Source: an optimization exercise on an open RTL-to-GDS flow (aim: small area and a short achievable clock period). Production flows keep margins and buffers that such runs may drop.
Where RTL was checked, it was by simulation tests only, not by an equivalence proof against the original.
Some runs may be left out. An edit can pass the tests and still lose a function that they never use.
For runs 1 to 11 and 16, only the layout was checked, not whether the RTL still works.

--- flow/design.v: outline only ---
// module mult_cell: 46 lines
// module mult_man: 1000 lines
module mult_man (
  input clk, input rstn, input data_rdy,
  input [16:0] mult1_signed, input [16:0] mult2_signed,
  output [31:0] res, output [33:0] res_signed, output res_rdy, output [32:0] res_final);
  // ...
==> flow/run.sh <==
#!/bin/bash
# synth_recipe.tcl (not shown) runs the flow's synth.tcl, then flattens the netlist and writes it again
# the make line also repeats each setting of config.mk as NAME=value (left out here)
make -C /OpenROAD-flow-scripts/flow DESIGN_CONFIG=/design/flow/config.mk WORK_HOME=/design/flow/orfs CLKGATE_MAP_FILE= SYNTH_SCRIPT=/design/flow/synth_recipe.tcl finish
==> flow/config.mk <==
export PLATFORM = sky130hd
export DESIGN_NAME = mult_man
export DESIGN_NICKNAME = mult_man
export VERILOG_FILES = /design/flow/design.v
export SDC_FILE = /design/flow/constraint.sdc
export NUM_CORES = 4
export LEC_CHECK = 0
export CAP_MARGIN = 20
export CORE_MARGIN = 2
export CORE_UTILIZATION = 40
export SLEW_MARGIN = 20
==> flow/constraint.sdc <==
create_clock -name core_clock -period 4.5 [get_ports {clk}]
set_input_delay 0.9000 -clock core_clock [delete_from_list [all_inputs] [get_ports {clk}]]
set_output_delay 0.9000 -clock core_clock [all_outputs]
set_load 0.01 [all_outputs]
==> run_1/wire_density.png <==
(2 px per um) 21 x 21 tiles, from dark blue (low) to red (high), scaled to the fullest tile. Values are wire area over tile area, all layers added.
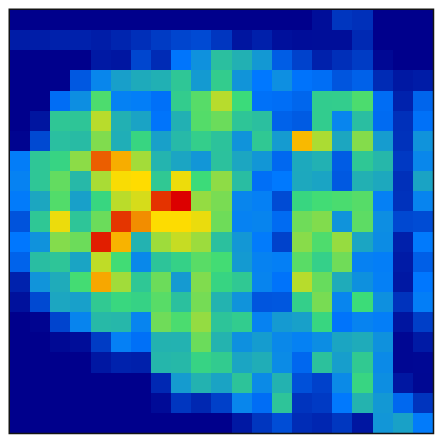
tiles over half the peak: 16%
mean over tiles: 0.14
densest ninth of the die: left middle
fullest tile: 0.49
emptiest ninth of the die: bottom left
Total GRT Usage: 18.30%
via count: 11170
drt wl/cell: 17.16 um
drt total wl: 39740 um

==> run_1/pins.png <==
(2 px per um) Pins as bars across the die edge, other pins in gray.
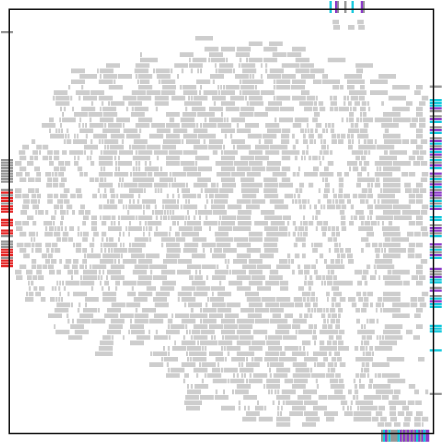
legend:
  `res_signed`:
    color: cyan
    pins: 34
    direction: output
    edge: 27 right, 5 bottom, 2 top
  `mult2_signed`:
    color: red
    pins: 17
    direction: input
    edge: left
  `res`:
    color: purple
    pins: 32
    direction: output
    edge: 20 right, 10 bottom, 2 top
all pins by edge: 69 right, 35 left, 26 bottom, 7 top
die width: 211.3 um
I/O Buffers: 135
Die Ht: 211.3 um

==> run_1/cell_classes.png <==
(2 px per um)
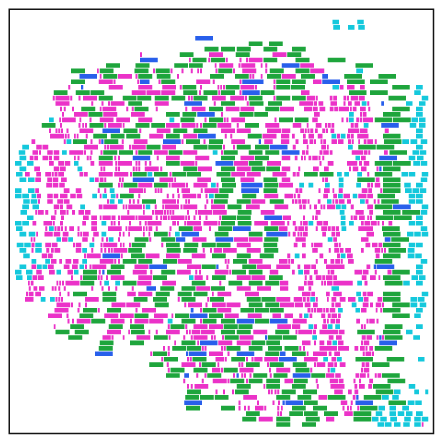
legend:
  flip-flops:
    color: green
    cells: 365
  all other logic:
    color: magenta
    cells: 1117
  other buffers and delay cells:
    color: cyan
    cells: 230
  clock drivers and dummy loads:
    color: blue
    cells: 65
final instance area: 20880 um2
final core utilization: 49.44%

==> reports/results.tsv, run 1 <==
stage	metric	value	unit
layout	share of layout cells above drive strength 1	10.64	%
synthesis	register bit count reported by yosys	365	
placed_design	DP Worst Slack	-0.1695	ns
layout	multi-input logic area	8725	um2
layout	FF+latch area	7642	um2
synthesis	cell count after synthesis	1554	
worst_setup_path	Arr. time, crit path	4.77	ns
timing	clk_skew	0.02025	ns
timing	fin. max-slew vios	0	
clocking	Hold-fix buffers, CTS	0	
synthesis	Commonest cells post-synth	dfxtp_1 (298), nor2_1 (205), fa_1 (196), nand2_1 (148), inv_1 (145)	
layout	max FFs per register	33	
synthesis	Post-Syn Area per Cell	11.07	um2
synthesis	Yosys top cell area share	34.69	%
timing	fin crit period	4.353	ns
flow_run	max_cap viols	0	
synthesis	Netlist Area Pre-Place	17200	um2
synthesis	YS warnings	1	
synthesis	top_reg_cell synth	dfxtp_1	
timing	Final Hold Fails	0	
worst_setup_path	crit end category	register	
worst_setup_path	CP required	4.91	ns
global_route	total grt overflow	0	
clocking	Sink Count	365	
layout	fillers	3879	
global_route	initial antenna violation count	0	
layout	Area Overhead vs Synth	21.42	%
worst_setup_path	critical path class	reg -> reg	
clocking	TritonCTS Buffers	38	
synthesis	Post-synth EDFFs	0	
drt	antenna-violating nets left	0	
placed_design	GPL Wtd Cong	0.8887	
timing	Slew headroom	30.14	%
clocking	Clock Path Buffers	3	
synthesis	Simple-Gate Fraction of Synth Area	11.96	%
global_route	first-pass GRT wire length	63020	um
status	run status	complete, no violations	
worst_setup_path	FF-to-FF setup slack	0.15	ns
synthesis	post-synthesis sequential area ratio	44.44	%
floorplanning	core area	42230	um2
==> run 1: what timing repair did <==
action                                  in CTS  in global routing
resized for setup                            7                 28
endpoints found under the setup margin       9                 13
buffers inserted                             8                  4
pin swaps                                    3                 12
==> run 1: cells by family after synthesis <==
kind of cell    count (synthesis)
simple gates                  465
fa+ha+maj                     245
flops                         365
compound gates                156
xor+xnor                      100
other cells                     1
buf+inv                       217
mux                             5
==> run 1: layout by cell type (no fill, tap or decap), types with 5 or more instances in the layout <==
| master | synthesis | layout |
|---|---|---|
| and2_1 | 24 | 24 |
| nor4_1 | 8 | 7 |
| nor3_1 | 12 | 11 |
| clkbuf_16 | 0 | 39 |
| nand2b_1 | 13 | 13 |
| xnor2_1 | 41 | 41 |
| clkdlybuf4s50_1 | 0 | 134 |
| buf_4 | 36 | 94 |
| a21o_1 | 6 | 6 |
| nand4_1 | 5 | 5 |
| or2_2 | 6 | 6 |
| fa_1 | 196 | 196 |
| o31ai_1 | 14 | 10 |
| nand2_1 | 148 | 148 |
| nor2_1 | 205 | 205 |
| nand3_1 | 7 | 7 |
| or3_1 | 11 | 11 |
| o21ai_0 | 41 | 37 |
| xor2_1 | 59 | 59 |
| clkbuf_1 | 29 | 13 |
| dfrtp_1 | 67 | 67 |
| ha_1 | 49 | 48 |
| o21a_1 | 5 | 5 |
| inv_1 | 145 | 145 |
| dfxtp_1 | 298 | 298 |
| a21oi_1 | 38 | 35 |
==> run 1: worst max-delay path: stages, from the launching register on <==
cell and delay (ns):
dfxtp_1 0.32, fa_1 0.49, ha_1 0.41, nand2_1 0.21
or3_1 0.41, o22ai_1 0.26, and3_1 0.26, o32ai_1 0.11
nor4_1 0.32, buf_4 0.17, or4bb_4 0.50, buf_4 0.17
nor3_4 0.21, a21oi_2 0.08, mux2_1 0.31
==> run 1: stage by stage <==
stage	util (%)	area (um2)	std cells
after floorplan	-	17200	1554
after global placement	45.93	19390	2239
after detailed placement	45.93	19390	2239
after CTS	49.04	20710	2312
after global routing	49.44	20880	2316
final	49.44	20880	2316
==> run 1: cell type report <==
class	instances	share of cell area, %
clock buffers	55	5.106
clock inverters	10	0.7850
inverters	145	2.607
multi-input cells	972	41.79
flip-flops and latches	365	36.60
well taps	539	3.230
repair buffers	230	9.882
==> run 1: layer usage <==
layer | wire (um) | up-vias
li1 | - | 5282
met1 | 18390 | 5504
met2 | 18210 | 323
met3 | 2090 | 63
met4 | 1049 | 0
met5 | 0 | -
--- run 2: outline of the changes from run 1 ---
flow/design.v: 1046 -> 2323 lines; modules unchanged: 0
  mult_cell: edited, 46 -> 4 lines
  mult_ha: new, 4 lines
  mult_han: new, 4 lines
  mult_inv: new, 3 lines
  mult_nand2: new, 3 lines
  mult_nor2: new, 3 lines
  mult_aoi21: new, 3 lines
  mult_oai21: new, 3 lines
  mult_man: edited, 1000 -> 2296 lines
==> module mult_inv as of run 2 <==
module mult_inv (input a, output y);
   assign y = ~a;
endmodule
==> module mult_nor2 as of run 2 <==
module mult_nor2 (input a, input b, output y);
   assign y = ~(a | b);
endmodule
==> module mult_oai21 as of run 2 <==
module mult_oai21 (input a, input b, input c, output y);
   assign y = ~(a & (b | c));
endmodule
==> module mult_nand2 as of run 2 <==
module mult_nand2 (input a, input b, output y);
   assign y = ~(a & b);
endmodule
==> module mult_aoi21 as of run 2 <==
module mult_aoi21 (input a, input b, input c, output y);
   assign y = ~(a | (b & c));
endmodule
==> module mult_ha as of run 2 <==
module mult_ha (input a, input b, output s, output co);               
   assign s  = a ^ b;
   assign co = a & b;
endmodule
==> module mult_han as of run 2 <==
module mult_han (input a, input b, output s, output co);              
   assign s  = a ^ b;
   assign co = ~(a | b);
endmodule
==> module mult_cell as of run 2 <==
module mult_cell (input a, input b, input ci, output s, output co);    
   assign s  = a ^ b ^ ci;
   assign co = (a & b) | (a & ci) | (b & ci);
endmodule
--- a/flow/config.mk
+++ b/flow/config.mk
@@ -6,6 +6,9 @@
 export NUM_CORES = 4
 export LEC_CHECK = 0
+export ABC_CLOCK_PERIOD_IN_PS = 2000
 export CAP_MARGIN = 20
 export CORE_MARGIN = 2
 export CORE_UTILIZATION = 40
+export SETUP_SLACK_MARGIN = 2.4
 export SLEW_MARGIN = 20
+export SYNTH_HIERARCHICAL = 1
==> run_2/pins.png <==
(2 px per um) Pins as bars across the die edge, other pins in gray.
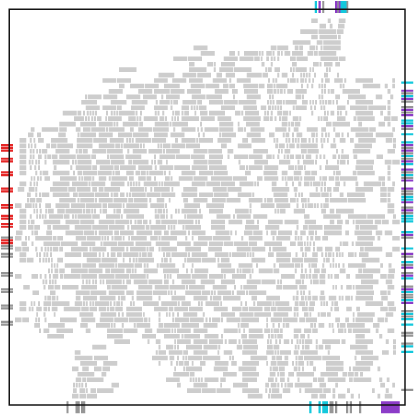
legend:
  `res_signed`:
    color: cyan
    pins: 34
    direction: output
    edge: 25 right, 5 bottom, 4 top
  `res`:
    color: purple
    pins: 32
    direction: output
    edge: 19 right, 10 bottom, 3 top
  `mult2_signed`:
    color: red
    pins: 17
    direction: input
    edge: left
all pins by edge: 71 right, 30 left, 26 bottom, 10 top
Die Ht: 197.1 um
die width: 197.1 um

==> reports/results.tsv, run 2 <==
stage	metric	value	unit	change
layout	Area Overhead vs Synth	34.41	%	was 21.42%
worst_setup_path	instance count on the critical path	4		was 14
flow_run	max_cap viols	0		unchanged
drt	via count	10630		was 11170
floorplanning	core area	36700	um2	was 42230 um2
timing	clk_skew	0.02082	ns	was 0.02025 ns
drt	antenna-violating nets left	0		unchanged
clocking	TritonCTS Buffers	29		was 38
drt	drt wl/cell	15.70	um	was 17.16 um
global_route	initial antenna violation count	0		unchanged
layout	most common cell after layout, fill and taps aside	nand2_1		was dfxtp_1
timing	Final Hold Fails	0		unchanged
drt	drt total wl	36130	um	was 39740 um
synthesis	Post-Syn Area per Cell	9.737	um2	was 11.07 um2
synthesis	Post-synth EDFFs	0		unchanged
layout	max FFs per register	33		unchanged
worst_setup_path	slowest stage cell on the critical path	fa_1		was or4bb_4
clocking	Sink Count	260		was 365
worst_setup_path	Arr. time, crit path	2.69	ns	was 4.77 ns
synthesis	post-synthesis sequential area ratio	37.17	%	was 44.44%
global_route	total grt overflow	0		unchanged
worst_setup_path	CP required	4.93	ns	was 4.91 ns
global_route	Total GRT Usage	18.58	%	was 18.30%
worst_setup_path	Crit path top cell by count	fa_2		was buf_4
layout	commonest cells after routing, fill and taps aside	nand2_1 (372), inv_1 (162), nor2_1 (152)		was dfxtp_1 (298), nor2_1 (205), fa_1 (196)
synthesis	Netlist Area Pre-Place	14920	um2	was 17200 um2
worst_setup_path	FF-to-FF setup slack	2.24	ns	was 0.15 ns
synthesis	Yosys top cell area share	26.57	%	was 34.69%
synthesis	YS warnings	7		was 1
status	run status	complete, no violations		unchanged
layout	share of layout cells above drive strength 1	29.99	%	was 10.64%
clocking	Clock Path Buffers	3		unchanged
placed_design	DP Worst Slack	1.850	ns	was -0.1695 ns
synthesis	cell count after synthesis	1532		was 1554
worst_setup_path	crit end category	register		unchanged
==> run_2/final_all.png <==
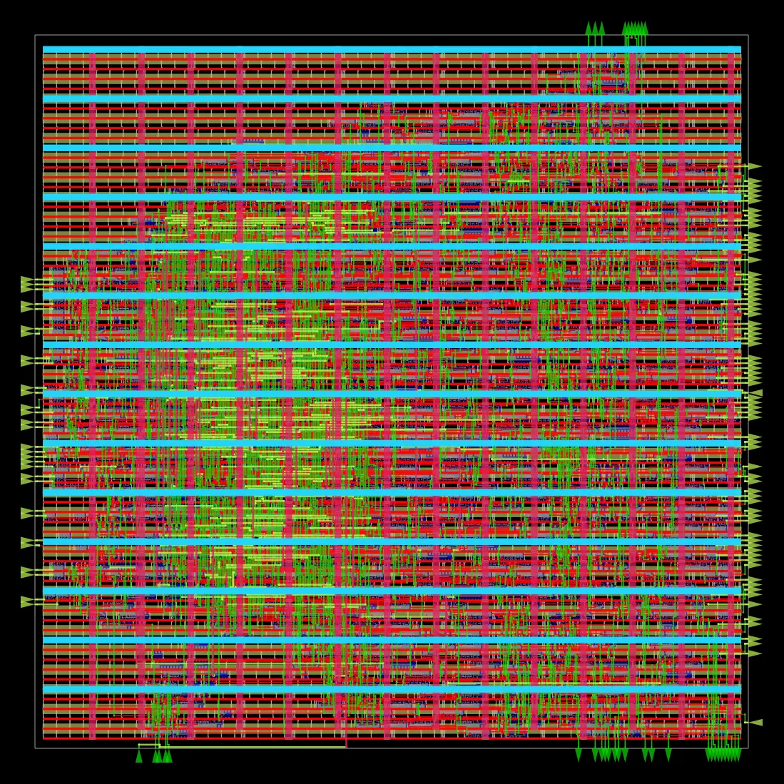
final core utilization: 54.63%
fin cells: 2302

run 2: cell count changes after synthesis, moves of 14 or more:
cell	change
ha_1	-37
nor2_1	-34
o31ai_1	-14
o21ai_0	-41
o21ai_1	+29
inv_1	+23
clkbuf_1	-23
a21oi_1	-38
nand2_1	+254
a21oi_2	+39
xnor2_1	+32
dfxtp_1	-106
run 2: layout make-up:
| cell class | instances | area, um2 |
|---|---|---|
| flip-flops and latches | 260 | 5709 |
| fillers | 3187 | 16650 |
| inverters | 168 | 638.1 |
| clock inverters | 16 | 158.9 |
| well taps | 468 | 585.6 |
| clock buffers | 38 | 850.8 |
| multi-input cells | 1058 | 9126 |
| repair buffers | 294 | 2980 |
run 2: repair_timing:
action	4_1_cts	5_1_grt
buffers inserted	118	38
cloned	0	1
pin swaps	43	67
setup endpoints to repair	195	123
hold buffers	0	0
gates resized for setup	396	199
run 2: per-layer routing:
metal  up-vias  wire [um]  share of wire, %
met2       496      16210                45
li1       5082          -                 -
met4         0       1227               3.4
met5         -          0                 0
met1      4956      15470                43
met3        94       3222               8.9
run 2: metrics by stage:
stage                     utilization (%)
after floorplan                         -
after global placement              45.31
after detailed placement            45.31
after CTS                           52.36
after global routing                54.63
final                               54.63
run 2: cell families (layout without fill, tap and decap cells):
| group | count (synthesis) | after routing | share of synthesized area [%] |
|---|---|---|---|
| adder cells (fa/ha/maj) | 210 | 210 | 27.58 |
| other | 1 | 1 | 0.02514 |
| AND/OR/NAND/NOR | 638 | 638 | 17.29 |
| buffers and inverters | 214 | 516 | 6.417 |
| AO/OA/AOI/OAI | 69 | 69 | 3.296 |
| flip-flops | 260 | 260 | 37.17 |
| XOR/XNOR | 140 | 140 | 8.220 |
## Run 3: what changed since run 2
--- a/flow/config.mk
+++ b/flow/config.mk
@@ -14 +14,2 @@
 export SYNTH_HIERARCHICAL = 1
+export TNS_END_PERCENT = 0
==> run_3/pins.png <==
(2 px per um) Pins as bars across the die edge, other pins in gray.
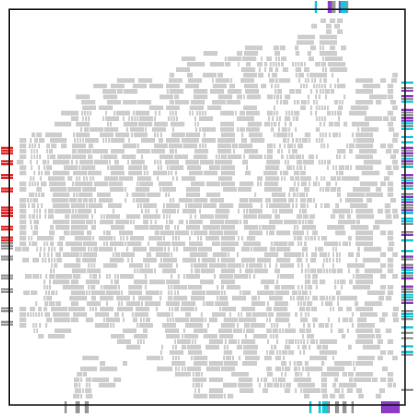
legend:
  `res_signed`:
    color: cyan
    pins: 34
    direction: output
    edge: 25 right, 5 bottom, 4 top
  `mult2_signed`:
    color: red
    pins: 17
    direction: input
    edge: left
  `res`:
    color: purple
    pins: 32
    direction: output
    edge: 19 right, 10 bottom, 3 top

==> reports/results.tsv, run 3 <==
stage	metric	value	unit	change
status	run status	complete, no violations		unchanged
synthesis	Post-synth EDFFs	0		unchanged
synthesis	cell count after synthesis	1532		unchanged
worst_setup_path	Arr. time, crit path	2.69	ns	about the same
timing	Slew headroom	45.96	%	was 46.25%
layout	Area Overhead vs Synth	24.56	%	was 34.41%
synthesis	Yosys top cell area share	26.57	%	unchanged
synthesis	top_reg_cell synth	dfxtp_1		unchanged
timing	fin. max-slew vios	0		unchanged
layout	commonest cells after routing, fill and taps aside	nand2_1 (397), fa_1 (192), inv_1 (167)		was nand2_1 (372), inv_1 (162), nor2_1 (152)
placed_design	DP Area	16610	um2	was 16630 um2
synthesis	register bit count reported by yosys	260		unchanged
timing	Final Hold Fails	0		unchanged
clocking	TritonCTS Buffers	30		was 29
global_route	initial antenna violation count	1		was 0
floorplanning	Die Ht	197.1	um	unchanged
clocking	Sink Count	260		unchanged
timing	clk_skew	0.03050	ns	was 0.02082 ns
worst_setup_path	crit end category	register		unchanged
floorplanning	die width	197.1	um	unchanged
layout	most common cell after layout, fill and taps aside	nand2_1		unchanged
layout	share of layout cells above drive strength 1	13.62	%	was 29.99%
layout	fillers	3396		was 3187
worst_setup_path	critical path class	reg -> reg		unchanged
clocking	Clock Path Buffers	3		unchanged
==> run_3/wire_density.png <==
(2 px per um) 39 x 39 tiles, from dark blue (low) to red (high), scaled to the fullest tile. Values are wire area over tile area, all layers added.
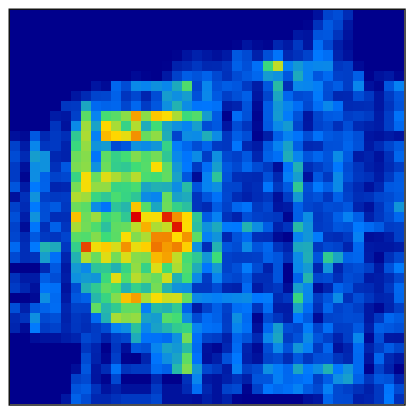
tiles over half the peak: 9.9%
fullest tile: 0.73
mean over tiles: 0.14
emptiest ninth of the die: top left
drt total wl: 33660 um
via count: 10260
Total GRT Usage: 17.63%
drt wl/cell: 15.14 um

run 3: metal layers:
| layer | global-route usage [%] | vias up | wire length (um) |
|---|---|---|---|
| met2 | 27.44 | 407 | 14630 |
| li1 | - | 4921 | - |
| met1 | 24.47 | 4862 | 15180 |
| met5 | 0 | - | 0 |
| met3 | 4.285 | 66 | 3026 |
| met4 | 5.291 | 0 | 832 |
run 3: cell families after synthesis:
logic type      count (synthesis)  synth area share (%)
xor+xnor                      140                 8.220
buf+inv                       214                 6.417
compound gates                 69                 3.296
simple gates                  638                 17.29
fa+ha+maj                     210                 27.58
other cells                     1               0.02514
flops                         260                 37.17
run 3: per-stage QoR:
step	hold slack [ns]	util, %
finish	0.3276	50.63
global route	0.3304	50.63
CTS	0.3279	49.69
detailed placement	0.3121	45.27
global placement	0.3152	45.27
floorplan	0.3095	-
run 3: layout make-up:
cell class / count / area [um2] / area share, %
Multi-Input combinational cell: 1058 / 8571 / 46.13
Sequential cell: 260 / 5670 / 30.52
Clock inverter: 18 / 192.7 / 1.037
Clock buffer: 38 / 843.3 / 4.539
Timing Repair Buffer: 213 / 2087 / 11.23
Tap cell: 468 / 585.6 / 3.152
Inverter: 168 / 630.6 / 3.394
run 3: worst max-delay path, cell delays in order (launching register included):
cell     delay [ns]
dfxtp_4        0.44
buf_6          0.18
nand2_1        0.08
fa_1           0.39
fa_1           0.52
fa_1           0.50
run 3: repair_timing:
item,in CTS,in global routing
hold buffers,0,0
pin swaps,4,2
resized for setup,139,39
setup buffers,56,19
endpoints found under the setup margin,198,209
## Run 4: what changed since run 3
--- a/flow/config.mk
+++ b/flow/config.mk
@@ -11,2 +11,3 @@
 export CORE_UTILIZATION = 40
+export CTS_BUF_LIST = sky130_fd_sc_hd__clkbuf_4 sky130_fd_sc_hd__clkbuf_8
 export SETUP_SLACK_MARGIN = 2.4
@@ -14,2 +15 @@
 export SYNTH_HIERARCHICAL = 1
-export TNS_END_PERCENT = 0
==> run_4/final_worst_path.png <==
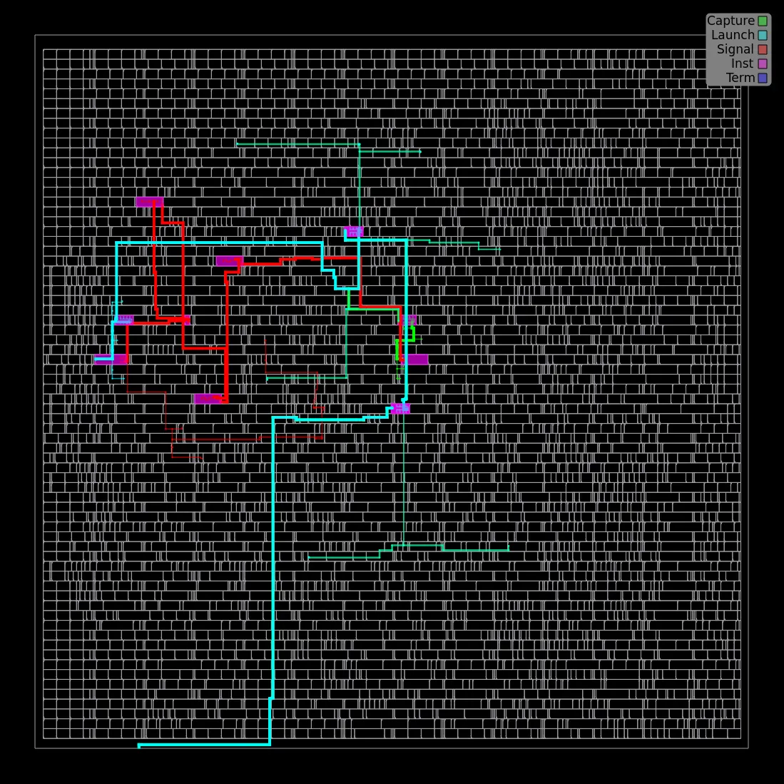
post-route setup TNS: 0 ns
Setup WS post-layout: 2.105 ns
final core utilization: 54.28%
fin cells: 2324
fin crit period: 2.395 ns

==> reports/results.tsv, run 4 <==
stage	metric	value	unit	change
timing	RSZ-0062 raised after global routing	yes		unchanged
synthesis	Post-synth EDFFs	0		unchanged
layout	Area Overhead vs Synth	33.53	%	was 24.56%
synthesis	Commonest cells post-synth	nand2_1 (402), fa_1 (198), dfxtp_1 (192), nor2_1 (171), inv_1 (168)		unchanged
synthesis	Netlist Area Pre-Place	14920	um2	unchanged
global_route	met1 usage	25.44	%	was 24.47%
global_route	GR Util met3	4.303	%	was 4.285%
synthesis	register bit count reported by yosys	260		unchanged
worst_setup_path	CP required	4.90	ns	was 4.95 ns
layout	fillers	3217		was 3396
layout	most common cell after layout, fill and taps aside	nand2_1		unchanged
placed_design	GPL Wtd Cong	0.8395		was 0.8225
placed_design	I/O Buffers	135		unchanged
layout	final instance area	19920	um2	was 18580 um2
synthesis	top_reg_cell synth	dfxtp_1		unchanged
floorplanning	core area	36700	um2	unchanged
drt	antenna-violating nets left	0		unchanged
layout	share of layout cells above drive strength 1	32.67	%	was 13.62%
global_route	initial antenna violation count	1		unchanged
floorplanning	Die Ht	197.1	um	unchanged
timing	hold slack final	0.3269	ns	was 0.3276 ns
clocking	TritonCTS Buffers	43		was 30
timing	Final Hold Fails	0		unchanged
status	run status	complete, no violations		unchanged
clocking	Sink Count	260		unchanged
clocking	Hold-fix buffers, CTS	0		unchanged
flow_run	max_cap viols	0		unchanged
timing	Slew headroom	46.46	%	was 45.96%
worst_setup_path	FF-to-FF setup slack	2.10	ns	was 2.25 ns
clocking	Clock Path Buffers	3		unchanged
global_route	GR peak layer	met2		unchanged
timing	Fmax	417.5	MHz	was 445.2 MHz
global_route	GR Util met2	29.29	%	was 27.44%
synthesis	post-synthesis sequential area ratio	37.17	%	unchanged
worst_setup_path	critical path class	reg -> reg		unchanged
placed_design	dpl cells	2091		unchanged
synthesis	Yosys top cell area share	26.57	%	unchanged
placed_design	DP Area	16630	um2	was 16610 um2
floorplanning	die width	197.1	um	unchanged
clocking	worst skew pair latency	0.56	ns	was 0.58 ns
synthesis	cell count after synthesis	1532		unchanged
timing	fin. max-slew vios	0		unchanged
layout	max FFs per register	33		unchanged
global_route	first-pass GRT wire length	57650	um	was 54750 um
layout	commonest cells after routing, fill and taps aside	nand2_1 (359), inv_1 (163), nor2_1 (150)		was nand2_1 (397), fa_1 (192), inv_1 (167)
global_route	total grt overflow	0		unchanged
==> run_4/metal_stack.png <==
(2 px per um) Only two layers are drawn.
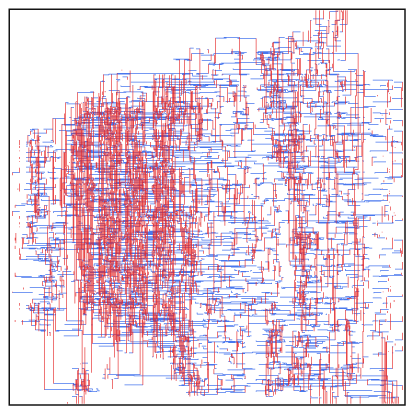
legend:
  met1:
    color: blue
    wire_length: 15500 um
  met2:
    color: red
    wire_length: 16800 um
via count: 10780
drt total wl: 37340 um
Total GRT Usage: 18.78%
drt wl/cell: 16.07 um

==> run 4: changes by cell type in the layout (fill, tap and decap cells not counted), moves of 17 or more <==
cell and change:
clkbuf_16 -31, fa_1 -88, buf_6 +19, dlygate4sd2_1 -99, buf_12 +21, buf_2 +64, fa_2 +88, clkbuf_8 +58
buf_4 +32, clkbuf_2 +17, nand2_2 +22, nand2_1 -38
==> run 4: layout make-up <==
| type | count | area (um2) | share of cell area, % |
|---|---|---|---|
| inverters | 168 | 630.6 | 3.166 |
| clock buffers | 71 | 908.4 | 4.561 |
| multi-input cells | 1058 | 9190 | 46.14 |
| clock inverters | 8 | 121.4 | 0.6093 |
| diodes | 1 | 2.502 | 0.01256 |
| repair buffers | 290 | 2776 | 13.94 |
| well taps | 468 | 585.6 | 2.940 |
| flip-flops and latches | 260 | 5703 | 28.63 |
==> run 4: timing repair <==
action                     CTS  global route
pin swaps                   28            98
setup endpoints to repair  194           125
cloned                       0             1
gates resized for setup    440           226
buffers inserted           114            38
==> run 4: logic make-up after synthesis <==
family	synth area share, %
xor+xnor	8.220
buf+inv	6.417
fa+ha+maj	27.58
flops	37.17
compound gates	3.296
simple gates	17.29
other cells	0.02514
==> run 4: critical path, stage by stage, from the launching register on <==
cell and delay [ns]:
dfxtp_4 0.45, nand2_1 0.14, fa_1 0.63, fa_1 0.50, fa_1 0.52
==> run 4: metrics by stage <==
step           worst slack, ns
2_1_floorplan            2.371
3_3_place_gp             1.883
3_5_place_dp             1.850
4_1_cts                  2.288
5_1_grt                  2.142
6_report                 2.105
==> run 4: metal layers <==
layer,share of wire [%],vias to the layer above
li1,-,5100
met5,0,-
met2,45,569
met1,41,4974
met3,9.6,132
met4,3.9,0
## Run 5: what changed since run 4
--- a/flow/config.mk
+++ b/flow/config.mk
@@ -11,5 +11,5 @@
 export CORE_UTILIZATION = 40
-export CTS_BUF_LIST = sky130_fd_sc_hd__clkbuf_4 sky130_fd_sc_hd__clkbuf_8
-export SETUP_SLACK_MARGIN = 2.4
+export SETUP_SLACK_MARGIN = 2.3
 export SLEW_MARGIN = 20
 export SYNTH_HIERARCHICAL = 1
+export TNS_END_PERCENT = 10
==> run_5/pins.png <==
(2 px per um) Pins as bars across the die edge, other pins in gray.
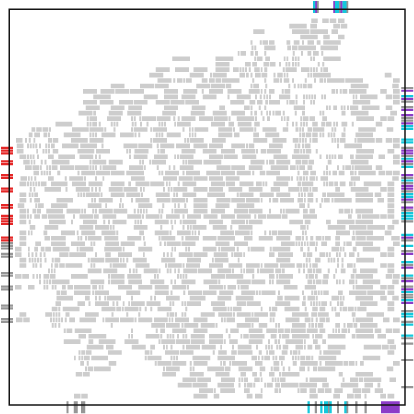
legend:
  `res_signed`:
    color: cyan
    pins: 34
    direction: output
    edge: 23 right, 6 bottom, 5 top
  `mult2_signed`:
    color: red
    pins: 17
    direction: input
    edge: left
  `res`:
    color: purple
    pins: 32
    direction: output
    edge: 19 right, 10 bottom, 3 top
all pins by edge: 69 right, 30 left, 27 bottom, 11 top

==> reports/results.tsv, run 5 <==
stage	metric	value	unit	change
status	run status	complete, no violations		unchanged
synthesis	cell count after synthesis	1532		unchanged
clocking	Hold-fix buffers, CTS	0		unchanged
placed_design	I/O Buffers	135		unchanged
global_route	Total GRT Usage	17.46	%	was 18.78%
global_route	initial antenna violation count	0		was 1
synthesis	Yosys top cell area share	26.57	%	unchanged
clocking	Clock Path Buffers	3		unchanged
drt	antenna-violating nets left	0		unchanged
worst_setup_path	Arr. time, crit path	1.45	ns	was 2.80 ns
worst_setup_path	critical path class	reg -> out		was reg -> reg
layout	antenna cells	0		was 1
layout	fillers	3365		was 3217
synthesis	Netlist Area Pre-Place	14920	um2	unchanged
synthesis	top_reg_cell synth	dfxtp_1		unchanged
worst_setup_path	crit path buf inv count	1		was 0
layout	FF+latch area	5688	um2	was 5703 um2
worst_setup_path	CP top delay family	buffers and inverters		was adder cells
flow_run	max_cap viols	0		unchanged
layout	commonest cells after routing, fill and taps aside	nand2_1 (397), fa_1 (197), inv_1 (167)		was nand2_1 (359), inv_1 (163), nor2_1 (150)
timing	Slew headroom	50.41	%	was 46.46%
layout	share of layout cells above drive strength 1	12.34	%	was 32.67%
synthesis	register bit count reported by yosys	260		unchanged
placed_design	DP Worst Slack	1.729	ns	was 1.850 ns
layout	multi-input logic area	8645	um2	was 9190 um2
layout	fin cells	2178		was 2324
synthesis	Post-synth EDFFs	0		unchanged
floorplanning	die width	197.1	um	unchanged
floorplanning	Die Ht	197.1	um	unchanged
synthesis	YS warnings	7		unchanged
placed_design	GPL Wtd Cong	0.8682		was 0.8395
layout	max FFs per register	33		unchanged
worst_setup_path	instance count on the critical path	1		was 4
timing	clk_skew	0.01663	ns	was 0.02633 ns
drt	drt total wl	32780	um	was 37340 um
timing	post-route setup TNS	0	ns	unchanged
timing	fin crit period	2.353	ns	was 2.395 ns
clocking	TritonCTS Buffers	27		was 43
global_route	first-pass GRT wire length	54040	um	was 57650 um
worst_setup_path	slowest stage cell on the critical path	clkdlybuf4s50_1		was fa_1
worst_setup_path	CP required	3.60	ns	was 4.90 ns
timing	hold slack final	0.3269	ns	about the same
clocking	worst skew pair latency	0.55	ns	was 0.56 ns
drt	drt wl/cell	15.05	um	was 16.07 um
timing	Setup WS post-layout	2.147	ns	was 2.105 ns
timing	RSZ-0062 raised after global routing	yes		unchanged
==> run_5/cell_classes.png <==
(2 px per um)
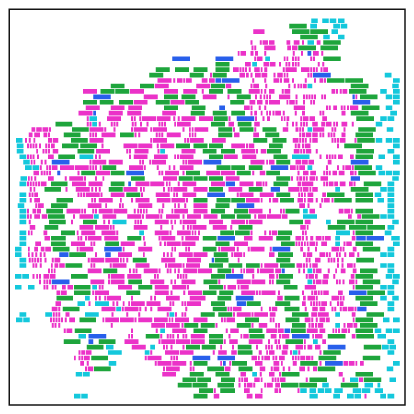
legend:
  clock drivers and dummy loads:
    color: blue
    cells: 48
  other buffers and delay cells:
    color: cyan
    cells: 176
  flip-flops:
    color: green
    cells: 260
  all other logic:
    color: magenta
    cells: 1226
final core utilization: 49.67%
sequential cell area share: 31.21%
core area: 36700 um2
final instance area: 18230 um2

## run 5: cell counts after synthesis
Identical to the previous run, type by type.
## run 5: cells by family (layout without fill, tap and decap cells)
logic type,after synthesis,after routing,synth area share [%]
flops,260,260,37.17
simple gates,638,638,17.29
other cells,1,1,0.02514
buf+inv,214,392,6.417
xor+xnor,140,140,8.220
fa+ha+maj,210,210,27.58
compound gates,69,69,3.296
## run 5: cell type report
| cell class | count | area share [%] |
|---|---|---|
| clock buffers | 37 | 4.414 |
| clock inverters | 11 | 0.4050 |
| inverters | 168 | 3.460 |
| multi-input cells | 1058 | 47.43 |
| flip-flops and latches | 260 | 31.21 |
| well taps | 468 | 3.213 |
| repair buffers | 176 | 9.872 |
## run 5: timing repair
action / in CTS / in global routing
resized for setup: 76 / 59
setup buffers: 27 / 11
gates cloned: 0 / 1
pin swaps: 4 / 18
endpoints found under the setup margin: 194 / 163
## run 5: routing by layer
| metal | part of all wire (%) | global-route usage, % | up-vias |
|---|---|---|---|
| met4 | 2.5 | 5.904 | 0 |
| met2 | 43 | 26.97 | 445 |
| met1 | 45 | 23.95 | 4687 |
| met5 | 0 | 0 | - |
| li1 | - | - | 4827 |
| met3 | 9.4 | 4.542 | 73 |
## run 5: through the flow
step,util (%),instance area [um2]
after floorplan,-,14950
after global placement,45.15,16570
after detailed placement,45.15,16570
after CTS,48.80,17910
after global routing,49.67,18230
final,49.67,18230
--- run 6: outline of the changes from run 5 ---
flow/design.v: 2323 -> 2204 lines; modules unchanged: 8
  mult_buf: new, 3 lines
  mult_orpn: new, 3 lines
  mult_andpn: new, 3 lines
  mult_aoi21b: new, 3 lines
  mult_oai21b: new, 3 lines
  mult_man: edited, 2296 -> 2162 lines
==> module mult_orpn as of run 6 <==
module mult_orpn (input a, input b, output y);
   assign y = a | ~b;
endmodule
==> module mult_buf as of run 6 <==
module mult_buf (input a, output y);
   assign y = a;
endmodule
==> module mult_andpn as of run 6 <==
module mult_andpn (input a, input b, output y);
   assign y = a & ~b;
endmodule
==> module mult_aoi21b as of run 6 <==
module mult_aoi21b (input a, input b, input c, output y);    
   assign y = ~(~a | (b & c));
endmodule
==> module mult_oai21b as of run 6 <==
module mult_oai21b (input a, input b, input c, output y);    
   assign y = ~(~a & (b | c));
endmodule
--- a/flow/config.mk
+++ b/flow/config.mk
@@ -10,6 +10,6 @@
 export CORE_MARGIN = 2
 export CORE_UTILIZATION = 40
-export SETUP_SLACK_MARGIN = 2.3
+export SETUP_SLACK_MARGIN = 2.4
 export SLEW_MARGIN = 20
 export SYNTH_HIERARCHICAL = 1
-export TNS_END_PERCENT = 10
+export TNS_END_PERCENT = 0
==> run_6/cell_classes.png <==
(2 px per um)
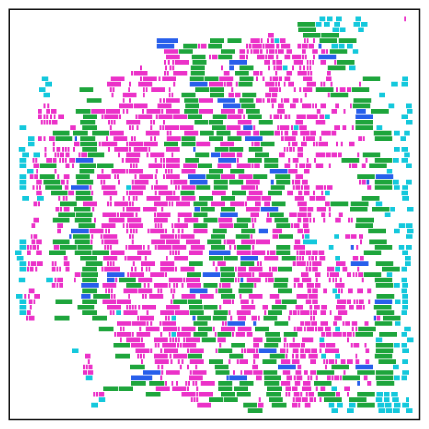
legend:
  flip-flops:
    color: green
    cells: 292
  other buffers and delay cells:
    color: cyan
    cells: 157
  clock drivers and dummy loads:
    color: blue
    cells: 55
  all other logic:
    color: magenta
    cells: 1125
final core utilization: 47.77%
final instance area: 18940 um2
row count: 73
sequential cell area share: 33.61%

==> reports/results.tsv, run 6 <==
stage	metric	value	unit	change
clocking	worst skew pair latency	0.56	ns	was 0.55 ns
timing	clk_skew	0.01146	ns	was 0.01663 ns
layout	commonest cells after routing, fill and taps aside	nand2_1 (372), fa_1 (195), dfxtp_1 (151)		was nand2_1 (397), fa_1 (197), inv_1 (167)
layout	antenna cells	0		unchanged
layout	Area Overhead vs Synth	17.93	%	was 22.19%
timing	Slew headroom	55.36	%	was 50.41%
layout	fin cells	2154		was 2178
drt	antenna-violating nets left	0		unchanged
synthesis	register bit count reported by yosys	292		was 260
synthesis	Netlist Area Pre-Place	16060	um2	was 14920 um2
floorplanning	core area	39640	um2	was 36700 um2
synthesis	post-synthesis sequential area ratio	38.52	%	was 37.17%
timing	fin crit period	2.171	ns	was 2.353 ns
timing	post-route setup TNS	0	ns	unchanged
synthesis	Yosys top cell area share	27.93	%	was 26.57%
global_route	Total GRT Usage	15.86	%	was 17.46%
global_route	met1 usage	22.80	%	was 23.95%
layout	fillers	3710		was 3365
synthesis	Commonest cells post-synth	nand2_1 (377), dfxtp_1 (224), fa_1 (198), nor2_1 (118), xor2_1 (74)		was nand2_1 (402), fa_1 (198), dfxtp_1 (192), nor2_1 (171), inv_1 (168)
layout	share of layout cells above drive strength 1	16.51	%	was 12.34%
drt	drt wl/cell	14.85	um	was 15.05 um
global_route	GR peak layer	met2		unchanged
timing	fin. max-slew vios	0		unchanged
status	run status	complete, no violations		unchanged
worst_setup_path	critical path class	reg -> reg		was reg -> out
==> run_6/pins.png <==
(2 px per um) Pins as bars across the die edge, other pins in gray.
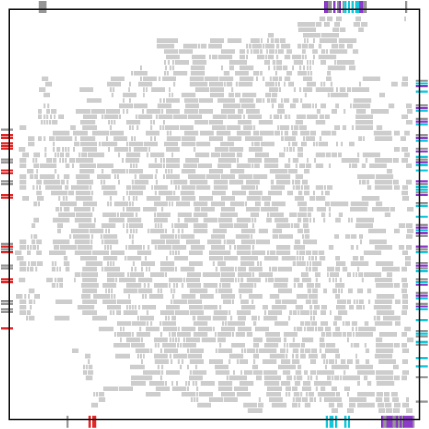
legend:
  `mult2_signed`:
    color: red
    pins: 17
    direction: input
    edge: 14 left, 3 bottom
  `res_signed`:
    color: cyan
    pins: 34
    direction: output
    edge: 23 right, 6 bottom, 5 top
  `res`:
    color: purple
    pins: 32
    direction: output
    edge: 15 right, 11 bottom, 6 top
all pins by edge: 60 right, 28 bottom, 27 left, 22 top
Die Ht: 204.4 um
die width: 204.4 um

## run 6: changes by cell type in the layout (fill, tap and decap cells not counted), sizes merged, moves of 18 or more
cell,before,now
inv,172,72
clkdlybuf4s50,124,35
dlygate4sd2,1,61
nor2,171,118
nor2b,0,50
clkdlybuf4s15,0,38
dfxtp,192,224
nand2,402,377
nand2b,23,44
buf,41,23
## run 6: layout make-up
class                      count  area share, %
sequential                   292          33.61
inverter                      70          1.388
timing repair buffer         157          7.645
clock inverter                14         0.8325
tap                          525          3.469
multi-input combinational   1055          48.50
clock buffer                  41          4.559
## run 6: per-stage QoR
stage	hold slack (ns)	cell area [um2]	util (%)	worst slack [ns]
6_report	0.3306	18940	47.77	2.329
5_1_grt	0.3352	18940	47.77	2.233
3_5_place_dp	0.3147	17550	44.28	1.764
4_1_cts	0.3321	18840	47.54	2.352
3_3_place_gp	0.3136	17550	44.28	1.812
2_1_floorplan	0.3095	16110	-	2.351
## run 6: kinds of logic (layout without fill, tap and decap cells)
family                     after synthesis  count (layout)  synth area share, %
and+or+nand+nor                        632             632                19.38
DFF                                    292             292                38.52
adders and majority gates              210             210                25.62
buffers and inverters                  148             282                5.228
xor gates and xnor gates               143             143                7.800
AOI/OAI and AO/OA                       69              69                3.428
other                                    1               1              0.02335
## run 6: critical path, cell delays in order, from the launching register on
cell,delay (ns)
dfxtp_4,0.43
nand2_1,0.10
fa_1,0.45
fa_1,0.61
fa_1,0.45
## run 6: what timing repair did
item	4_1_cts	5_1_grt
pin swaps	8	5
endpoints found under the hold margin	0	0
setup endpoints to repair	213	198
gates resized for setup	254	12
buffers inserted	13	6
## run 6: metal layers
layer  wire [um]  part of all wire, %
met1       15630                   49
met2       13770                   43
met4         510                  1.6
met5           0                    0
met3        2084                  6.5
--- run 7: outline of the changes from run 6 ---
flow/design.v: 2204 -> 1750 lines; modules unchanged: 12
  mult_man: edited, 2162 -> 1712 lines
  removed: mult_han
==> flow/flow/run.sh (new file) <==
#!/bin/bash
# The standard layout (standard.sh) with two changes:
# - the port buffers that buffer_ports inserts are sky130_fd_sc_hd__buf_2 cells (resized later as
#   needed) instead of the delay cell buffer_ports picks by itself; every port still gets one;
# - ABC maps the design's small gate modules for a 1 fF load instead of 5 fF, so that it does
#   not pick x2/x4 drive strengths for single gates (the resizer upsizes where timing needs it).
set -euo pipefail
bash standard.sh 'BUFFER_PORTS_ARGS=-buffer_cell sky130_fd_sc_hd__buf_2' ABC_LOAD_IN_FF=1 finish > standard_flow.log 2>&1
==> flow/standard.sh (new file) <==
#!/bin/bash
# synth_recipe.tcl (not shown) runs the flow's synth.tcl, then flattens the netlist and writes it again
# the make line also repeats each setting of config.mk as NAME=value (left out here)
make -C /OpenROAD-flow-scripts/flow DESIGN_CONFIG=/design/flow/config.mk WORK_HOME=/design/flow/orfs CLKGATE_MAP_FILE= SYNTH_SCRIPT=/design/flow/synth_recipe.tcl "${@:-finish}"
--- a/flow/config.mk
+++ b/flow/config.mk
@@ -6,9 +6,11 @@
 export NUM_CORES = 4
 export LEC_CHECK = 0
-export ABC_CLOCK_PERIOD_IN_PS = 2000
 export CAP_MARGIN = 20
 export CORE_MARGIN = 2
 export CORE_UTILIZATION = 40
-export SETUP_SLACK_MARGIN = 2.4
+export CTS_BUF_LIST = sky130_fd_sc_hd__clkbuf_16
+export CTS_CLUSTER_DIAMETER = 80
+export CTS_CLUSTER_SIZE = 30
+export SETUP_SLACK_MARGIN = 2.45
 export SLEW_MARGIN = 20
 export SYNTH_HIERARCHICAL = 1
removed: flow/run.sh
==> run_7/pins.png <==
(2 px per um) Pins as bars across the die edge, other pins in gray.
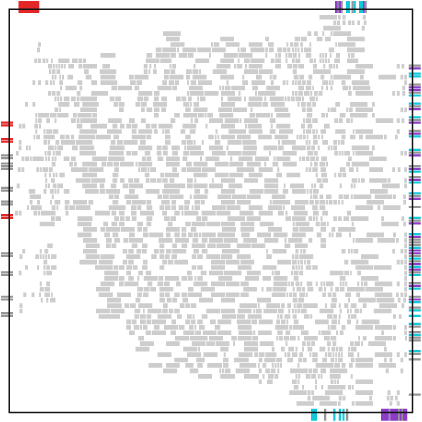
legend:
  `res_signed`:
    color: cyan
    pins: 34
    direction: output
    edge: 23 right, 6 bottom, 5 top
  `mult2_signed`:
    color: red
    pins: 17
    direction: input
    edge: 11 top, 6 left
  `res`:
    color: purple
    pins: 32
    direction: output
    edge: 18 right, 11 bottom, 3 top
Die Ht: 200.8 um
die width: 200.8 um

==> reports/results.tsv, run 7 <==
stage	metric	value	unit	change
layout	max FFs per register	33		unchanged
worst_setup_path	CP required	4.91	ns	was 4.93 ns
worst_setup_path	FF-to-FF setup slack	2.38	ns	was 2.33 ns
synthesis	post-synthesis sequential area ratio	38.36	%	was 38.52%
timing	post-route setup TNS	0	ns	unchanged
timing	fin. max-slew vios	0		unchanged
timing	Setup WS post-layout	2.382	ns	was 2.329 ns
synthesis	Post-synth EDFFs	0		unchanged
timing	Final Hold Fails	0		unchanged
timing	hold slack final	0.3288	ns	was 0.3306 ns
clocking	worst skew pair latency	0.53	ns	was 0.56 ns
timing	clk_skew	0.03076	ns	was 0.01146 ns
layout	antenna cells	0		unchanged
synthesis	register bit count reported by yosys	280		was 292
synthesis	Post-Syn Area per Cell	9.999	um2	was 10.74 um2
layout	fillers	3658		was 3710
worst_setup_path	Arr. time, crit path	2.53	ns	was 2.60 ns
drt	drt total wl	32080	um	was 31990 um
status	run status	complete, no violations		unchanged
flow_run	max_cap viols	0		unchanged
synthesis	Yosys top cell area share	27.38	%	was 27.93%
global_route	initial antenna violation count	0		unchanged
global_route	first-pass GRT wire length	53430	um	was 53030 um
layout	final instance area	17090	um2	was 18940 um2
timing	RSZ-0062 raised after global routing	yes		unchanged
layout	final core utilization	44.42	%	was 47.77%
placed_design	I/O Buffers	135		unchanged
timing	Fmax	472.1	MHz	was 460.5 MHz
clocking	TritonCTS Buffers	18		was 30
placed_design	GPL Wtd Cong	0.8663		was 0.8757
layout	most common cell after layout, fill and taps aside	xnor2_1		was nand2_1
floorplanning	core area	38470	um2	was 39640 um2
clocking	Sink Count	280		was 292
global_route	total grt overflow	0		unchanged
clocking	Clock Path Buffers	3		unchanged
synthesis	YS warnings	7		unchanged
placed_design	DP Worst Slack	2.029	ns	was 1.764 ns
timing	fin crit period	2.118	ns	was 2.171 ns
layout	Area Overhead vs Synth	10.25	%	was 17.93%
placed_design	DP Area	16110	um2	was 17550 um2
clocking	Hold-fix buffers, CTS	0		unchanged
drt	antenna-violating nets left	0		unchanged
==> run_7/metal_stack.png <==
(2 px per um) Only two layers are drawn.
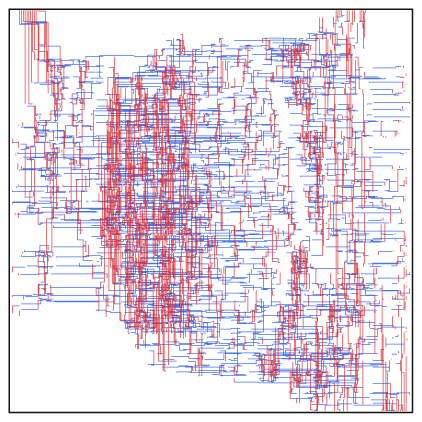
legend:
  met1:
    color: blue
    wire_length: 15200 um
  met2:
    color: red
    wire_length: 13900 um
via count: 9853
Total GRT Usage: 16.07%

==> run 7: cell count changes after synthesis, moves of 37 or more <==
| cell | previous run | this run |
|---|---|---|
| nor2b_1 | 0 | 49 |
| nand2_1 | 377 | 167 |
| fa_1 | 198 | 108 |
| xnor2_1 | 69 | 219 |
| clkbuf_1 | 3 | 40 |
| nor2b_4 | 50 | 0 |
| a22oi_1 | 0 | 120 |
==> run 7: kinds of logic after synthesis <==
| kind of cell | synth area share [%] |
|---|---|
| and+or+nand+nor | 13.68 |
| xor gates and xnor gates | 17.22 |
| DFF | 38.36 |
| buffers and inverters | 6.814 |
| AOI/OAI and AO/OA | 8.816 |
| adders and majority gates | 15.08 |
| other | 0.02420 |
==> run 7: area by class of cell <==
| type | count | area (um2) | share of cell area [%] |
|---|---|---|---|
| inverter | 67 | 251.5 | 1.472 |
| clock buffer | 19 | 475.5 | 2.782 |
| timing repair buffer | 154 | 854.6 | 5.001 |
| multi-input combinational | 1060 | 8626 | 50.48 |
| sequential | 280 | 6032 | 35.30 |
| tap | 518 | 648.1 | 3.793 |
| clock inverter | 12 | 200.2 | 1.172 |
==> run 7: critical path: stages (launching register included) <==
cell and delay [ns]:
dfxtp_1 0.61, a22oi_1 0.19, xnor2_1 0.18, fa_1 0.61, fa_1 0.43
==> run 7: metal layers <==
layer | global-route usage, % | share of wire, %
met5 | 0 | 0
met4 | 3.439 | 1.3
met3 | 3.214 | 7.9
met2 | 25.16 | 43
met1 | 23.06 | 47
==> run 7: through the flow <==
step | cells
global placement | 2069
finish | 2110
global route | 2110
CTS | 2103
floorplan | 1550
detailed placement | 2069
==> run 7: what timing repair did <==
action | CTS | global route
pin swaps | 2 | 6
resized for setup | 28 | 53
buffers inserted | 3 | 6
endpoints found under the setup margin | 111 | 90
==> run 8: too many edits to list; what changed since run 7 <==
flow/design.v: 1750 -> 1869 lines; modules unchanged: 12
  mult_man: edited, 1712 -> 1831 lines
==> run_8/final_all.png <==
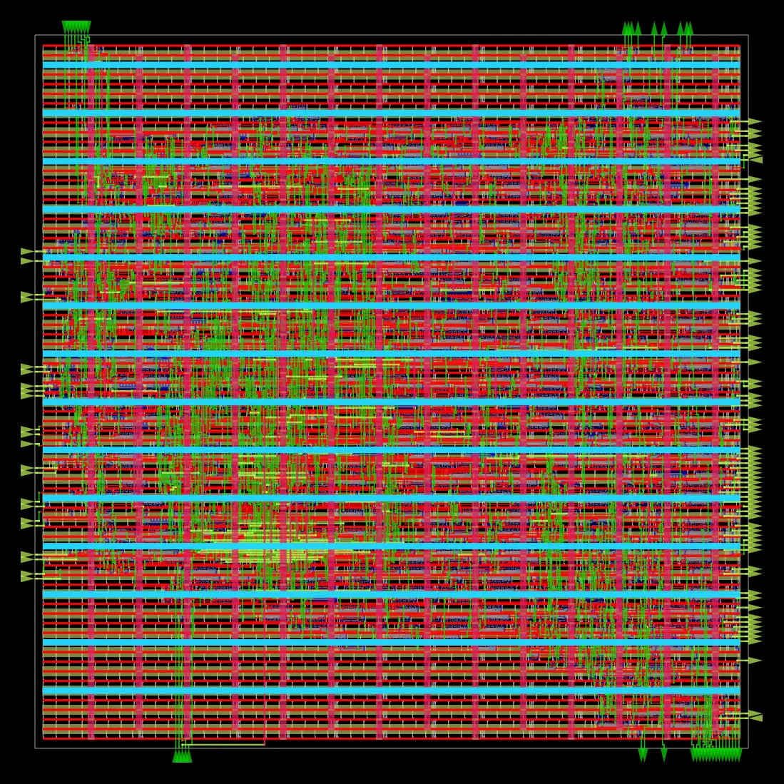
Die Ht: 201.6 um
Die ar.: 40640 um2
final instance area: 17720 um2

==> reports/results.tsv, run 8 <==
stage	metric	value	unit	change
status	run status	complete, no violations		unchanged
layout	antenna cells	0		unchanged
synthesis	Simple-Gate Fraction of Synth Area	15.14	%	was 13.68%
clocking	TritonCTS Buffers	18		unchanged
synthesis	register bit count reported by yosys	265		was 280
global_route	initial antenna violation count	1		was 0
synthesis	top_reg_cell synth	dfxtp_1		unchanged
synthesis	YS warnings	7		unchanged
synthesis	post-synthesis sequential area ratio	36.15	%	was 38.36%
synthesis	adder-cell share of the synthesized area	14.09	%	was 15.08%
layout	share of layout cells above drive strength 1	19.00	%	was 16.46%
layout	fin cells	2223		was 2110
floorplanning	die width	201.6	um	was 200.8 um
timing	post-route setup TNS	0	ns	unchanged
drt	via count	10470		was 9853
worst_setup_path	critical path class	reg -> reg		unchanged
worst_setup_path	Arr. time, crit path	2.48	ns	was 2.53 ns
timing	clk_skew	0.03707	ns	was 0.03076 ns
synthesis	mux cell area share after synthesis	0.1602	%	was 0%
synthesis	cell count after synthesis	1623		was 1550
synthesis	compound-gate portion of the synthesized area	10.73	%	was 8.816%
drt	antenna-violating nets left	0		unchanged
clocking	Clock Path Buffers	3		unchanged
timing	Slew headroom	33.89	%	was 48.53%
layout	most common cell after layout, fill and taps aside	xor2_1		was xnor2_1
timing	Fmax	478.3	MHz	was 472.1 MHz
worst_setup_path	instance count on the critical path	5		was 4
global_route	first-pass GRT wire length	51990	um	was 53430 um
synthesis	Commonest cells post-synth	xor2_1 (231), dfxtp_1 (197), nor2_1 (148), nand2_1 (129), a22oi_1 (128)		was xnor2_1 (219), dfxtp_1 (212), nand2_1 (167), a22oi_1 (120), fa_1 (108)
synthesis	xor/xnor cell area share of the yosys netlist	17.38	%	was 17.22%
timing	fin crit period	2.091	ns	was 2.118 ns
placed_design	DP Worst Slack	1.630	ns	was 2.029 ns
timing	fin. max-slew vios	0		unchanged
flow_run	max_cap viols	0		unchanged
worst_setup_path	crit end category	register		unchanged
synthesis	Yosys top cell area share	25.25	%	was 27.38%
worst_setup_path	Crit path top cell by count	fa_1		unchanged
worst_setup_path	CP required	4.89	ns	was 4.91 ns
synthesis	Post-Syn Area per Cell	9.622	um2	was 9.999 um2
clocking	Sink Count	265		was 280
floorplanning	core area	38560	um2	was 38470 um2
timing	hold slack final	0.3387	ns	was 0.3288 ns
synthesis	Post-synth EDFFs	0		unchanged
==> run_8/cell_classes.png <==
(2 px per um)
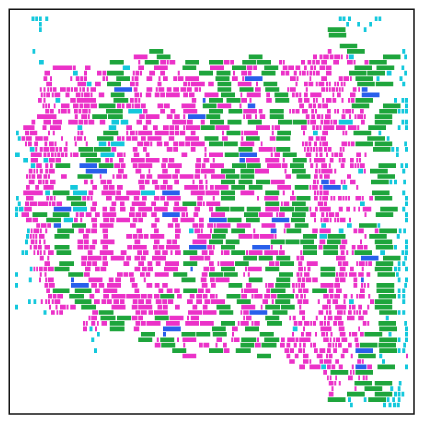
legend:
  flip-flops:
    color: green
    cells: 265
  all other logic:
    color: magenta
    cells: 1236
  other buffers and delay cells:
    color: cyan
    cells: 172
  clock drivers and dummy loads:
    color: blue
    cells: 32
final core utilization: 45.95%
sequential cell area share: 32.43%
row count: 72

[run 8: cell count changes in the layout (fill, tap and decap cells not counted), moves of 9 or more]
| cell | delta |
|---|---|
| inv_1 | +17 |
| dfxtp_2 | +17 |
| nand2b_1 | -16 |
| o21ai_0 | +12 |
| xor2_1 | +159 |
| xnor2_1 | -157 |
| o21a_1 | +9 |
| ha_1 | -11 |
| a21boi_1 | -17 |
| dfxtp_1 | -30 |
| a21oi_1 | +18 |
| nor2b_1 | +25 |
| nor2_1 | +41 |
| nand2_1 | -43 |
[run 8: cell families (layout without fill, tap and decap cells)]
kind of cell,after synthesis,after routing
AND/OR/NAND/NOR,486,486
adder cells (fa/ha/maj),111,111
buffers and inverters,207,289
flip-flops,265,265
AO/OA/AOI/OAI,248,248
other,1,1
multiplexers,2,2
XOR/XNOR,303,303
[run 8: repair_timing]
action,4_1_cts,5_1_grt
setup buffers,18,15
endpoints found under the setup margin,123,86
gates cloned,0,0
hold buffers,0,0
pin swaps,12,14
resized for setup,73,66
[run 8: layer usage]
metal  share of wire [%]  vias up  track usage [%]
li1                    -     5290                -
met1                  50     4870            22.55
met2                  43      262            23.72
met3                 4.6       46            1.814
met4                 2.3        0            4.070
met5                   0        -                0
[run 8: worst reg2reg max path: cells and delay by family, from the launching register on]
family / cells / cell delay, ns
adders and majority gates: 2 / 1.03
DFF: 1 / 0.57
and+or+nand+nor: 1 / 0.17
AOI/OAI and AO/OA: 2 / 0.22
[run 8: cell type report]
cell class	count	area (um2)	area share (%)
clock buffers	19	475.5	2.684
clock inverters	13	130.1	0.7345
inverters	85	319.1	1.801
multi-input cells	1151	9314	52.57
flip-flops and latches	265	5746	32.43
well taps	518	648.1	3.658
repair buffers	172	1084	6.116
[run 8: through the flow]
| step | area (um2) |
|---|---|
| after floorplan | 15670 |
| after global placement | 16340 |
| after detailed placement | 16340 |
| after CTS | 17300 |
| after global routing | 17720 |
| final | 17720 |
## Run 9: what changed since run 8
--- a/flow/config.mk
+++ b/flow/config.mk
@@ -10,5 +10,2 @@
 export CORE_UTILIZATION = 40
-export CTS_BUF_LIST = sky130_fd_sc_hd__clkbuf_16
-export CTS_CLUSTER_DIAMETER = 80
-export CTS_CLUSTER_SIZE = 30
 export SETUP_SLACK_MARGIN = 2.45
==> run_9/final_all.png <==
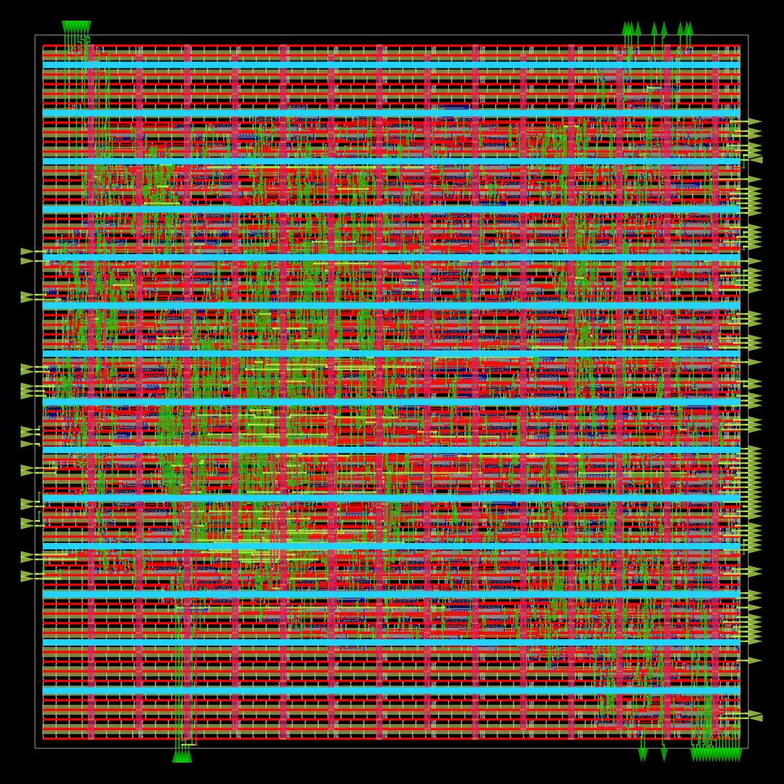
final core utilization: 47.06%
fin cells: 2260
die width: 201.6 um
top-level I/O count: 137

==> reports/results.tsv, run 9 <==
stage	metric	value	unit	change
floorplanning	core area	38560	um2	unchanged
layout	share of layout cells above drive strength 1	19.46	%	was 19.00%
layout	fillers	3693		was 3741
global_route	Total GRT Usage	15.16	%	was 15.29%
timing	post-route setup TNS	0	ns	unchanged
drt	drt wl/cell	14.13	um	was 14.24 um
clocking	Clock Path Buffers	3		unchanged
synthesis	top_reg_cell synth	dfxtp_1		unchanged
synthesis	Post-Syn Area per Cell	9.622	um2	unchanged
layout	Area Overhead vs Synth	16.19	%	was 13.44%
synthesis	cell count after synthesis	1623		unchanged
timing	RSZ-0062 raised after global routing	yes		unchanged
drt	DR WL met3	1605	um	was 1443 um
synthesis	Yosys top cell area share	25.25	%	unchanged
status	run status	complete, no violations		unchanged
layout	max FFs per register	33		unchanged
global_route	total grt overflow	0		unchanged
synthesis	YS warnings	7		unchanged
timing	Final Hold Fails	0		unchanged
timing	clk_skew	0.009200	ns	was 0.03707 ns
clocking	TritonCTS Buffers	28		was 18
worst_setup_path	critical path class	in -> reg		was reg -> reg
synthesis	Post-synth EDFFs	0		unchanged
layout	commonest cells after routing, fill and taps aside	xor2_1 (229), dfxtp_1 (148), nor2_1 (135)		was xor2_1 (228), dfxtp_1 (143), nor2_1 (136)
global_route	first-pass GRT wire length	51740	um	was 51990 um
floorplanning	row count	72		unchanged
worst_setup_path	CP required	4.91	ns	was 4.89 ns
global_route	initial antenna violation count	1		unchanged
floorplanning	Die ar.	40640	um2	unchanged
==> run_9/pins.png <==
(2 px per um) Pins as bars across the die edge, other pins in gray.
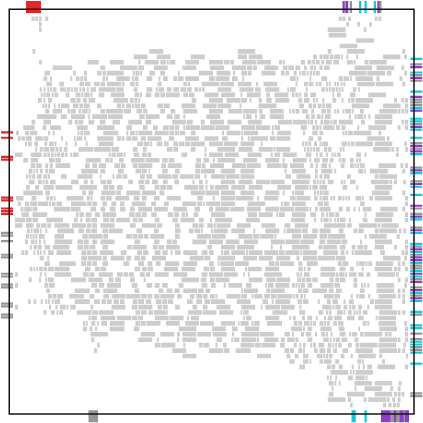
legend:
  `res`:
    color: purple
    pins: 32
    direction: output
    edge: 19 right, 10 bottom, 3 top
  `res_signed`:
    color: cyan
    pins: 34
    direction: output
    edge: 28 right, 3 bottom, 3 top
  `mult2_signed`:
    color: red
    pins: 17
    direction: input
    edge: 9 left, 8 top
all pins by edge: 75 right, 23 bottom, 22 left, 17 top

run 9: cell count changes in the layout (fill, tap and decap cells not counted), moves of 3 or more:
cell        before  now
buf_4           23   37
clkbuf_16       19   29
clkbuf_8         1    9
dfxtp_2         41   35
clkbuf_1         0    5
dfxtp_1        143  148
a21oi_1         28   32
a21oi_2          6    2
buf_6            7   10
clkinvlp_4       0    3
inv_8            3    0
xnor2_1         59   62
run 9: stage by stage:
step / std cells / worst slack (ns) / area (um2)
floorplan: 1623 / 2.214 / 15670
global placement: 2158 / 1.697 / 16340
detailed placement: 2158 / 1.630 / 16340
CTS: 2217 / 2.327 / 17470
global route: 2260 / 2.272 / 18140
finish: 2260 / 2.360 / 18140
run 9: layer usage:
metal | global-route usage (%) | up-vias
met5 | 0 | -
met4 | 4.175 | 0
met3 | 1.895 | 53
met2 | 23.42 | 263
met1 | 22.33 | 4927
li1 | - | 5354
run 9: cell families after synthesis:
| family | count (synthesis) | synth area share, % |
|---|---|---|
| AO/OA/AOI/OAI | 248 | 10.73 |
| buffers and inverters | 207 | 6.338 |
| multiplexers | 2 | 0.1602 |
| XOR/XNOR | 303 | 17.38 |
| other | 1 | 0.02401 |
| AND/OR/NAND/NOR | 486 | 15.13 |
| adder cells (fa/ha/maj) | 111 | 14.09 |
| flip-flops | 265 | 36.15 |
run 9: worst max-delay path, cell delays in order:
cell	delay (ns)
buf_8	0.10
nor2_4	0.13
nand2_4	0.11
nor2_4	0.23
nand2b_1	0.13
nand2_4	0.09
xor2_4	0.21
buf_12	0.14
mux2i_1	0.06
a221oi_1	0.32
o2bb2ai_1	0.12
run 9: cell type report:
type,instances,area (um2),share of cell area (%)
flip-flops and latches,265,5742,31.64
repair buffers,188,1237,6.820
multi-input cells,1152,9260,51.03
clock buffers,42,854.6,4.710
inverters,85,319.1,1.758
clock inverters,10,83.83,0.4620
well taps,518,648.1,3.572
run 9: what timing repair did:
item | 4_1_cts | 5_1_grt
setup buffers | 7 | 42
gates resized for setup | 53 | 74
gates cloned | 0 | 1
endpoints found under the setup margin | 122 | 99
pin swaps | 7 | 17
hold buffers | 0 | 0
--- run 10: outline of the changes from run 9 ---
flow/design.v: 1869 -> 1645 lines; modules unchanged: 0
  mult_cell: edited, 4 -> 4 lines
  mult_ha: edited, 4 -> 4 lines
  mult_or2: new, 3 lines
  mult_and2: new, 3 lines
  mult_ao21: new, 3 lines
  mult_man: edited, 1831 -> 1628 lines
  removed: mult_buf, mult_inv, mult_nand2, mult_nor2, mult_orpn, mult_andpn, mult_aoi21b, mult_oai21b, mult_aoi21, mult_oai21
==> module mult_ao21 as of run 10 <==
module mult_ao21 (input a, input b, input c, output y);
   assign y = a | (b & c);
endmodule
==> module mult_cell as of run 10 <==
module mult_cell (input a, input b, input ci, output s, output co);
   assign s  = a ^ b ^ ci;
   assign co = (a & b) | (a & ci) | (b & ci);
endmodule
==> module mult_and2 as of run 10 <==
module mult_and2 (input a, input b, output y);
   assign y = a & b;
endmodule
==> module mult_ha as of run 10 <==
module mult_ha (input a, input b, output s, output co);
   assign s  = a ^ b;
   assign co = a & b;
endmodule
==> module mult_or2 as of run 10 <==
module mult_or2 (input a, input b, output y);
   assign y = a | b;
endmodule
==> flow/run.sh (new file) <==
#!/bin/bash
# synth_recipe.tcl (not shown) runs the flow's synth.tcl, then flattens the netlist and writes it again
# the make line also repeats each setting of config.mk as NAME=value (left out here)
make -C /OpenROAD-flow-scripts/flow DESIGN_CONFIG=/design/flow/config.mk WORK_HOME=/design/flow/orfs CLKGATE_MAP_FILE= SYNTH_SCRIPT=/design/flow/synth_recipe.tcl finish
--- a/flow/config.mk
+++ b/flow/config.mk
@@ -6,9 +6,9 @@
 export NUM_CORES = 4
 export LEC_CHECK = 0
+export ABC_CLOCK_PERIOD_IN_PS = 2000
 export CAP_MARGIN = 20
 export CORE_MARGIN = 2
 export CORE_UTILIZATION = 40
-export SETUP_SLACK_MARGIN = 2.45
+export SETUP_SLACK_MARGIN = 2.4
 export SLEW_MARGIN = 20
 export SYNTH_HIERARCHICAL = 1
-export TNS_END_PERCENT = 0
removed: flow/flow/run.sh
removed: flow/standard.sh
==> run_10/cell_classes.png <==
(2 px per um)
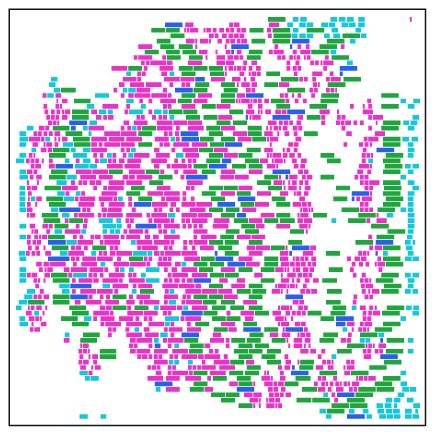
legend:
  other buffers and delay cells:
    color: cyan
    cells: 234
  clock drivers and dummy loads:
    color: blue
    cells: 61
  flip-flops:
    color: green
    cells: 294
  all other logic:
    color: magenta
    cells: 1072
final core utilization: 51.40%
core area: 40830 um2
final instance area: 20990 um2
row count: 74
sequential cell area share: 30.31%

==> reports/results.tsv, run 10 <==
stage	metric	value	unit	change
status	run status	complete, no violations		unchanged
global_route	Total GRT Usage	17.34	%	was 15.16%
worst_setup_path	critical-path cell list	buf_6 > and2_4 > fa_2 > fa_1 > fa_2		was buf_8 > nor2_4 > nand2_4 > nor2_4 > nand2b_1 > nand2_4 > xor2_4 > buf_12 > mux2i_1 > a221oi_1 > o2bb2ai_1
synthesis	Commonest cells post-synth	and2_1 (335), dfxtp_1 (225), fa_1 (198), or2_1 (139), inv_1 (78)		was xor2_1 (231), dfxtp_1 (197), nor2_1 (148), nand2_1 (129), a22oi_1 (128)
global_route	first-pass GRT wire length	59060	um	was 51740 um
synthesis	YS warnings	7		unchanged
synthesis	cell count after synthesis	1443		was 1623
timing	post-route setup TNS	0	ns	unchanged
worst_setup_path	Arr. time, crit path	2.72	ns	was 2.55 ns
placed_design	DP Area	18200	um2	was 16340 um2
clocking	TritonCTS Buffers	34		was 28
synthesis	top_reg_cell synth	dfxtp_1		unchanged
floorplanning	top-level I/O count	137		unchanged
timing	RSZ-0062 raised after global routing	yes		unchanged
timing	Final Hold Fails	0		unchanged
worst_setup_path	critical path class	reg -> reg		was in -> reg
worst_setup_path	CP peak stage delay	0.59	ns	was 0.32 ns
placed_design	I/O Buffers	135		unchanged
global_route	total grt overflow	0		unchanged
placed_design	GPL Wtd Cong	0.7999		was 0.9064
synthesis	Netlist Area Pre-Place	16540	um2	was 15620 um2
drt	drt total wl	36540	um	was 31940 um
timing	hold slack final	0.3253	ns	was 0.3247 ns
clocking	Sink Count	294		was 265
floorplanning	die width	207.3	um	was 201.6 um
synthesis	Post-synth EDFFs	0		unchanged
worst_setup_path	CP required	4.90	ns	was 4.91 ns
layout	commonest cells after routing, fill and taps aside	and2_1 (292), dfxtp_1 (182), or2_1 (124)		was xor2_1 (229), dfxtp_1 (148), nor2_1 (135)
drt	via count	10050		was 10600
synthesis	post-synthesis sequential area ratio	37.68	%	was 36.15%
clocking	Clock Path Buffers	3		unchanged
layout	max FFs per register	33		unchanged
layout	Area Overhead vs Synth	26.90	%	was 16.19%
worst_setup_path	Crit path top cell by count	fa_2		
worst_setup_path	FF-to-FF setup slack	2.19	ns	was 2.39 ns
timing	Slew headroom	50.16	%	was 33.61%
timing	clk_skew	0.01696	ns	was 0.009200 ns
timing	Fmax	432.3	MHz	was 467.2 MHz
clocking	worst skew pair latency	0.52	ns	was 0.54 ns
floorplanning	Die ar.	42990	um2	was 40640 um2
synthesis	Post-Syn Area per Cell	11.46	um2	was 9.622 um2
floorplanning	Die Ht	207.3	um	was 201.6 um
layout	fillers	3598		was 3693
timing	fin. max-slew vios	0		unchanged
layout	share of layout cells above drive strength 1	24.74	%	was 19.46%
synthesis	Yosys top cell area share	27.24	%	was 25.25%
global_route	initial antenna violation count	1		unchanged
worst_setup_path	slowest stage cell on the critical path	fa_1		was a221oi_1
synthesis	register bit count reported by yosys	294		was 265
==> run_10/final_worst_path.png <==
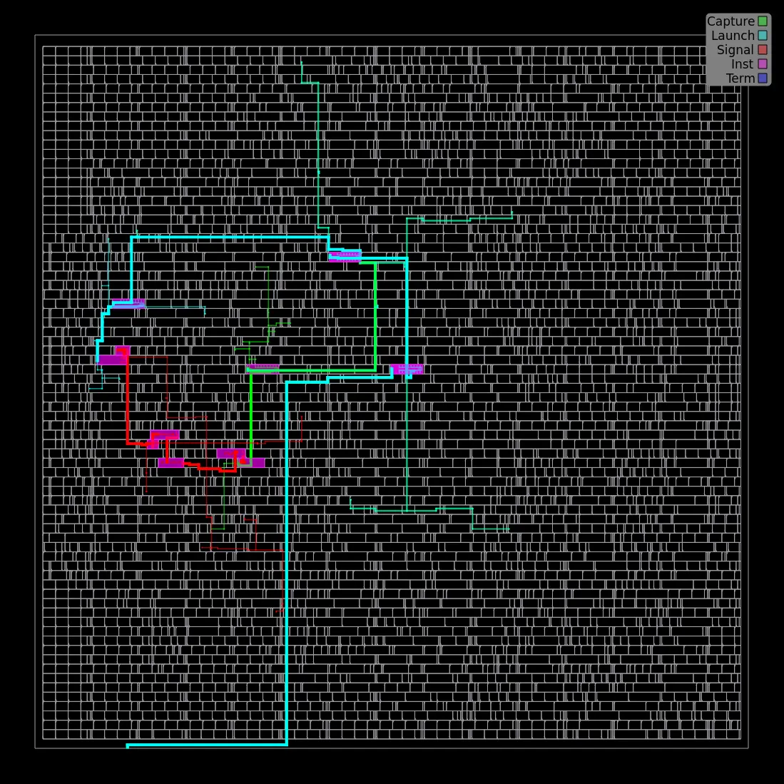
Setup WS post-layout: 2.187 ns
fin crit period: 2.313 ns

## run 10: cells by family (layout without fill, tap and decap cells)
group | count (synthesis) | after routing | share of synthesized area, %
buffers and inverters | 158 | 373 | 4.471
xor gates and xnor gates | 60 | 60 | 3.177
and+or+nand+nor | 567 | 570 | 20.53
adders and majority gates | 263 | 263 | 28.88
muxes | 31 | 31 | 2.111
other | 1 | 2 | 0.02267
AOI/OAI and AO/OA | 69 | 69 | 3.132
DFF | 294 | 294 | 37.68
## run 10: final cells by class
cell class,instances,area [um2],share of cell area (%)
sequential,294,6362,30.31
clock inverter,16,236.5,1.127
multi-input combinational,994,10100,48.13
clock buffer,45,1017,4.847
timing repair buffer,234,2308,11.00
tap,532,665.6,3.172
inverter,78,292.8,1.395
antenna,1,2.502,0.01192
## run 10: layer usage
metal	track usage, %	vias to the layer above	wire length (um)
met4	6.355	2	1304
met3	3.873	97	2476
met1	23.13	4858	16300
met2	27.76	339	16440
li1	-	4754	-
met5	0	-	19
## run 10: critical path, delay by kind of cell, from the launching register on
| family | cells | cell delay [ns] |
|---|---|---|
| fa+ha+maj | 3 | 1.47 |
| flops | 1 | 0.42 |
| buf+inv | 1 | 0.16 |
| simple gates | 1 | 0.15 |
## run 10: what timing repair did
item | in CTS | in global routing
setup buffers | 85 | 12
hold buffers | 0 | 0
pin swaps | 90 | 67
setup endpoints to repair | 214 | 123
cloned | 3 | 0
gates resized for setup | 369 | 86
## run 10: per-stage QoR
step	util, %	cells	setup slack (ns)
after floorplan	-	1443	2.320
after global placement	44.56	2032	1.832
after detailed placement	44.57	2032	1.820
after CTS	50.59	2181	2.224
after global routing	51.39	2193	2.166
final	51.40	2194	2.187
## Run 11: what changed since run 10
--- a/flow/config.mk
+++ b/flow/config.mk
@@ -11,3 +11,2 @@
 export CORE_UTILIZATION = 40
-export SETUP_SLACK_MARGIN = 2.4
 export SLEW_MARGIN = 20
==> run_11/pins.png <==
(2 px per um) Pins as bars across the die edge, other pins in gray.
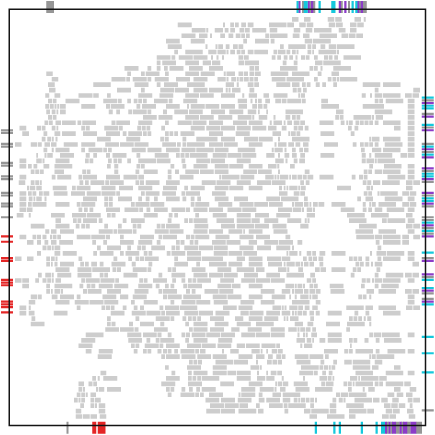
legend:
  `res_signed`:
    color: cyan
    pins: 34
    direction: output
    edge: 19 right, 8 top, 7 bottom
  `res`:
    color: purple
    pins: 32
    direction: output
    edge: 15 right, 10 bottom, 7 top
  `mult2_signed`:
    color: red
    pins: 17
    direction: input
    edge: 11 left, 6 bottom
die width: 207.3 um
Die Ht: 207.3 um

==> reports/results.tsv, run 11 <==
stage	metric	value	unit	change
status	run status	complete, no violations		unchanged
synthesis	compound-gate portion of the synthesized area	3.132	%	unchanged
floorplanning	row count	74		unchanged
drt	antenna-violating nets left	0		unchanged
synthesis	Netlist Area Pre-Place	16540	um2	unchanged
layout	antenna cells	0		was 1
placed_design	GPL Wtd Cong	0.8286		was 0.7999
worst_setup_path	FF-to-FF setup slack	1.86	ns	was 2.19 ns
floorplanning	top-level I/O count	137		unchanged
worst_setup_path	critical-path cell list	and2_1 > fa_1 > fa_1 > fa_1		was buf_6 > and2_4 > fa_2 > fa_1 > fa_2
global_route	Total GRT Usage	15.50	%	was 17.34%
synthesis	largest family of logic cells by synthesized area	adder cells		unchanged
synthesis	mux cell area share after synthesis	2.111	%	unchanged
layout	max FFs per register	33		unchanged
timing	Slew headroom	44.38	%	was 50.16%
synthesis	cell count after synthesis	1443		unchanged
global_route	first-pass GRT wire length	53610	um	was 59060 um
timing	fin. max-slew vios	0		unchanged
flow_run	max_cap viols	0		unchanged
clocking	worst skew pair latency	0.51	ns	was 0.52 ns
worst_setup_path	critical path class	reg -> reg		unchanged
synthesis	YS warnings	7		unchanged
synthesis	top_reg_cell synth	dfxtp_1		unchanged
synthesis	Post-Syn Area per Cell	11.46	um2	unchanged
clocking	TritonCTS Buffers	34		unchanged
worst_setup_path	CP required	4.88	ns	was 4.90 ns
layout	Area Overhead vs Synth	16.83	%	was 26.90%
synthesis	Simple-Gate Fraction of Synth Area	20.53	%	unchanged
synthesis	Post-synth EDFFs	0		unchanged
timing	Setup WS post-layout	1.857	ns	was 2.187 ns
clocking	Clock Path Buffers	3		unchanged
synthesis	xor/xnor cell area share of the yosys netlist	3.177	%	unchanged
floorplanning	core area	40830	um2	unchanged
timing	Fmax	378.3	MHz	was 432.3 MHz
clocking	post-CTS setup buffer count	0		was 85
global_route	initial antenna violation count	0		was 1
synthesis	Commonest cells post-synth	and2_1 (335), dfxtp_1 (225), fa_1 (198), or2_1 (139), inv_1 (78)		unchanged
clocking	Sink Count	294		unchanged
timing	clk_skew	0.01325	ns	was 0.01696 ns
timing	fin crit period	2.643	ns	was 2.313 ns
synthesis	Yosys top cell area share	27.24	%	unchanged
synthesis	register bit count reported by yosys	294		unchanged
layout	share of layout cells above drive strength 1	5.694	%	was 24.74%
worst_setup_path	Crit path top cell by count	fa_1		was fa_2
worst_setup_path	CP peak stage delay	0.76	ns	was 0.59 ns
placed_design	dpl cells	2033		was 2032
worst_setup_path	slowest stage cell on the critical path	dfxtp_1		was fa_1
drt	via count	9428		was 10050
==> run_11/final_all.png <==
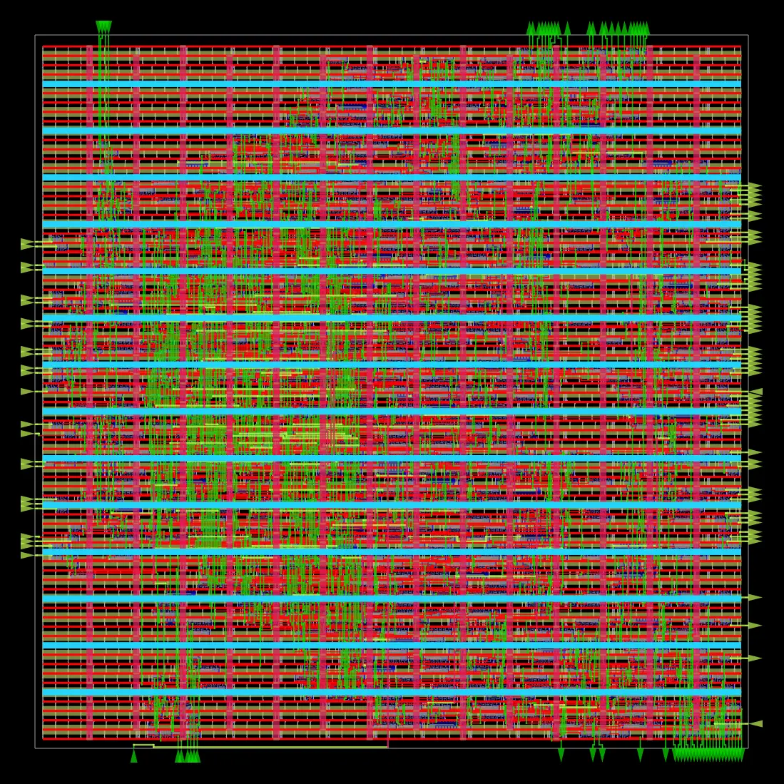
final instance area: 19320 um2
final core utilization: 47.32%
fin cells: 2095
Die ar.: 42990 um2

-- run 11: cell counts after synthesis --
Identical to the previous run, type by type.
-- run 11: cell type report --
type / instances / area (um2)
multi-input cells: 991 / 9568
fillers: 3714 / 21510
flip-flops and latches: 294 / 6231
clock inverters: 13 / 163.9
inverters: 78 / 292.8
well taps: 532 / 665.6
clock buffers: 49 / 1032
repair buffers: 138 / 1369
-- run 11: cell families after synthesis --
group                    Yosys count
flip-flops                       294
XOR/XNOR                          60
multiplexers                      31
adder cells (fa/ha/maj)          263
other                              1
AND/OR/NAND/NOR                  567
AO/OA/AOI/OAI                     69
buffers and inverters            158
-- run 11: metal layers --
| metal | up-vias | GRT usage (%) | wire length, um |
|---|---|---|---|
| met5 | - | 0 | 0 |
| met4 | 0 | 4.187 | 668 |
| met3 | 51 | 3.283 | 1879 |
| met2 | 208 | 24.74 | 14540 |
| met1 | 4614 | 21.45 | 14950 |
| li1 | 4555 | - | - |
-- run 11: stage by stage --
step	instance area (um2)
after floorplan	16540
after global placement	18130
after detailed placement	18130
after CTS	19320
after global routing	19320
final	19320
-- run 11: critical path, delay by kind of cell, from the launching register on --
| family | cells | cell delay, ns |
|---|---|---|
| and+or+nand+nor | 1 | 0.25 |
| adders and majority gates | 3 | 1.51 |
| DFF | 1 | 0.76 |
--- run 12: outline of the changes from run 11 ---
flow/design.v: 1645 -> 1649 lines; modules unchanged: 5
  mult_man: edited, 1628 -> 1632 lines
==> run_12/wire_density.png <==
(2 px per um) 21 x 21 tiles, from dark blue (low) to red (high), scaled to the fullest tile. Values are wire area over tile area, all layers added.
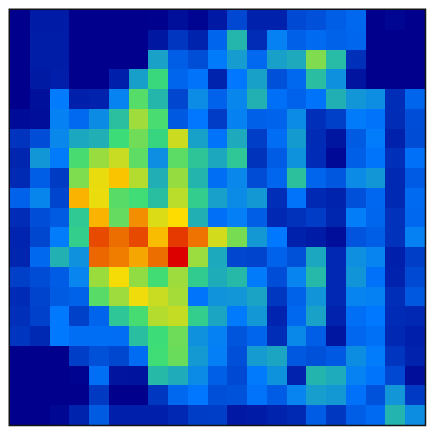
fullest tile: 0.47
densest ninth of the die: left middle
tiles over half the peak: 13%
emptiest ninth of the die: top left
nearly empty tiles: 11%
drt total wl: 31720 um
drt wl/cell: 15.18 um
Total GRT Usage: 15.28%
via count: 9358

==> reports/results.tsv, run 12 <==
stage	metric	value	unit	change
worst_setup_path	critical path class	reg -> reg		unchanged
placed_design	I/O Buffers	135		unchanged
layout	fin cells	2090		was 2095
status	run status	complete, no violations		unchanged
synthesis	register bit count reported by yosys	294		unchanged
floorplanning	Die ar.	43020	um2	was 42990 um2
layout	antenna cells	0		unchanged
clocking	Clock Path Buffers	3		unchanged
layout	multi-input logic area	9580	um2	was 9568 um2
worst_setup_path	Arr. time, crit path	3.04	ns	was 3.03 ns
global_route	met1 usage	20.97	%	was 21.45%
synthesis	top_reg_cell synth	dfxtp_1		unchanged
timing	RSZ-0062 raised after global routing	no		unchanged
layout	commonest cells after routing, fill and taps aside	and2_1 (337), dfxtp_1 (224), fa_1 (198)		was and2_1 (335), dfxtp_1 (225), fa_1 (198)
floorplanning	die width	207.4	um	was 207.3 um
layout	most common cell after layout, fill and taps aside	and2_1		unchanged
synthesis	YS warnings	7		unchanged
worst_setup_path	FF-to-FF setup slack	1.87	ns	was 1.86 ns
placed_design	DP Worst Slack	1.705	ns	was 1.662 ns
clocking	Sink Count	294		unchanged
synthesis	post-synthesis sequential area ratio	37.65	%	was 37.68%
timing	fin crit period	2.625	ns	was 2.643 ns
timing	post-route setup TNS	0	ns	unchanged
floorplanning	top-level I/O count	137		unchanged
timing	Fmax	380.9	MHz	was 378.3 MHz
layout	FF+latch area	6232	um2	was 6231 um2
global_route	first-pass GRT wire length	53300	um	was 53610 um
worst_setup_path	CP required	4.92	ns	was 4.88 ns
flow_run	max_cap viols	0		unchanged
layout	fillers	3765		was 3714
global_route	initial antenna violation count	0		unchanged
synthesis	Post-Syn Area per Cell	11.45	um2	was 11.46 um2
floorplanning	row count	74		unchanged
clocking	TritonCTS Buffers	31		was 34
synthesis	Netlist Area Pre-Place	16550	um2	was 16540 um2
global_route	GR Util met2	24.43	%	was 24.74%
global_route	GR peak layer	met2		unchanged
clocking	worst skew pair latency	0.56	ns	was 0.51 ns
==> run_12/cell_classes.png <==
(2 px per um)
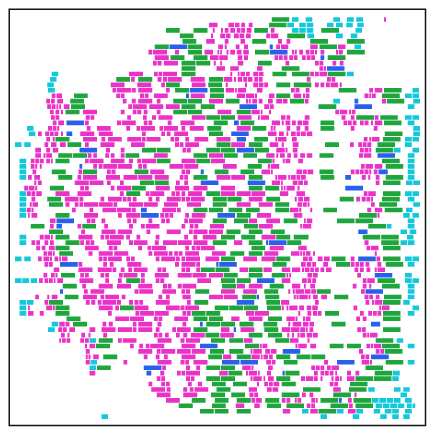
legend:
  all other logic:
    color: magenta
    cells: 1071
  other buffers and delay cells:
    color: cyan
    cells: 137
  clock drivers and dummy loads:
    color: blue
    cells: 56
  flip-flops:
    color: green
    cells: 294
sequential cell area share: 32.62%
final core utilization: 46.79%
final instance area: 19100 um2

## run 12: cells by family after synthesis
logic type,synth area share (%)
compound gates,3.130
xor+xnor,3.175
fa+ha+maj,28.86
buf+inv,4.468
flops,37.65
mux,2.109
other cells,0.02266
simple gates,20.59
## run 12: layout make-up
| class | instances | area share (%) |
|---|---|---|
| clock buffers | 41 | 4.578 |
| clock inverters | 15 | 0.5108 |
| inverters | 78 | 1.533 |
| multi-input cells | 993 | 50.15 |
| flip-flops and latches | 294 | 32.62 |
| well taps | 532 | 3.484 |
| repair buffers | 137 | 7.126 |
## run 12: critical path, stage by stage, from the launching register on
cell and delay, ns:
dfxtp_1 0.81, and2_1 0.25, fa_1 0.45, fa_1 0.45, fa_1 0.52
## run 12: through the flow
stage	hold slack [ns]	util [%]
2_1_floorplan	0.3096	-
6_report	0.3252	46.79
5_1_grt	0.3292	46.79
3_3_place_gp	0.3114	44.40
4_1_cts	0.3259	46.79
3_5_place_dp	0.3121	44.41
## run 12: per-layer routing
metal	vias to the layer above	wire length [um]	share of wire, %
met2	238	14080	44
met5	-	0	0
li1	4546	-	-
met3	42	2136	6.7
met1	4532	14990	47
met4	0	519	1.6
## Run 13: what changed since run 12
--- a/flow/config.mk
+++ b/flow/config.mk
@@ -11,2 +11,3 @@
 export CORE_UTILIZATION = 40
+export SETUP_SLACK_MARGIN = 2.4
 export SLEW_MARGIN = 20
==> run_13/wire_density.png <==
(2 px per um) 21 x 21 tiles, from dark blue (low) to red (high), scaled to the fullest tile. Values are wire area over tile area, all layers added.
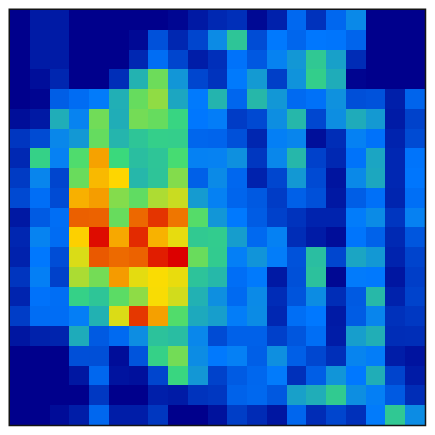
densest ninth of the die: left middle
emptiest ninth of the die: top left
nearly empty tiles: 12%
mean over tiles: 0.13
tiles over half the peak: 13%
Total GRT Usage: 16.05%
drt total wl: 34460 um
drt wl/cell: 15.97 um
via count: 9787

==> reports/results.tsv, run 13 <==
stage	metric	value	unit	change
layout	commonest cells after routing, fill and taps aside	and2_1 (318), dfxtp_1 (184), or2_1 (125)		was and2_1 (337), dfxtp_1 (224), fa_1 (198)
timing	fin crit period	2.267	ns	was 2.625 ns
clocking	worst skew pair latency	0.57	ns	was 0.56 ns
synthesis	Netlist Area Pre-Place	16550	um2	unchanged
placed_design	GPL Wtd Cong	0.8295		was 0.8201
worst_setup_path	CP top delay family	adder cells		unchanged
floorplanning	die width	207.4	um	unchanged
synthesis	Commonest cells post-synth	and2_1 (337), dfxtp_1 (225), fa_1 (198), or2_1 (139), inv_1 (78)		unchanged
synthesis	Post-synth EDFFs	0		unchanged
synthesis	post-synthesis sequential area ratio	37.65	%	unchanged
worst_setup_path	crit end category	register		unchanged
synthesis	mux cell area share after synthesis	2.109	%	unchanged
layout	antenna cells	0		unchanged
layout	fillers	3703		was 3765
global_route	total grt overflow	0		unchanged
worst_setup_path	slowest stage cell on the critical path	fa_1		was dfxtp_1
floorplanning	Die Ht	207.4	um	unchanged
synthesis	YS warnings	7		unchanged
floorplanning	core area	40830	um2	unchanged
status	run status	complete, no violations		unchanged
timing	Final Hold Fails	0		unchanged
global_route	initial antenna violation count	1		was 0
synthesis	Post-Syn Area per Cell	11.45	um2	unchanged
global_route	met1 usage	22.15	%	was 20.97%
synthesis	adder-cell share of the synthesized area	28.86	%	unchanged
layout	max FFs per register	33		unchanged
timing	post-route setup TNS	0	ns	unchanged
timing	Slew headroom	50.41	%	was 44.20%
layout	Area Overhead vs Synth	20.40	%	was 15.43%
placed_design	DP Area	18210	um2	was 18130 um2
placed_design	DP Worst Slack	1.771	ns	was 1.705 ns
worst_setup_path	instance count on the critical path	5		was 4
layout	multi-input logic area	9958	um2	was 9580 um2
layout	FF+latch area	6360	um2	was 6232 um2
synthesis	compound-gate portion of the synthesized area	3.130	%	unchanged
timing	Fmax	441.1	MHz	was 380.9 MHz
floorplanning	top-level I/O count	137		unchanged
synthesis	largest family of logic cells by synthesized area	adder cells		unchanged
timing	fin. max-slew vios	0		unchanged
timing	RSZ-0062 raised after global routing	yes		was no
global_route	first-pass GRT wire length	55800	um	was 53300 um
layout	share of layout cells above drive strength 1	23.88	%	was 5.456%
timing	Setup WS post-layout	2.233	ns	was 1.875 ns
worst_setup_path	Arr. time, crit path	2.70	ns	was 3.04 ns
clocking	Sink Count	294		unchanged
global_route	GR peak layer	met2		unchanged
worst_setup_path	FF-to-FF setup slack	2.23	ns	was 1.87 ns
worst_setup_path	crit path buf inv count	1		was 0
synthesis	cell count after synthesis	1445		unchanged
clocking	Clock Path Buffers	3		unchanged
placed_design	I/O Buffers	135		unchanged
timing	hold slack final	0.3200	ns	was 0.3252 ns
floorplanning	row count	74		unchanged
layout	most common cell after layout, fill and taps aside	and2_1		unchanged
timing	clk_skew	0.01879	ns	was 0.02604 ns
worst_setup_path	critical path class	reg -> reg		unchanged
==> run_13/final_all.png <==
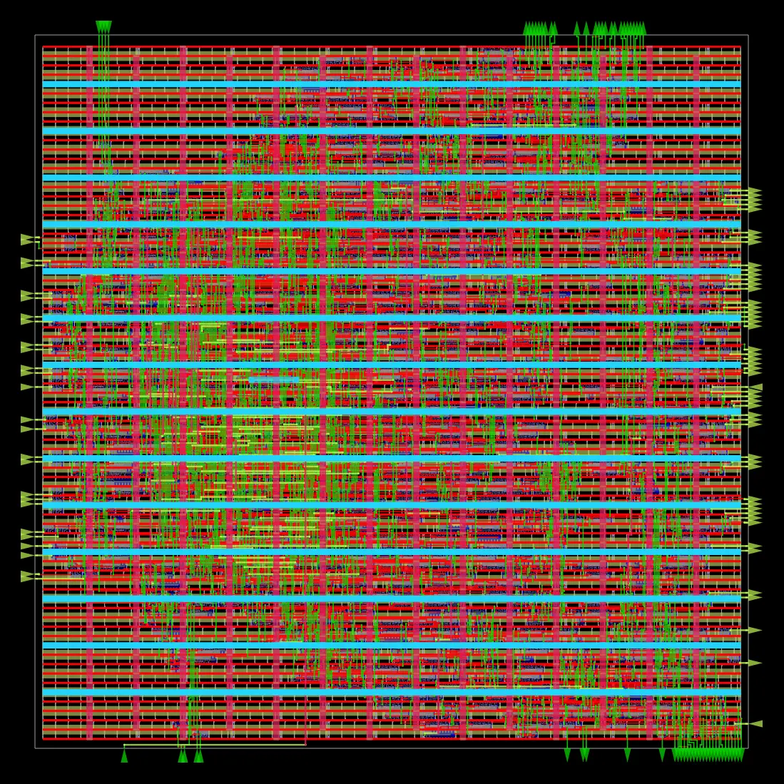
Die ar.: 43020 um2
final core utilization: 48.80%
fin cells: 2157

## run 13: cell types whose count changed in the layout (fill, tap and decap cells not counted), moves of 16 or more
cell,before,now
and2_1,337,318
and2_4,0,19
buf_2,1,66
buf_4,2,42
buf_6,0,16
clkbuf_2,0,16
clkdlybuf4s15_1,0,16
clkdlybuf4s50_1,134,25
dfxtp_1,224,184
dfxtp_4,0,31
fa_1,198,122
fa_2,0,76
or2_4,0,17
## run 13: cell type report
| type | instances | share of cell area, % |
|---|---|---|
| well taps | 532 | 3.340 |
| clock inverters | 14 | 0.7158 |
| flip-flops and latches | 294 | 31.92 |
| clock buffers | 44 | 4.659 |
| repair buffers | 199 | 7.924 |
| multi-input cells | 996 | 49.97 |
| inverters | 78 | 1.469 |
## run 13: per-stage QoR
stage,util (%)
6_report,48.80
5_1_grt,48.80
3_3_place_gp,44.59
3_5_place_dp,44.60
2_1_floorplan,-
4_1_cts,48.65
## run 13: kinds of logic after synthesis
kind of cell,Yosys count
simple gates,569
buf+inv,158
flops,294
mux,31
other cells,1
compound gates,69
fa+ha+maj,263
xor+xnor,60
## run 13: what timing repair did
item                                   in CTS  in global routing
endpoints found under the hold margin       0                  0
hold buffers                                0                  0
buffers inserted                           47                 15
setup endpoints to repair                 206                141
cloned                                      1                  2
gates resized for setup                   452                104
pin swaps                                  49                 34
## run 13: worst reg2reg max path, delay by kind of cell (launching register included)
kind / cells / cell delay, ns
adders and majority gates: 3 / 1.43
DFF: 1 / 0.38
buffers and inverters: 1 / 0.15
and+or+nand+nor: 1 / 0.16
## run 13: routing by layer
metal | part of all wire (%) | up-vias
li1 | - | 4681
met1 | 46 | 4817
met2 | 46 | 233
met3 | 5.7 | 54
met4 | 2.6 | 2
met5 | 0.035 | -
--- run 14: outline of the changes from run 13 ---
flow/design.v: 1649 -> 2125 lines; modules unchanged: 0
  mult_cell: edited, 4 -> 4 lines
  mult_ha: edited, 4 -> 4 lines
  mult_han: new, 4 lines
  mult_inv: new, 3 lines
  mult_nand2: new, 3 lines
  mult_nor2: new, 3 lines
  mult_orpn: new, 3 lines
  mult_andpn: new, 3 lines
  mult_aoi21: new, 3 lines
  mult_oai21: new, 3 lines
  mult_man: edited, 1632 -> 2092 lines
  removed: mult_or2, mult_and2, mult_ao21
==> module mult_han as of run 14 <==
module mult_han (input a, input b, output s, output co);              
   assign s  = a ^ b;
   assign co = ~(a | b);
endmodule
==> module mult_inv as of run 14 <==
module mult_inv (input a, output y);
   assign y = ~a;
endmodule
==> module mult_nor2 as of run 14 <==
module mult_nor2 (input a, input b, output y);
   assign y = ~(a | b);
endmodule
==> module mult_ha as of run 14 <==
module mult_ha (input a, input b, output s, output co);               
   assign s  = a ^ b;
   assign co = a & b;
endmodule
==> module mult_cell as of run 14 <==
module mult_cell (input a, input b, input ci, output s, output co);    
   assign s  = a ^ b ^ ci;
   assign co = (a & b) | (a & ci) | (b & ci);
endmodule
==> module mult_nand2 as of run 14 <==
module mult_nand2 (input a, input b, output y);
   assign y = ~(a & b);
endmodule
==> module mult_oai21 as of run 14 <==
module mult_oai21 (input a, input b, input c, output y);
   assign y = ~(a & (b | c));
endmodule
==> module mult_aoi21 as of run 14 <==
module mult_aoi21 (input a, input b, input c, output y);
   assign y = ~(a | (b & c));
endmodule
==> module mult_andpn as of run 14 <==
module mult_andpn (input a, input b, output y);
   assign y = a & ~b;
endmodule
==> module mult_orpn as of run 14 <==
module mult_orpn (input a, input b, output y);
   assign y = a | ~b;
endmodule
==> flow/flow/run.sh (new file) <==
#!/bin/bash
# The standard layout (standard.sh), with one change: the port buffers that buffer_ports
# inserts are sky130_fd_sc_hd__buf_1 cells (later resized as needed) instead of the delay cell
# buffer_ports picks by itself. Every input and output port still gets its buffer.
set -euo pipefail
bash standard.sh 'BUFFER_PORTS_ARGS=-buffer_cell sky130_fd_sc_hd__buf_1' finish > standard_flow.log 2>&1
==> flow/standard.sh (new file) <==
#!/bin/bash
# synth_recipe.tcl (not shown) runs the flow's synth.tcl, then flattens the netlist and writes it again
# the make line also repeats each setting of config.mk as NAME=value (left out here)
make -C /OpenROAD-flow-scripts/flow DESIGN_CONFIG=/design/flow/config.mk WORK_HOME=/design/flow/orfs CLKGATE_MAP_FILE= SYNTH_SCRIPT=/design/flow/synth_recipe.tcl "${@:-finish}"
--- a/flow/config.mk
+++ b/flow/config.mk
@@ -13,2 +13,3 @@
 export SLEW_MARGIN = 20
 export SYNTH_HIERARCHICAL = 1
+export TNS_END_PERCENT = 0
removed: flow/run.sh
==> run_14/wire_density.png <==
(2 px per um) 40 x 40 tiles, from dark blue (low) to red (high), scaled to the fullest tile. Values are wire area over tile area, all layers added.
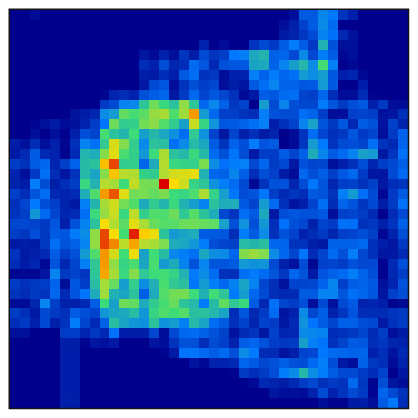
emptiest ninth of the die: top left
mean over tiles: 0.16
fullest tile: 0.90
nearly empty tiles: 25%
densest ninth of the die: middle
tiles over half the peak: 7.7%
Total GRT Usage: 18.13%
via count: 10330
drt total wl: 36300 um

==> reports/results.tsv, run 14 <==
stage	metric	value	unit	change
floorplanning	Die ar.	39560	um2	was 43020 um2
synthesis	Netlist Area Pre-Place	15190	um2	was 16550 um2
worst_setup_path	CP peak stage delay	0.52	ns	was 0.53 ns
worst_setup_path	slowest stage cell on the critical path	fa_1		unchanged
layout	final instance area	18840	um2	was 19930 um2
placed_design	GPL Wtd Cong	0.8238		was 0.8295
floorplanning	row count	71		was 74
layout	FF+latch area	5679	um2	was 6360 um2
layout	antenna cells	0		unchanged
global_route	initial antenna violation count	0		was 1
layout	multi-input logic area	9201	um2	was 9958 um2
global_route	total grt overflow	0		unchanged
synthesis	post-synthesis sequential area ratio	36.50	%	was 37.65%
worst_setup_path	CP top delay family	adder cells		unchanged
placed_design	DP Area	16100	um2	was 18210 um2
floorplanning	Die Ht	198.9	um	was 207.4 um
timing	Final Hold Fails	0		unchanged
placed_design	I/O Buffers	135		unchanged
floorplanning	die width	198.9	um	was 207.4 um
worst_setup_path	FF-to-FF setup slack	2.22	ns	was 2.23 ns
worst_setup_path	instance count on the critical path	5		unchanged
clocking	Clock Path Buffers	3		unchanged
status	run status	complete, no violations		unchanged
worst_setup_path	critical-path cell list	buf_6 > nand2_1 > fa_1 > fa_1 > fa_1		was buf_4 > and2_1 > fa_1 > fa_1 > fa_2
layout	commonest cells after routing, fill and taps aside	nand2_1 (362), fa_1 (189), dfxtp_1 (149)		was and2_1 (318), dfxtp_1 (184), or2_1 (125)
flow_run	max_cap viols	0		unchanged
worst_setup_path	Crit path top cell by count	fa_1		unchanged
synthesis	Post-synth EDFFs	0		unchanged
timing	post-route setup TNS	0	ns	unchanged
layout	Area Overhead vs Synth	24.01	%	was 20.40%
worst_setup_path	Arr. time, crit path	2.70	ns	about the same
drt	drt wl/cell	16.29	um	was 15.97 um
clocking	TritonCTS Buffers	29		was 31
floorplanning	core area	37580	um2	was 40830 um2
timing	clk_skew	0.02751	ns	was 0.01879 ns
timing	Slew headroom	45.50	%	was 50.41%
timing	RSZ-0062 raised after global routing	yes		unchanged
layout	max FFs per register	33		unchanged
synthesis	YS warnings	7		unchanged
clocking	Sink Count	260		was 294
global_route	first-pass GRT wire length	55480	um	was 55800 um
worst_setup_path	critical path class	reg -> reg		unchanged
timing	Fmax	438.2	MHz	was 441.1 MHz
drt	antenna-violating nets left	0		unchanged
synthesis	Commonest cells post-synth	nand2_1 (377), fa_1 (198), dfxtp_1 (192), nor2_1 (118), inv_1 (83)		was and2_1 (337), dfxtp_1 (225), fa_1 (198), or2_1 (139), inv_1 (78)
synthesis	top_reg_cell synth	dfxtp_1		unchanged
layout	share of layout cells above drive strength 1	21.03	%	was 23.88%
clocking	Hold-fix buffers, CTS	0		unchanged
floorplanning	top-level I/O count	137		unchanged
worst_setup_path	CP required	4.92	ns	was 4.93 ns
==> run_14/final_worst_path.png <==
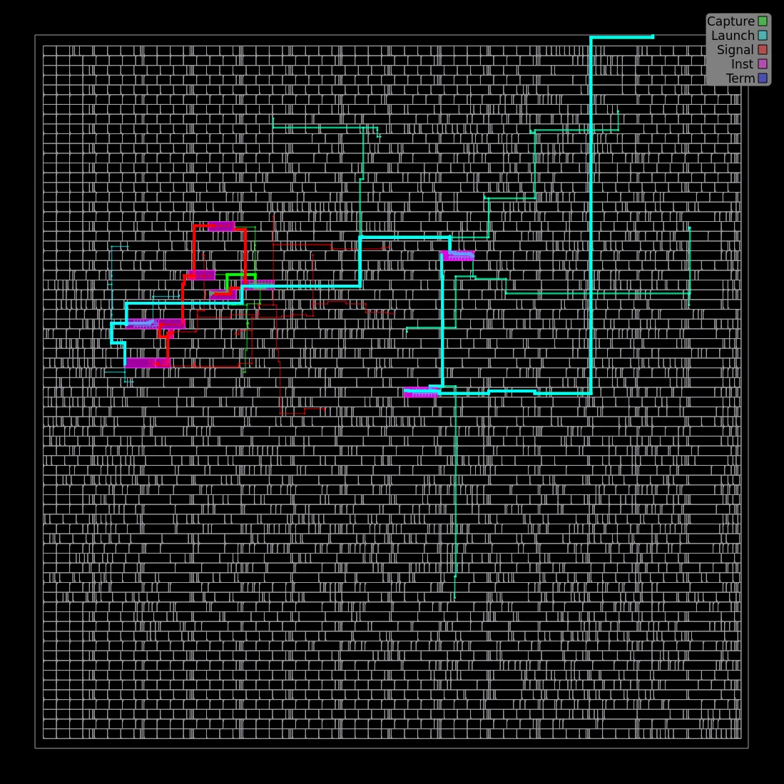
Setup WS post-layout: 2.218 ns
final core utilization: 50.14%
fin crit period: 2.282 ns

run 14: changes by cell type after synthesis, moves of 31 or more:
cell and delta:
a21o_1 -69, nand2b_1 +44, ha_1 -53, xor2_1 +44, nor2b_1 -31, clkbuf_1 -32
or2_1 -139, nor2_1 +118, a21oi_2 +46, dfxtp_1 -33, and2_1 -311, nor2b_4 +50
nand2_1 +316, xnor2_1 +39
run 14: routing by layer:
metal	part of all wire [%]	GRT usage, %	up-vias
li1	-	-	4836
met1	43	24.50	4866
met2	43	28.09	534
met3	11	5.205	92
met4	3.4	5.832	0
met5	0	0	-
run 14: cells by family (layout without fill, tap and decap cells):
group	count (synthesis)	in the layout	synth area share, %
buffers and inverters	129	401	4.266
adder cells (fa/ha/maj)	210	210	27.08
XOR/XNOR	143	143	8.243
AO/OA/AOI/OAI	69	69	3.409
other	1	1	0.02468
flip-flops	260	260	36.50
AND/OR/NAND/NOR	632	633	20.48
run 14: timing repair:
item,4_1_cts,5_1_grt
endpoints found under the setup margin,99,89
buffers inserted,87,40
pin swaps,9,23
gates resized for setup,75,39
gates cloned,1,0
run 14: layout make-up:
| cell class | count | share of cell area (%) |
|---|---|---|
| multi-input combinational | 1056 | 48.83 |
| timing repair buffer | 264 | 10.57 |
| tap | 511 | 3.393 |
| inverter | 83 | 1.653 |
| sequential | 260 | 30.14 |
| clock inverter | 8 | 0.5644 |
| clock buffer | 46 | 4.841 |
run 14: stage by stage:
step                      util (%)  setup slack [ns]  cells  hold slack, ns
final                        50.14             2.218   2228          0.3261
after CTS                    48.71             2.311   2188          0.3259
after global routing         50.14             2.199   2228          0.3331
after detailed placement     42.85             1.975   2046          0.3121
after global placement       42.85             2.021   2046          0.3136
after floorplan                  -             2.351   1444          0.3095
## Run 15: what changed since run 14
==> flow/run.sh (new file) <==
#!/bin/bash
# synth_recipe.tcl (not shown) runs the flow's synth.tcl, then flattens the netlist and writes it again
# the make line also repeats each setting of config.mk as NAME=value (left out here)
make -C /OpenROAD-flow-scripts/flow DESIGN_CONFIG=/design/flow/config.mk WORK_HOME=/design/flow/orfs CLKGATE_MAP_FILE= SYNTH_SCRIPT=/design/flow/synth_recipe.tcl finish
removed: flow/flow/run.sh
removed: flow/standard.sh
==> run_15/wire_density.png <==
(2 px per um) 40 x 40 tiles, from dark blue (low) to red (high), scaled to the fullest tile. Values are wire area over tile area, all layers added.
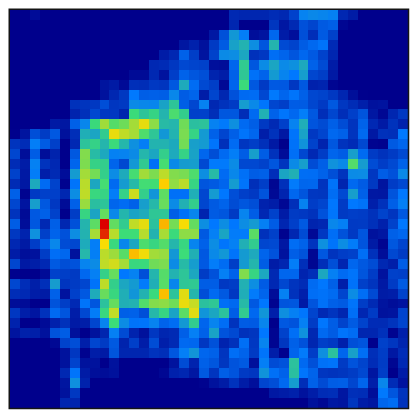
densest ninth of the die: middle
tiles over half the peak: 5.7%
nearly empty tiles: 22%
emptiest ninth of the die: top left
drt total wl: 32450 um
drt wl/cell: 15.41 um

==> reports/results.tsv, run 15 <==
stage	metric	value	unit	change
timing	Setup WS post-layout	2.210	ns	was 2.218 ns
synthesis	Yosys top cell area share	26.09	%	unchanged
floorplanning	Die Ht	198.9	um	unchanged
timing	fin crit period	2.290	ns	was 2.282 ns
placed_design	GPL Wtd Cong	0.8200		was 0.8238
status	run status	complete, no violations		unchanged
placed_design	DP Worst Slack	1.886	ns	was 1.975 ns
worst_setup_path	instance count on the critical path	1		was 5
synthesis	largest family of logic cells by synthesized area	adder cells		unchanged
global_route	Total GRT Usage	17.11	%	was 18.13%
synthesis	mux cell area share after synthesis	0	%	unchanged
clocking	Hold-fix buffers, CTS	0		unchanged
timing	clk_skew	0.01211	ns	was 0.02751 ns
timing	Final Hold Fails	0		unchanged
clocking	worst skew pair latency	0.54	ns	was 0.58 ns
timing	Fmax	436.6	MHz	was 438.2 MHz
synthesis	register bit count reported by yosys	260		unchanged
drt	antenna-violating nets left	0		unchanged
global_route	total grt overflow	0		unchanged
layout	Area Overhead vs Synth	17.95	%	was 24.01%
worst_setup_path	crit end category	primary output		was register
clocking	Clock Path Buffers	3		unchanged
clocking	Sink Count	260		unchanged
layout	antenna cells	0		unchanged
synthesis	Post-synth EDFFs	0		unchanged
timing	post-route setup TNS	0	ns	unchanged
worst_setup_path	critical path class	reg -> out		was reg -> reg
timing	RSZ-0062 raised after global routing	yes		unchanged
worst_setup_path	CP top delay family	buffers and inverters		was adder cells
timing	Slew headroom	45.20	%	was 45.50%
synthesis	YS warnings	7		unchanged
clocking	TritonCTS Buffers	28		was 29
global_route	first-pass GRT wire length	53560	um	was 55480 um
synthesis	xor/xnor cell area share of the yosys netlist	8.243	%	unchanged
worst_setup_path	CP required	3.60	ns	was 4.92 ns
synthesis	adder-cell share of the synthesized area	27.08	%	unchanged
worst_setup_path	critical-path cell list	clkdlybuf4s50_1		was buf_6 > nand2_1 > fa_1 > fa_1 > fa_1
==> run_15/cell_classes.png <==
(2 px per um)
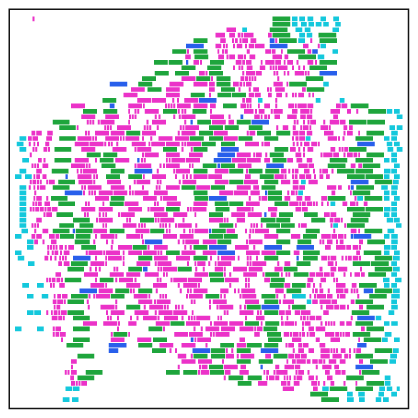
legend:
  other buffers and delay cells:
    color: cyan
    cells: 146
  flip-flops:
    color: green
    cells: 260
  all other logic:
    color: magenta
    cells: 1138
  clock drivers and dummy loads:
    color: blue
    cells: 51
final instance area: 17920 um2
row count: 71
final core utilization: 47.69%
core area: 37580 um2

run 15: metrics by stage:
stage	instance area, um2	utilization (%)	std cells
floorplan	15270	-	1444
global placement	16940	45.08	2046
detailed placement	16940	45.08	2046
CTS	17860	47.54	2105
global route	17920	47.69	2106
finish	17920	47.69	2106
run 15: what timing repair did:
| item | in CTS | in global routing |
|---|---|---|
| buffers inserted | 8 | 1 |
| resized for setup | 106 | 14 |
| setup endpoints to repair | 201 | 219 |
| pin swaps | 2 | 2 |
run 15: cells by family (layout without fill, tap and decap cells):
logic type,count (synthesis),count (layout)
compound gates,69,69
xor+xnor,143,143
fa+ha+maj,210,210
buf+inv,129,280
flops,260,260
other cells,1,1
simple gates,632,632
run 15: routing by layer:
metal	track usage (%)	part of all wire (%)
met3	3.391	7.9
met4	4.726	2.2
met1	23.20	44
met5	0	0
met2	27.96	45
run 15: cell type report:
cell class	count	area (um2)
Fill cell	3493	19660
Multi-Input combinational cell	1055	9092
Sequential cell	260	5664
Timing Repair Buffer	146	1354
Clock buffer	40	797.0
Tap cell	511	639.4
Inverter	83	311.5
Clock inverter	11	62.56
==> run 16: too many edits to list; what changed since run 15 <==
flow/design.v: 2125 -> 2105 lines; modules unchanged: 10
  mult_aoi21b: new, 3 lines
  mult_oai21b: new, 3 lines
  mult_man: edited, 2092 -> 2066 lines
==> module mult_aoi21b as of run 16 <==
module mult_aoi21b (input a, input b, input c, output y);    
   assign y = ~(~a | (b & c));
endmodule
==> module mult_oai21b as of run 16 <==
module mult_oai21b (input a, input b, input c, output y);    
   assign y = ~(~a & (b | c));
endmodule
==> run_16/final_worst_path.png <==
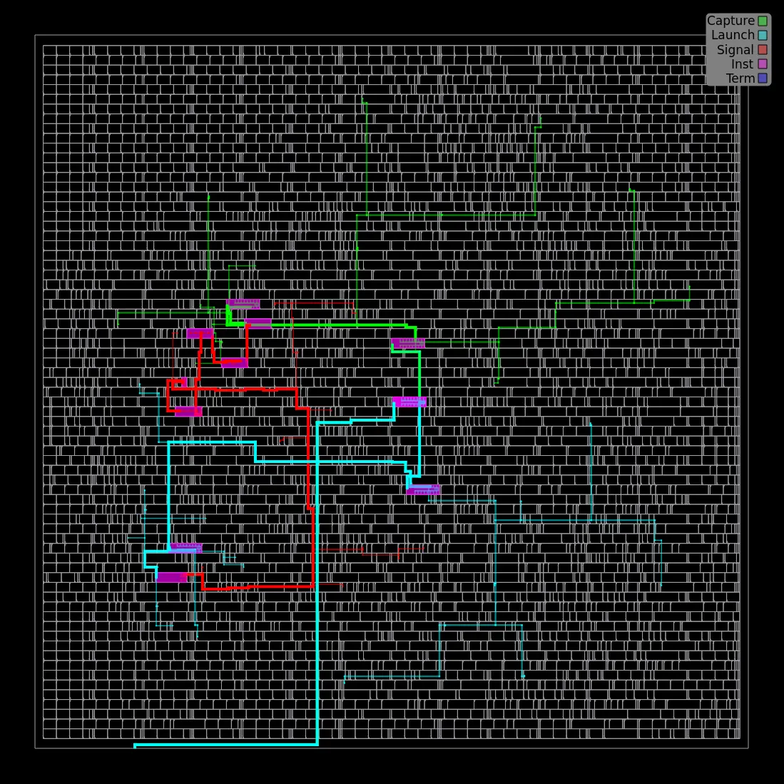
final core utilization: 48.22%
Setup WS post-layout: 2.198 ns

==> reports/results.tsv, run 16 <==
stage	metric	value	unit	change
status	run status	complete, no violations		unchanged
clocking	Sink Count	260		unchanged
layout	multi-input logic area	9156	um2	was 9092 um2
synthesis	Yosys top cell area share	26.12	%	was 26.09%
timing	fin crit period	2.302	ns	was 2.290 ns
worst_setup_path	slowest stage cell on the critical path	fa_1		was clkdlybuf4s50_1
layout	max FFs per register	33		unchanged
timing	clk_skew	0.01472	ns	was 0.01211 ns
synthesis	Netlist Area Pre-Place	15180	um2	was 15190 um2
synthesis	Post-synth EDFFs	0		unchanged
worst_setup_path	FF-to-FF setup slack	2.20	ns	was 2.22 ns
floorplanning	die width	198.8	um	was 198.9 um
worst_setup_path	critical-path cell list	nand2_1 > fa_1 > fa_1 > fa_1		was clkdlybuf4s50_1
layout	FF+latch area	5664	um2	unchanged
synthesis	top_reg_cell synth	dfxtp_1		unchanged
placed_design	DP Worst Slack	1.857	ns	was 1.886 ns
clocking	Clock Path Buffers	3		unchanged
synthesis	register bit count reported by yosys	260		unchanged
placed_design	I/O Buffers	135		unchanged
worst_setup_path	crit path buf inv count	0		was 1
flow_run	max_cap viols	0		unchanged
layout	fillers	3518		was 3493
timing	fin. max-slew vios	0		unchanged
clocking	worst skew pair latency	0.54	ns	about the same
floorplanning	top-level I/O count	137		unchanged
worst_setup_path	crit end category	register		was primary output
timing	Fmax	434.4	MHz	was 436.6 MHz
worst_setup_path	CP required	4.92	ns	was 3.60 ns
worst_setup_path	critical path class	reg -> reg		was reg -> out
floorplanning	row count	71		unchanged
floorplanning	Die Ht	198.8	um	was 198.9 um
timing	Final Hold Fails	0		unchanged
global_route	total grt overflow	0		unchanged
placed_design	GPL Wtd Cong	0.8243		was 0.8200
layout	commonest cells after routing, fill and taps aside	nand2_1 (373), fa_1 (198), dfxtp_1 (153)		was nand2_1 (374), fa_1 (198), dfxtp_1 (153)
worst_setup_path	CP top delay family	adder cells		was buffers and inverters
worst_setup_path	Crit path top cell by count	fa_1		
layout	most common cell after layout, fill and taps aside	nand2_1		unchanged
layout	share of layout cells above drive strength 1	13.80	%	was 12.79%
synthesis	cell count after synthesis	1431		was 1444
synthesis	Commonest cells post-synth	nand2_1 (377), fa_1 (198), dfxtp_1 (192), nor2_1 (118), xor2_1 (74)		was nand2_1 (377), fa_1 (198), dfxtp_1 (192), nor2_1 (118), inv_1 (83)
floorplanning	core area	37490	um2	was 37580 um2
synthesis	post-synthesis sequential area ratio	36.54	%	was 36.50%
worst_setup_path	instance count on the critical path	4		was 1
timing	RSZ-0062 raised after global routing	yes		unchanged
worst_setup_path	CP peak stage delay	0.58	ns	was 0.53 ns
synthesis	Post-Syn Area per Cell	10.61	um2	was 10.52 um2
==> run_16/wire_density.png <==
(2 px per um) 40 x 40 tiles, from dark blue (low) to red (high), scaled to the fullest tile. Values are wire area over tile area, all layers added.
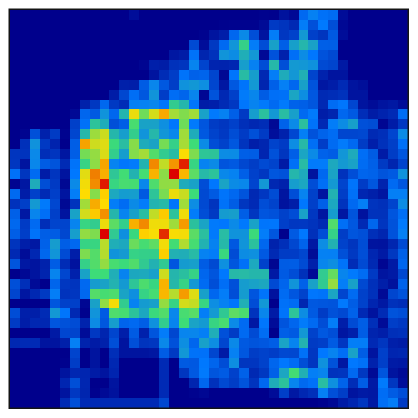
tiles over half the peak: 8.1%
mean over tiles: 0.13
densest ninth of the die: middle
drt total wl: 32500 um
Total GRT Usage: 16.95%
drt wl/cell: 15.49 um
via count: 9644

run 16: cell types whose count changed in the layout (fill, tap and decap cells not counted), sizes merged:
cell | before | now
a21boi | 0 | 11
clkinv | 8 | 4
inv | 83 | 71
dlygate4sd2 | 72 | 81
nor2 | 118 | 119
o21bai | 0 | 2
clkbuf | 40 | 43
buf | 12 | 15
o21ai | 23 | 21
a21oi | 46 | 35
clkdlybuf4s50 | 61 | 52
bufinv | 0 | 2
clkinvlp | 3 | 2
run 16: routing by layer:
metal	GRT usage [%]	share of wire, %	vias up
met3	3.154	7.7	75
met4	5.390	2.9	0
met2	27.17	45	354
li1	-	-	4570
met5	0	0	-
met1	23.31	45	4645
run 16: layout make-up:
cell class	instances	area share (%)
clock buffer	43	4.865
clock inverter	9	0.6160
inverter	70	1.453
multi-input combinational	1056	50.65
sequential	260	31.33
tap	511	3.537
timing repair buffer	149	7.551
run 16: stage by stage:
stage	std cells	hold WS [ns]	instance area, um2	util (%)
after CTS	2094	0.3286	17980	47.97
after global routing	2098	0.3358	18080	48.22
after global placement	2033	0.3140	16920	45.14
after detailed placement	2033	0.3153	16920	45.14
final	2098	0.3267	18080	48.22
after floorplan	1431	0.3095	15260	-
run 16: repair_timing:
action                                  CTS  global route
endpoints found under the setup margin  199           213
setup buffers                             9             3
gates cloned                              0             1
resized for setup                       119            14
pin swaps                                 2             2
run 16: logic make-up after synthesis:
| family | synth area share [%] |
|---|---|
| buffers and inverters | 3.949 |
| other | 0.02471 |
| xor gates and xnor gates | 8.252 |
| DFF | 36.54 |
| adders and majority gates | 27.11 |
| and+or+nand+nor | 20.50 |
| AOI/OAI and AO/OA | 3.627 |

==> layout pictures side by side <==
Placement by cell class.
(2 px per um)
picture 1
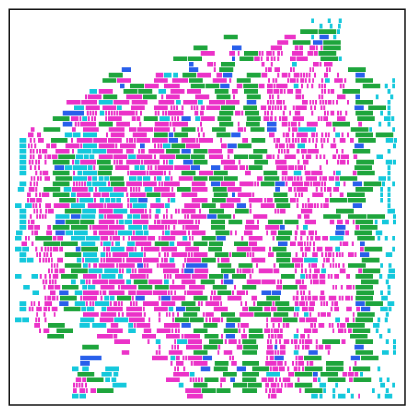
picture 2
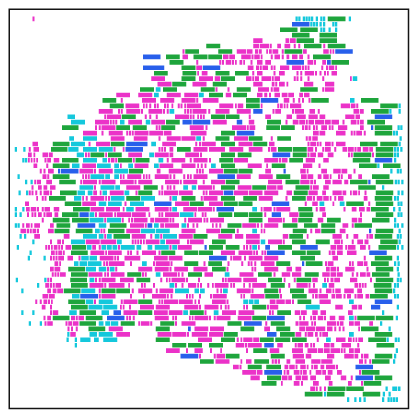
picture 3
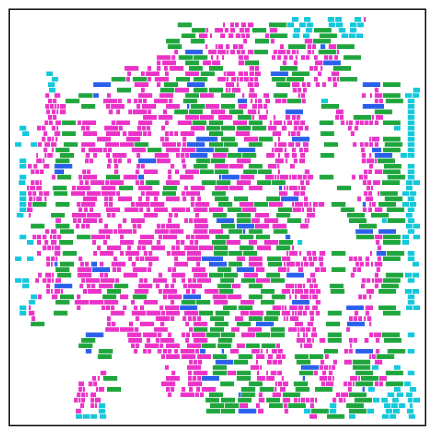
picture 4
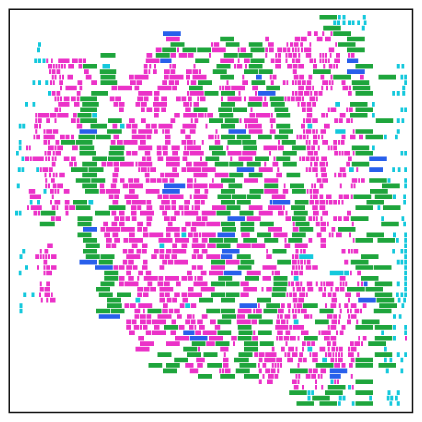
picture 5
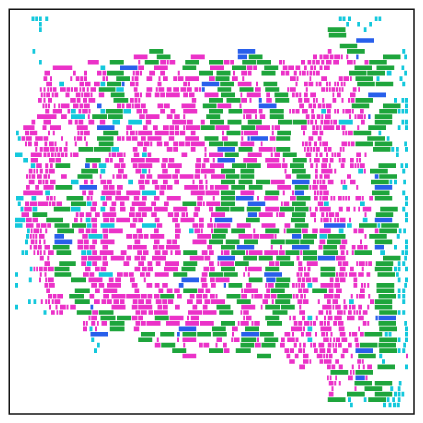
| from | picture |
|---|---|
| run 4 | picture 1 |
| run 9 | picture 5 |
| run 14 | picture 2 |
| run 11 | picture 3 |
| run 7 | picture 4 |

[separate check: timing with driven ports]
No port has a modelled driver above. Below, the same layouts with a new extraction and two added sets of constraints.
Step 1, drivers: a clkbuf_16 drives clk and a buf_2 each remaining input, both assumed.
Step 2 moves the port delays by t, midway between the first and last clock arrival at a register: inputs arrive t later, outputs are due t later. That takes back most of the time a late clock gives input paths.
Slacks: ideal ports / drivers / drivers and shift; pairs: ideal ports / drivers.
run	shift t [ns]	setup slack, ns	pins driven straight from the clock port
run 1	0.575	0.147 / 0.147 / 0.042	1
run 2	0.606	2.235 / 2.235 / 2.035	1
run 3	0.609	2.254 / 2.254 / 1.956	1
run 4	0.592	2.105 / 2.105 / 2.048	1
run 5	0.586	2.147 / 2.100 / 1.835	1
run 6	0.599	2.329 / 2.329 / 1.958	1
run 7	0.562	2.382 / 2.382 / 2.086	1
run 8	0.555	2.409 / 2.409 / 1.934	1
run 9	0.587	2.360 / 2.372 / 1.785	1
run 10	0.566	2.187 / 2.187 / 1.915	1
run 11	0.554	1.857 / 1.857 / 1.691	1
run 12	0.597	1.875 / 1.875 / 1.689	1
run 13	0.617	2.233 / 2.233 / 1.818	1
run 14	0.613	2.218 / 2.218 / 2.218	1
run 15	0.581	2.210 / 2.160 / 1.909	1
run 16	0.583	2.198 / 2.161 / 1.965	1
After both steps setup and hold are still met in every run listed. The setup slack of run 9, which loses most, moves by +0.012 ns with the drivers and by -0.575 ns with both steps.
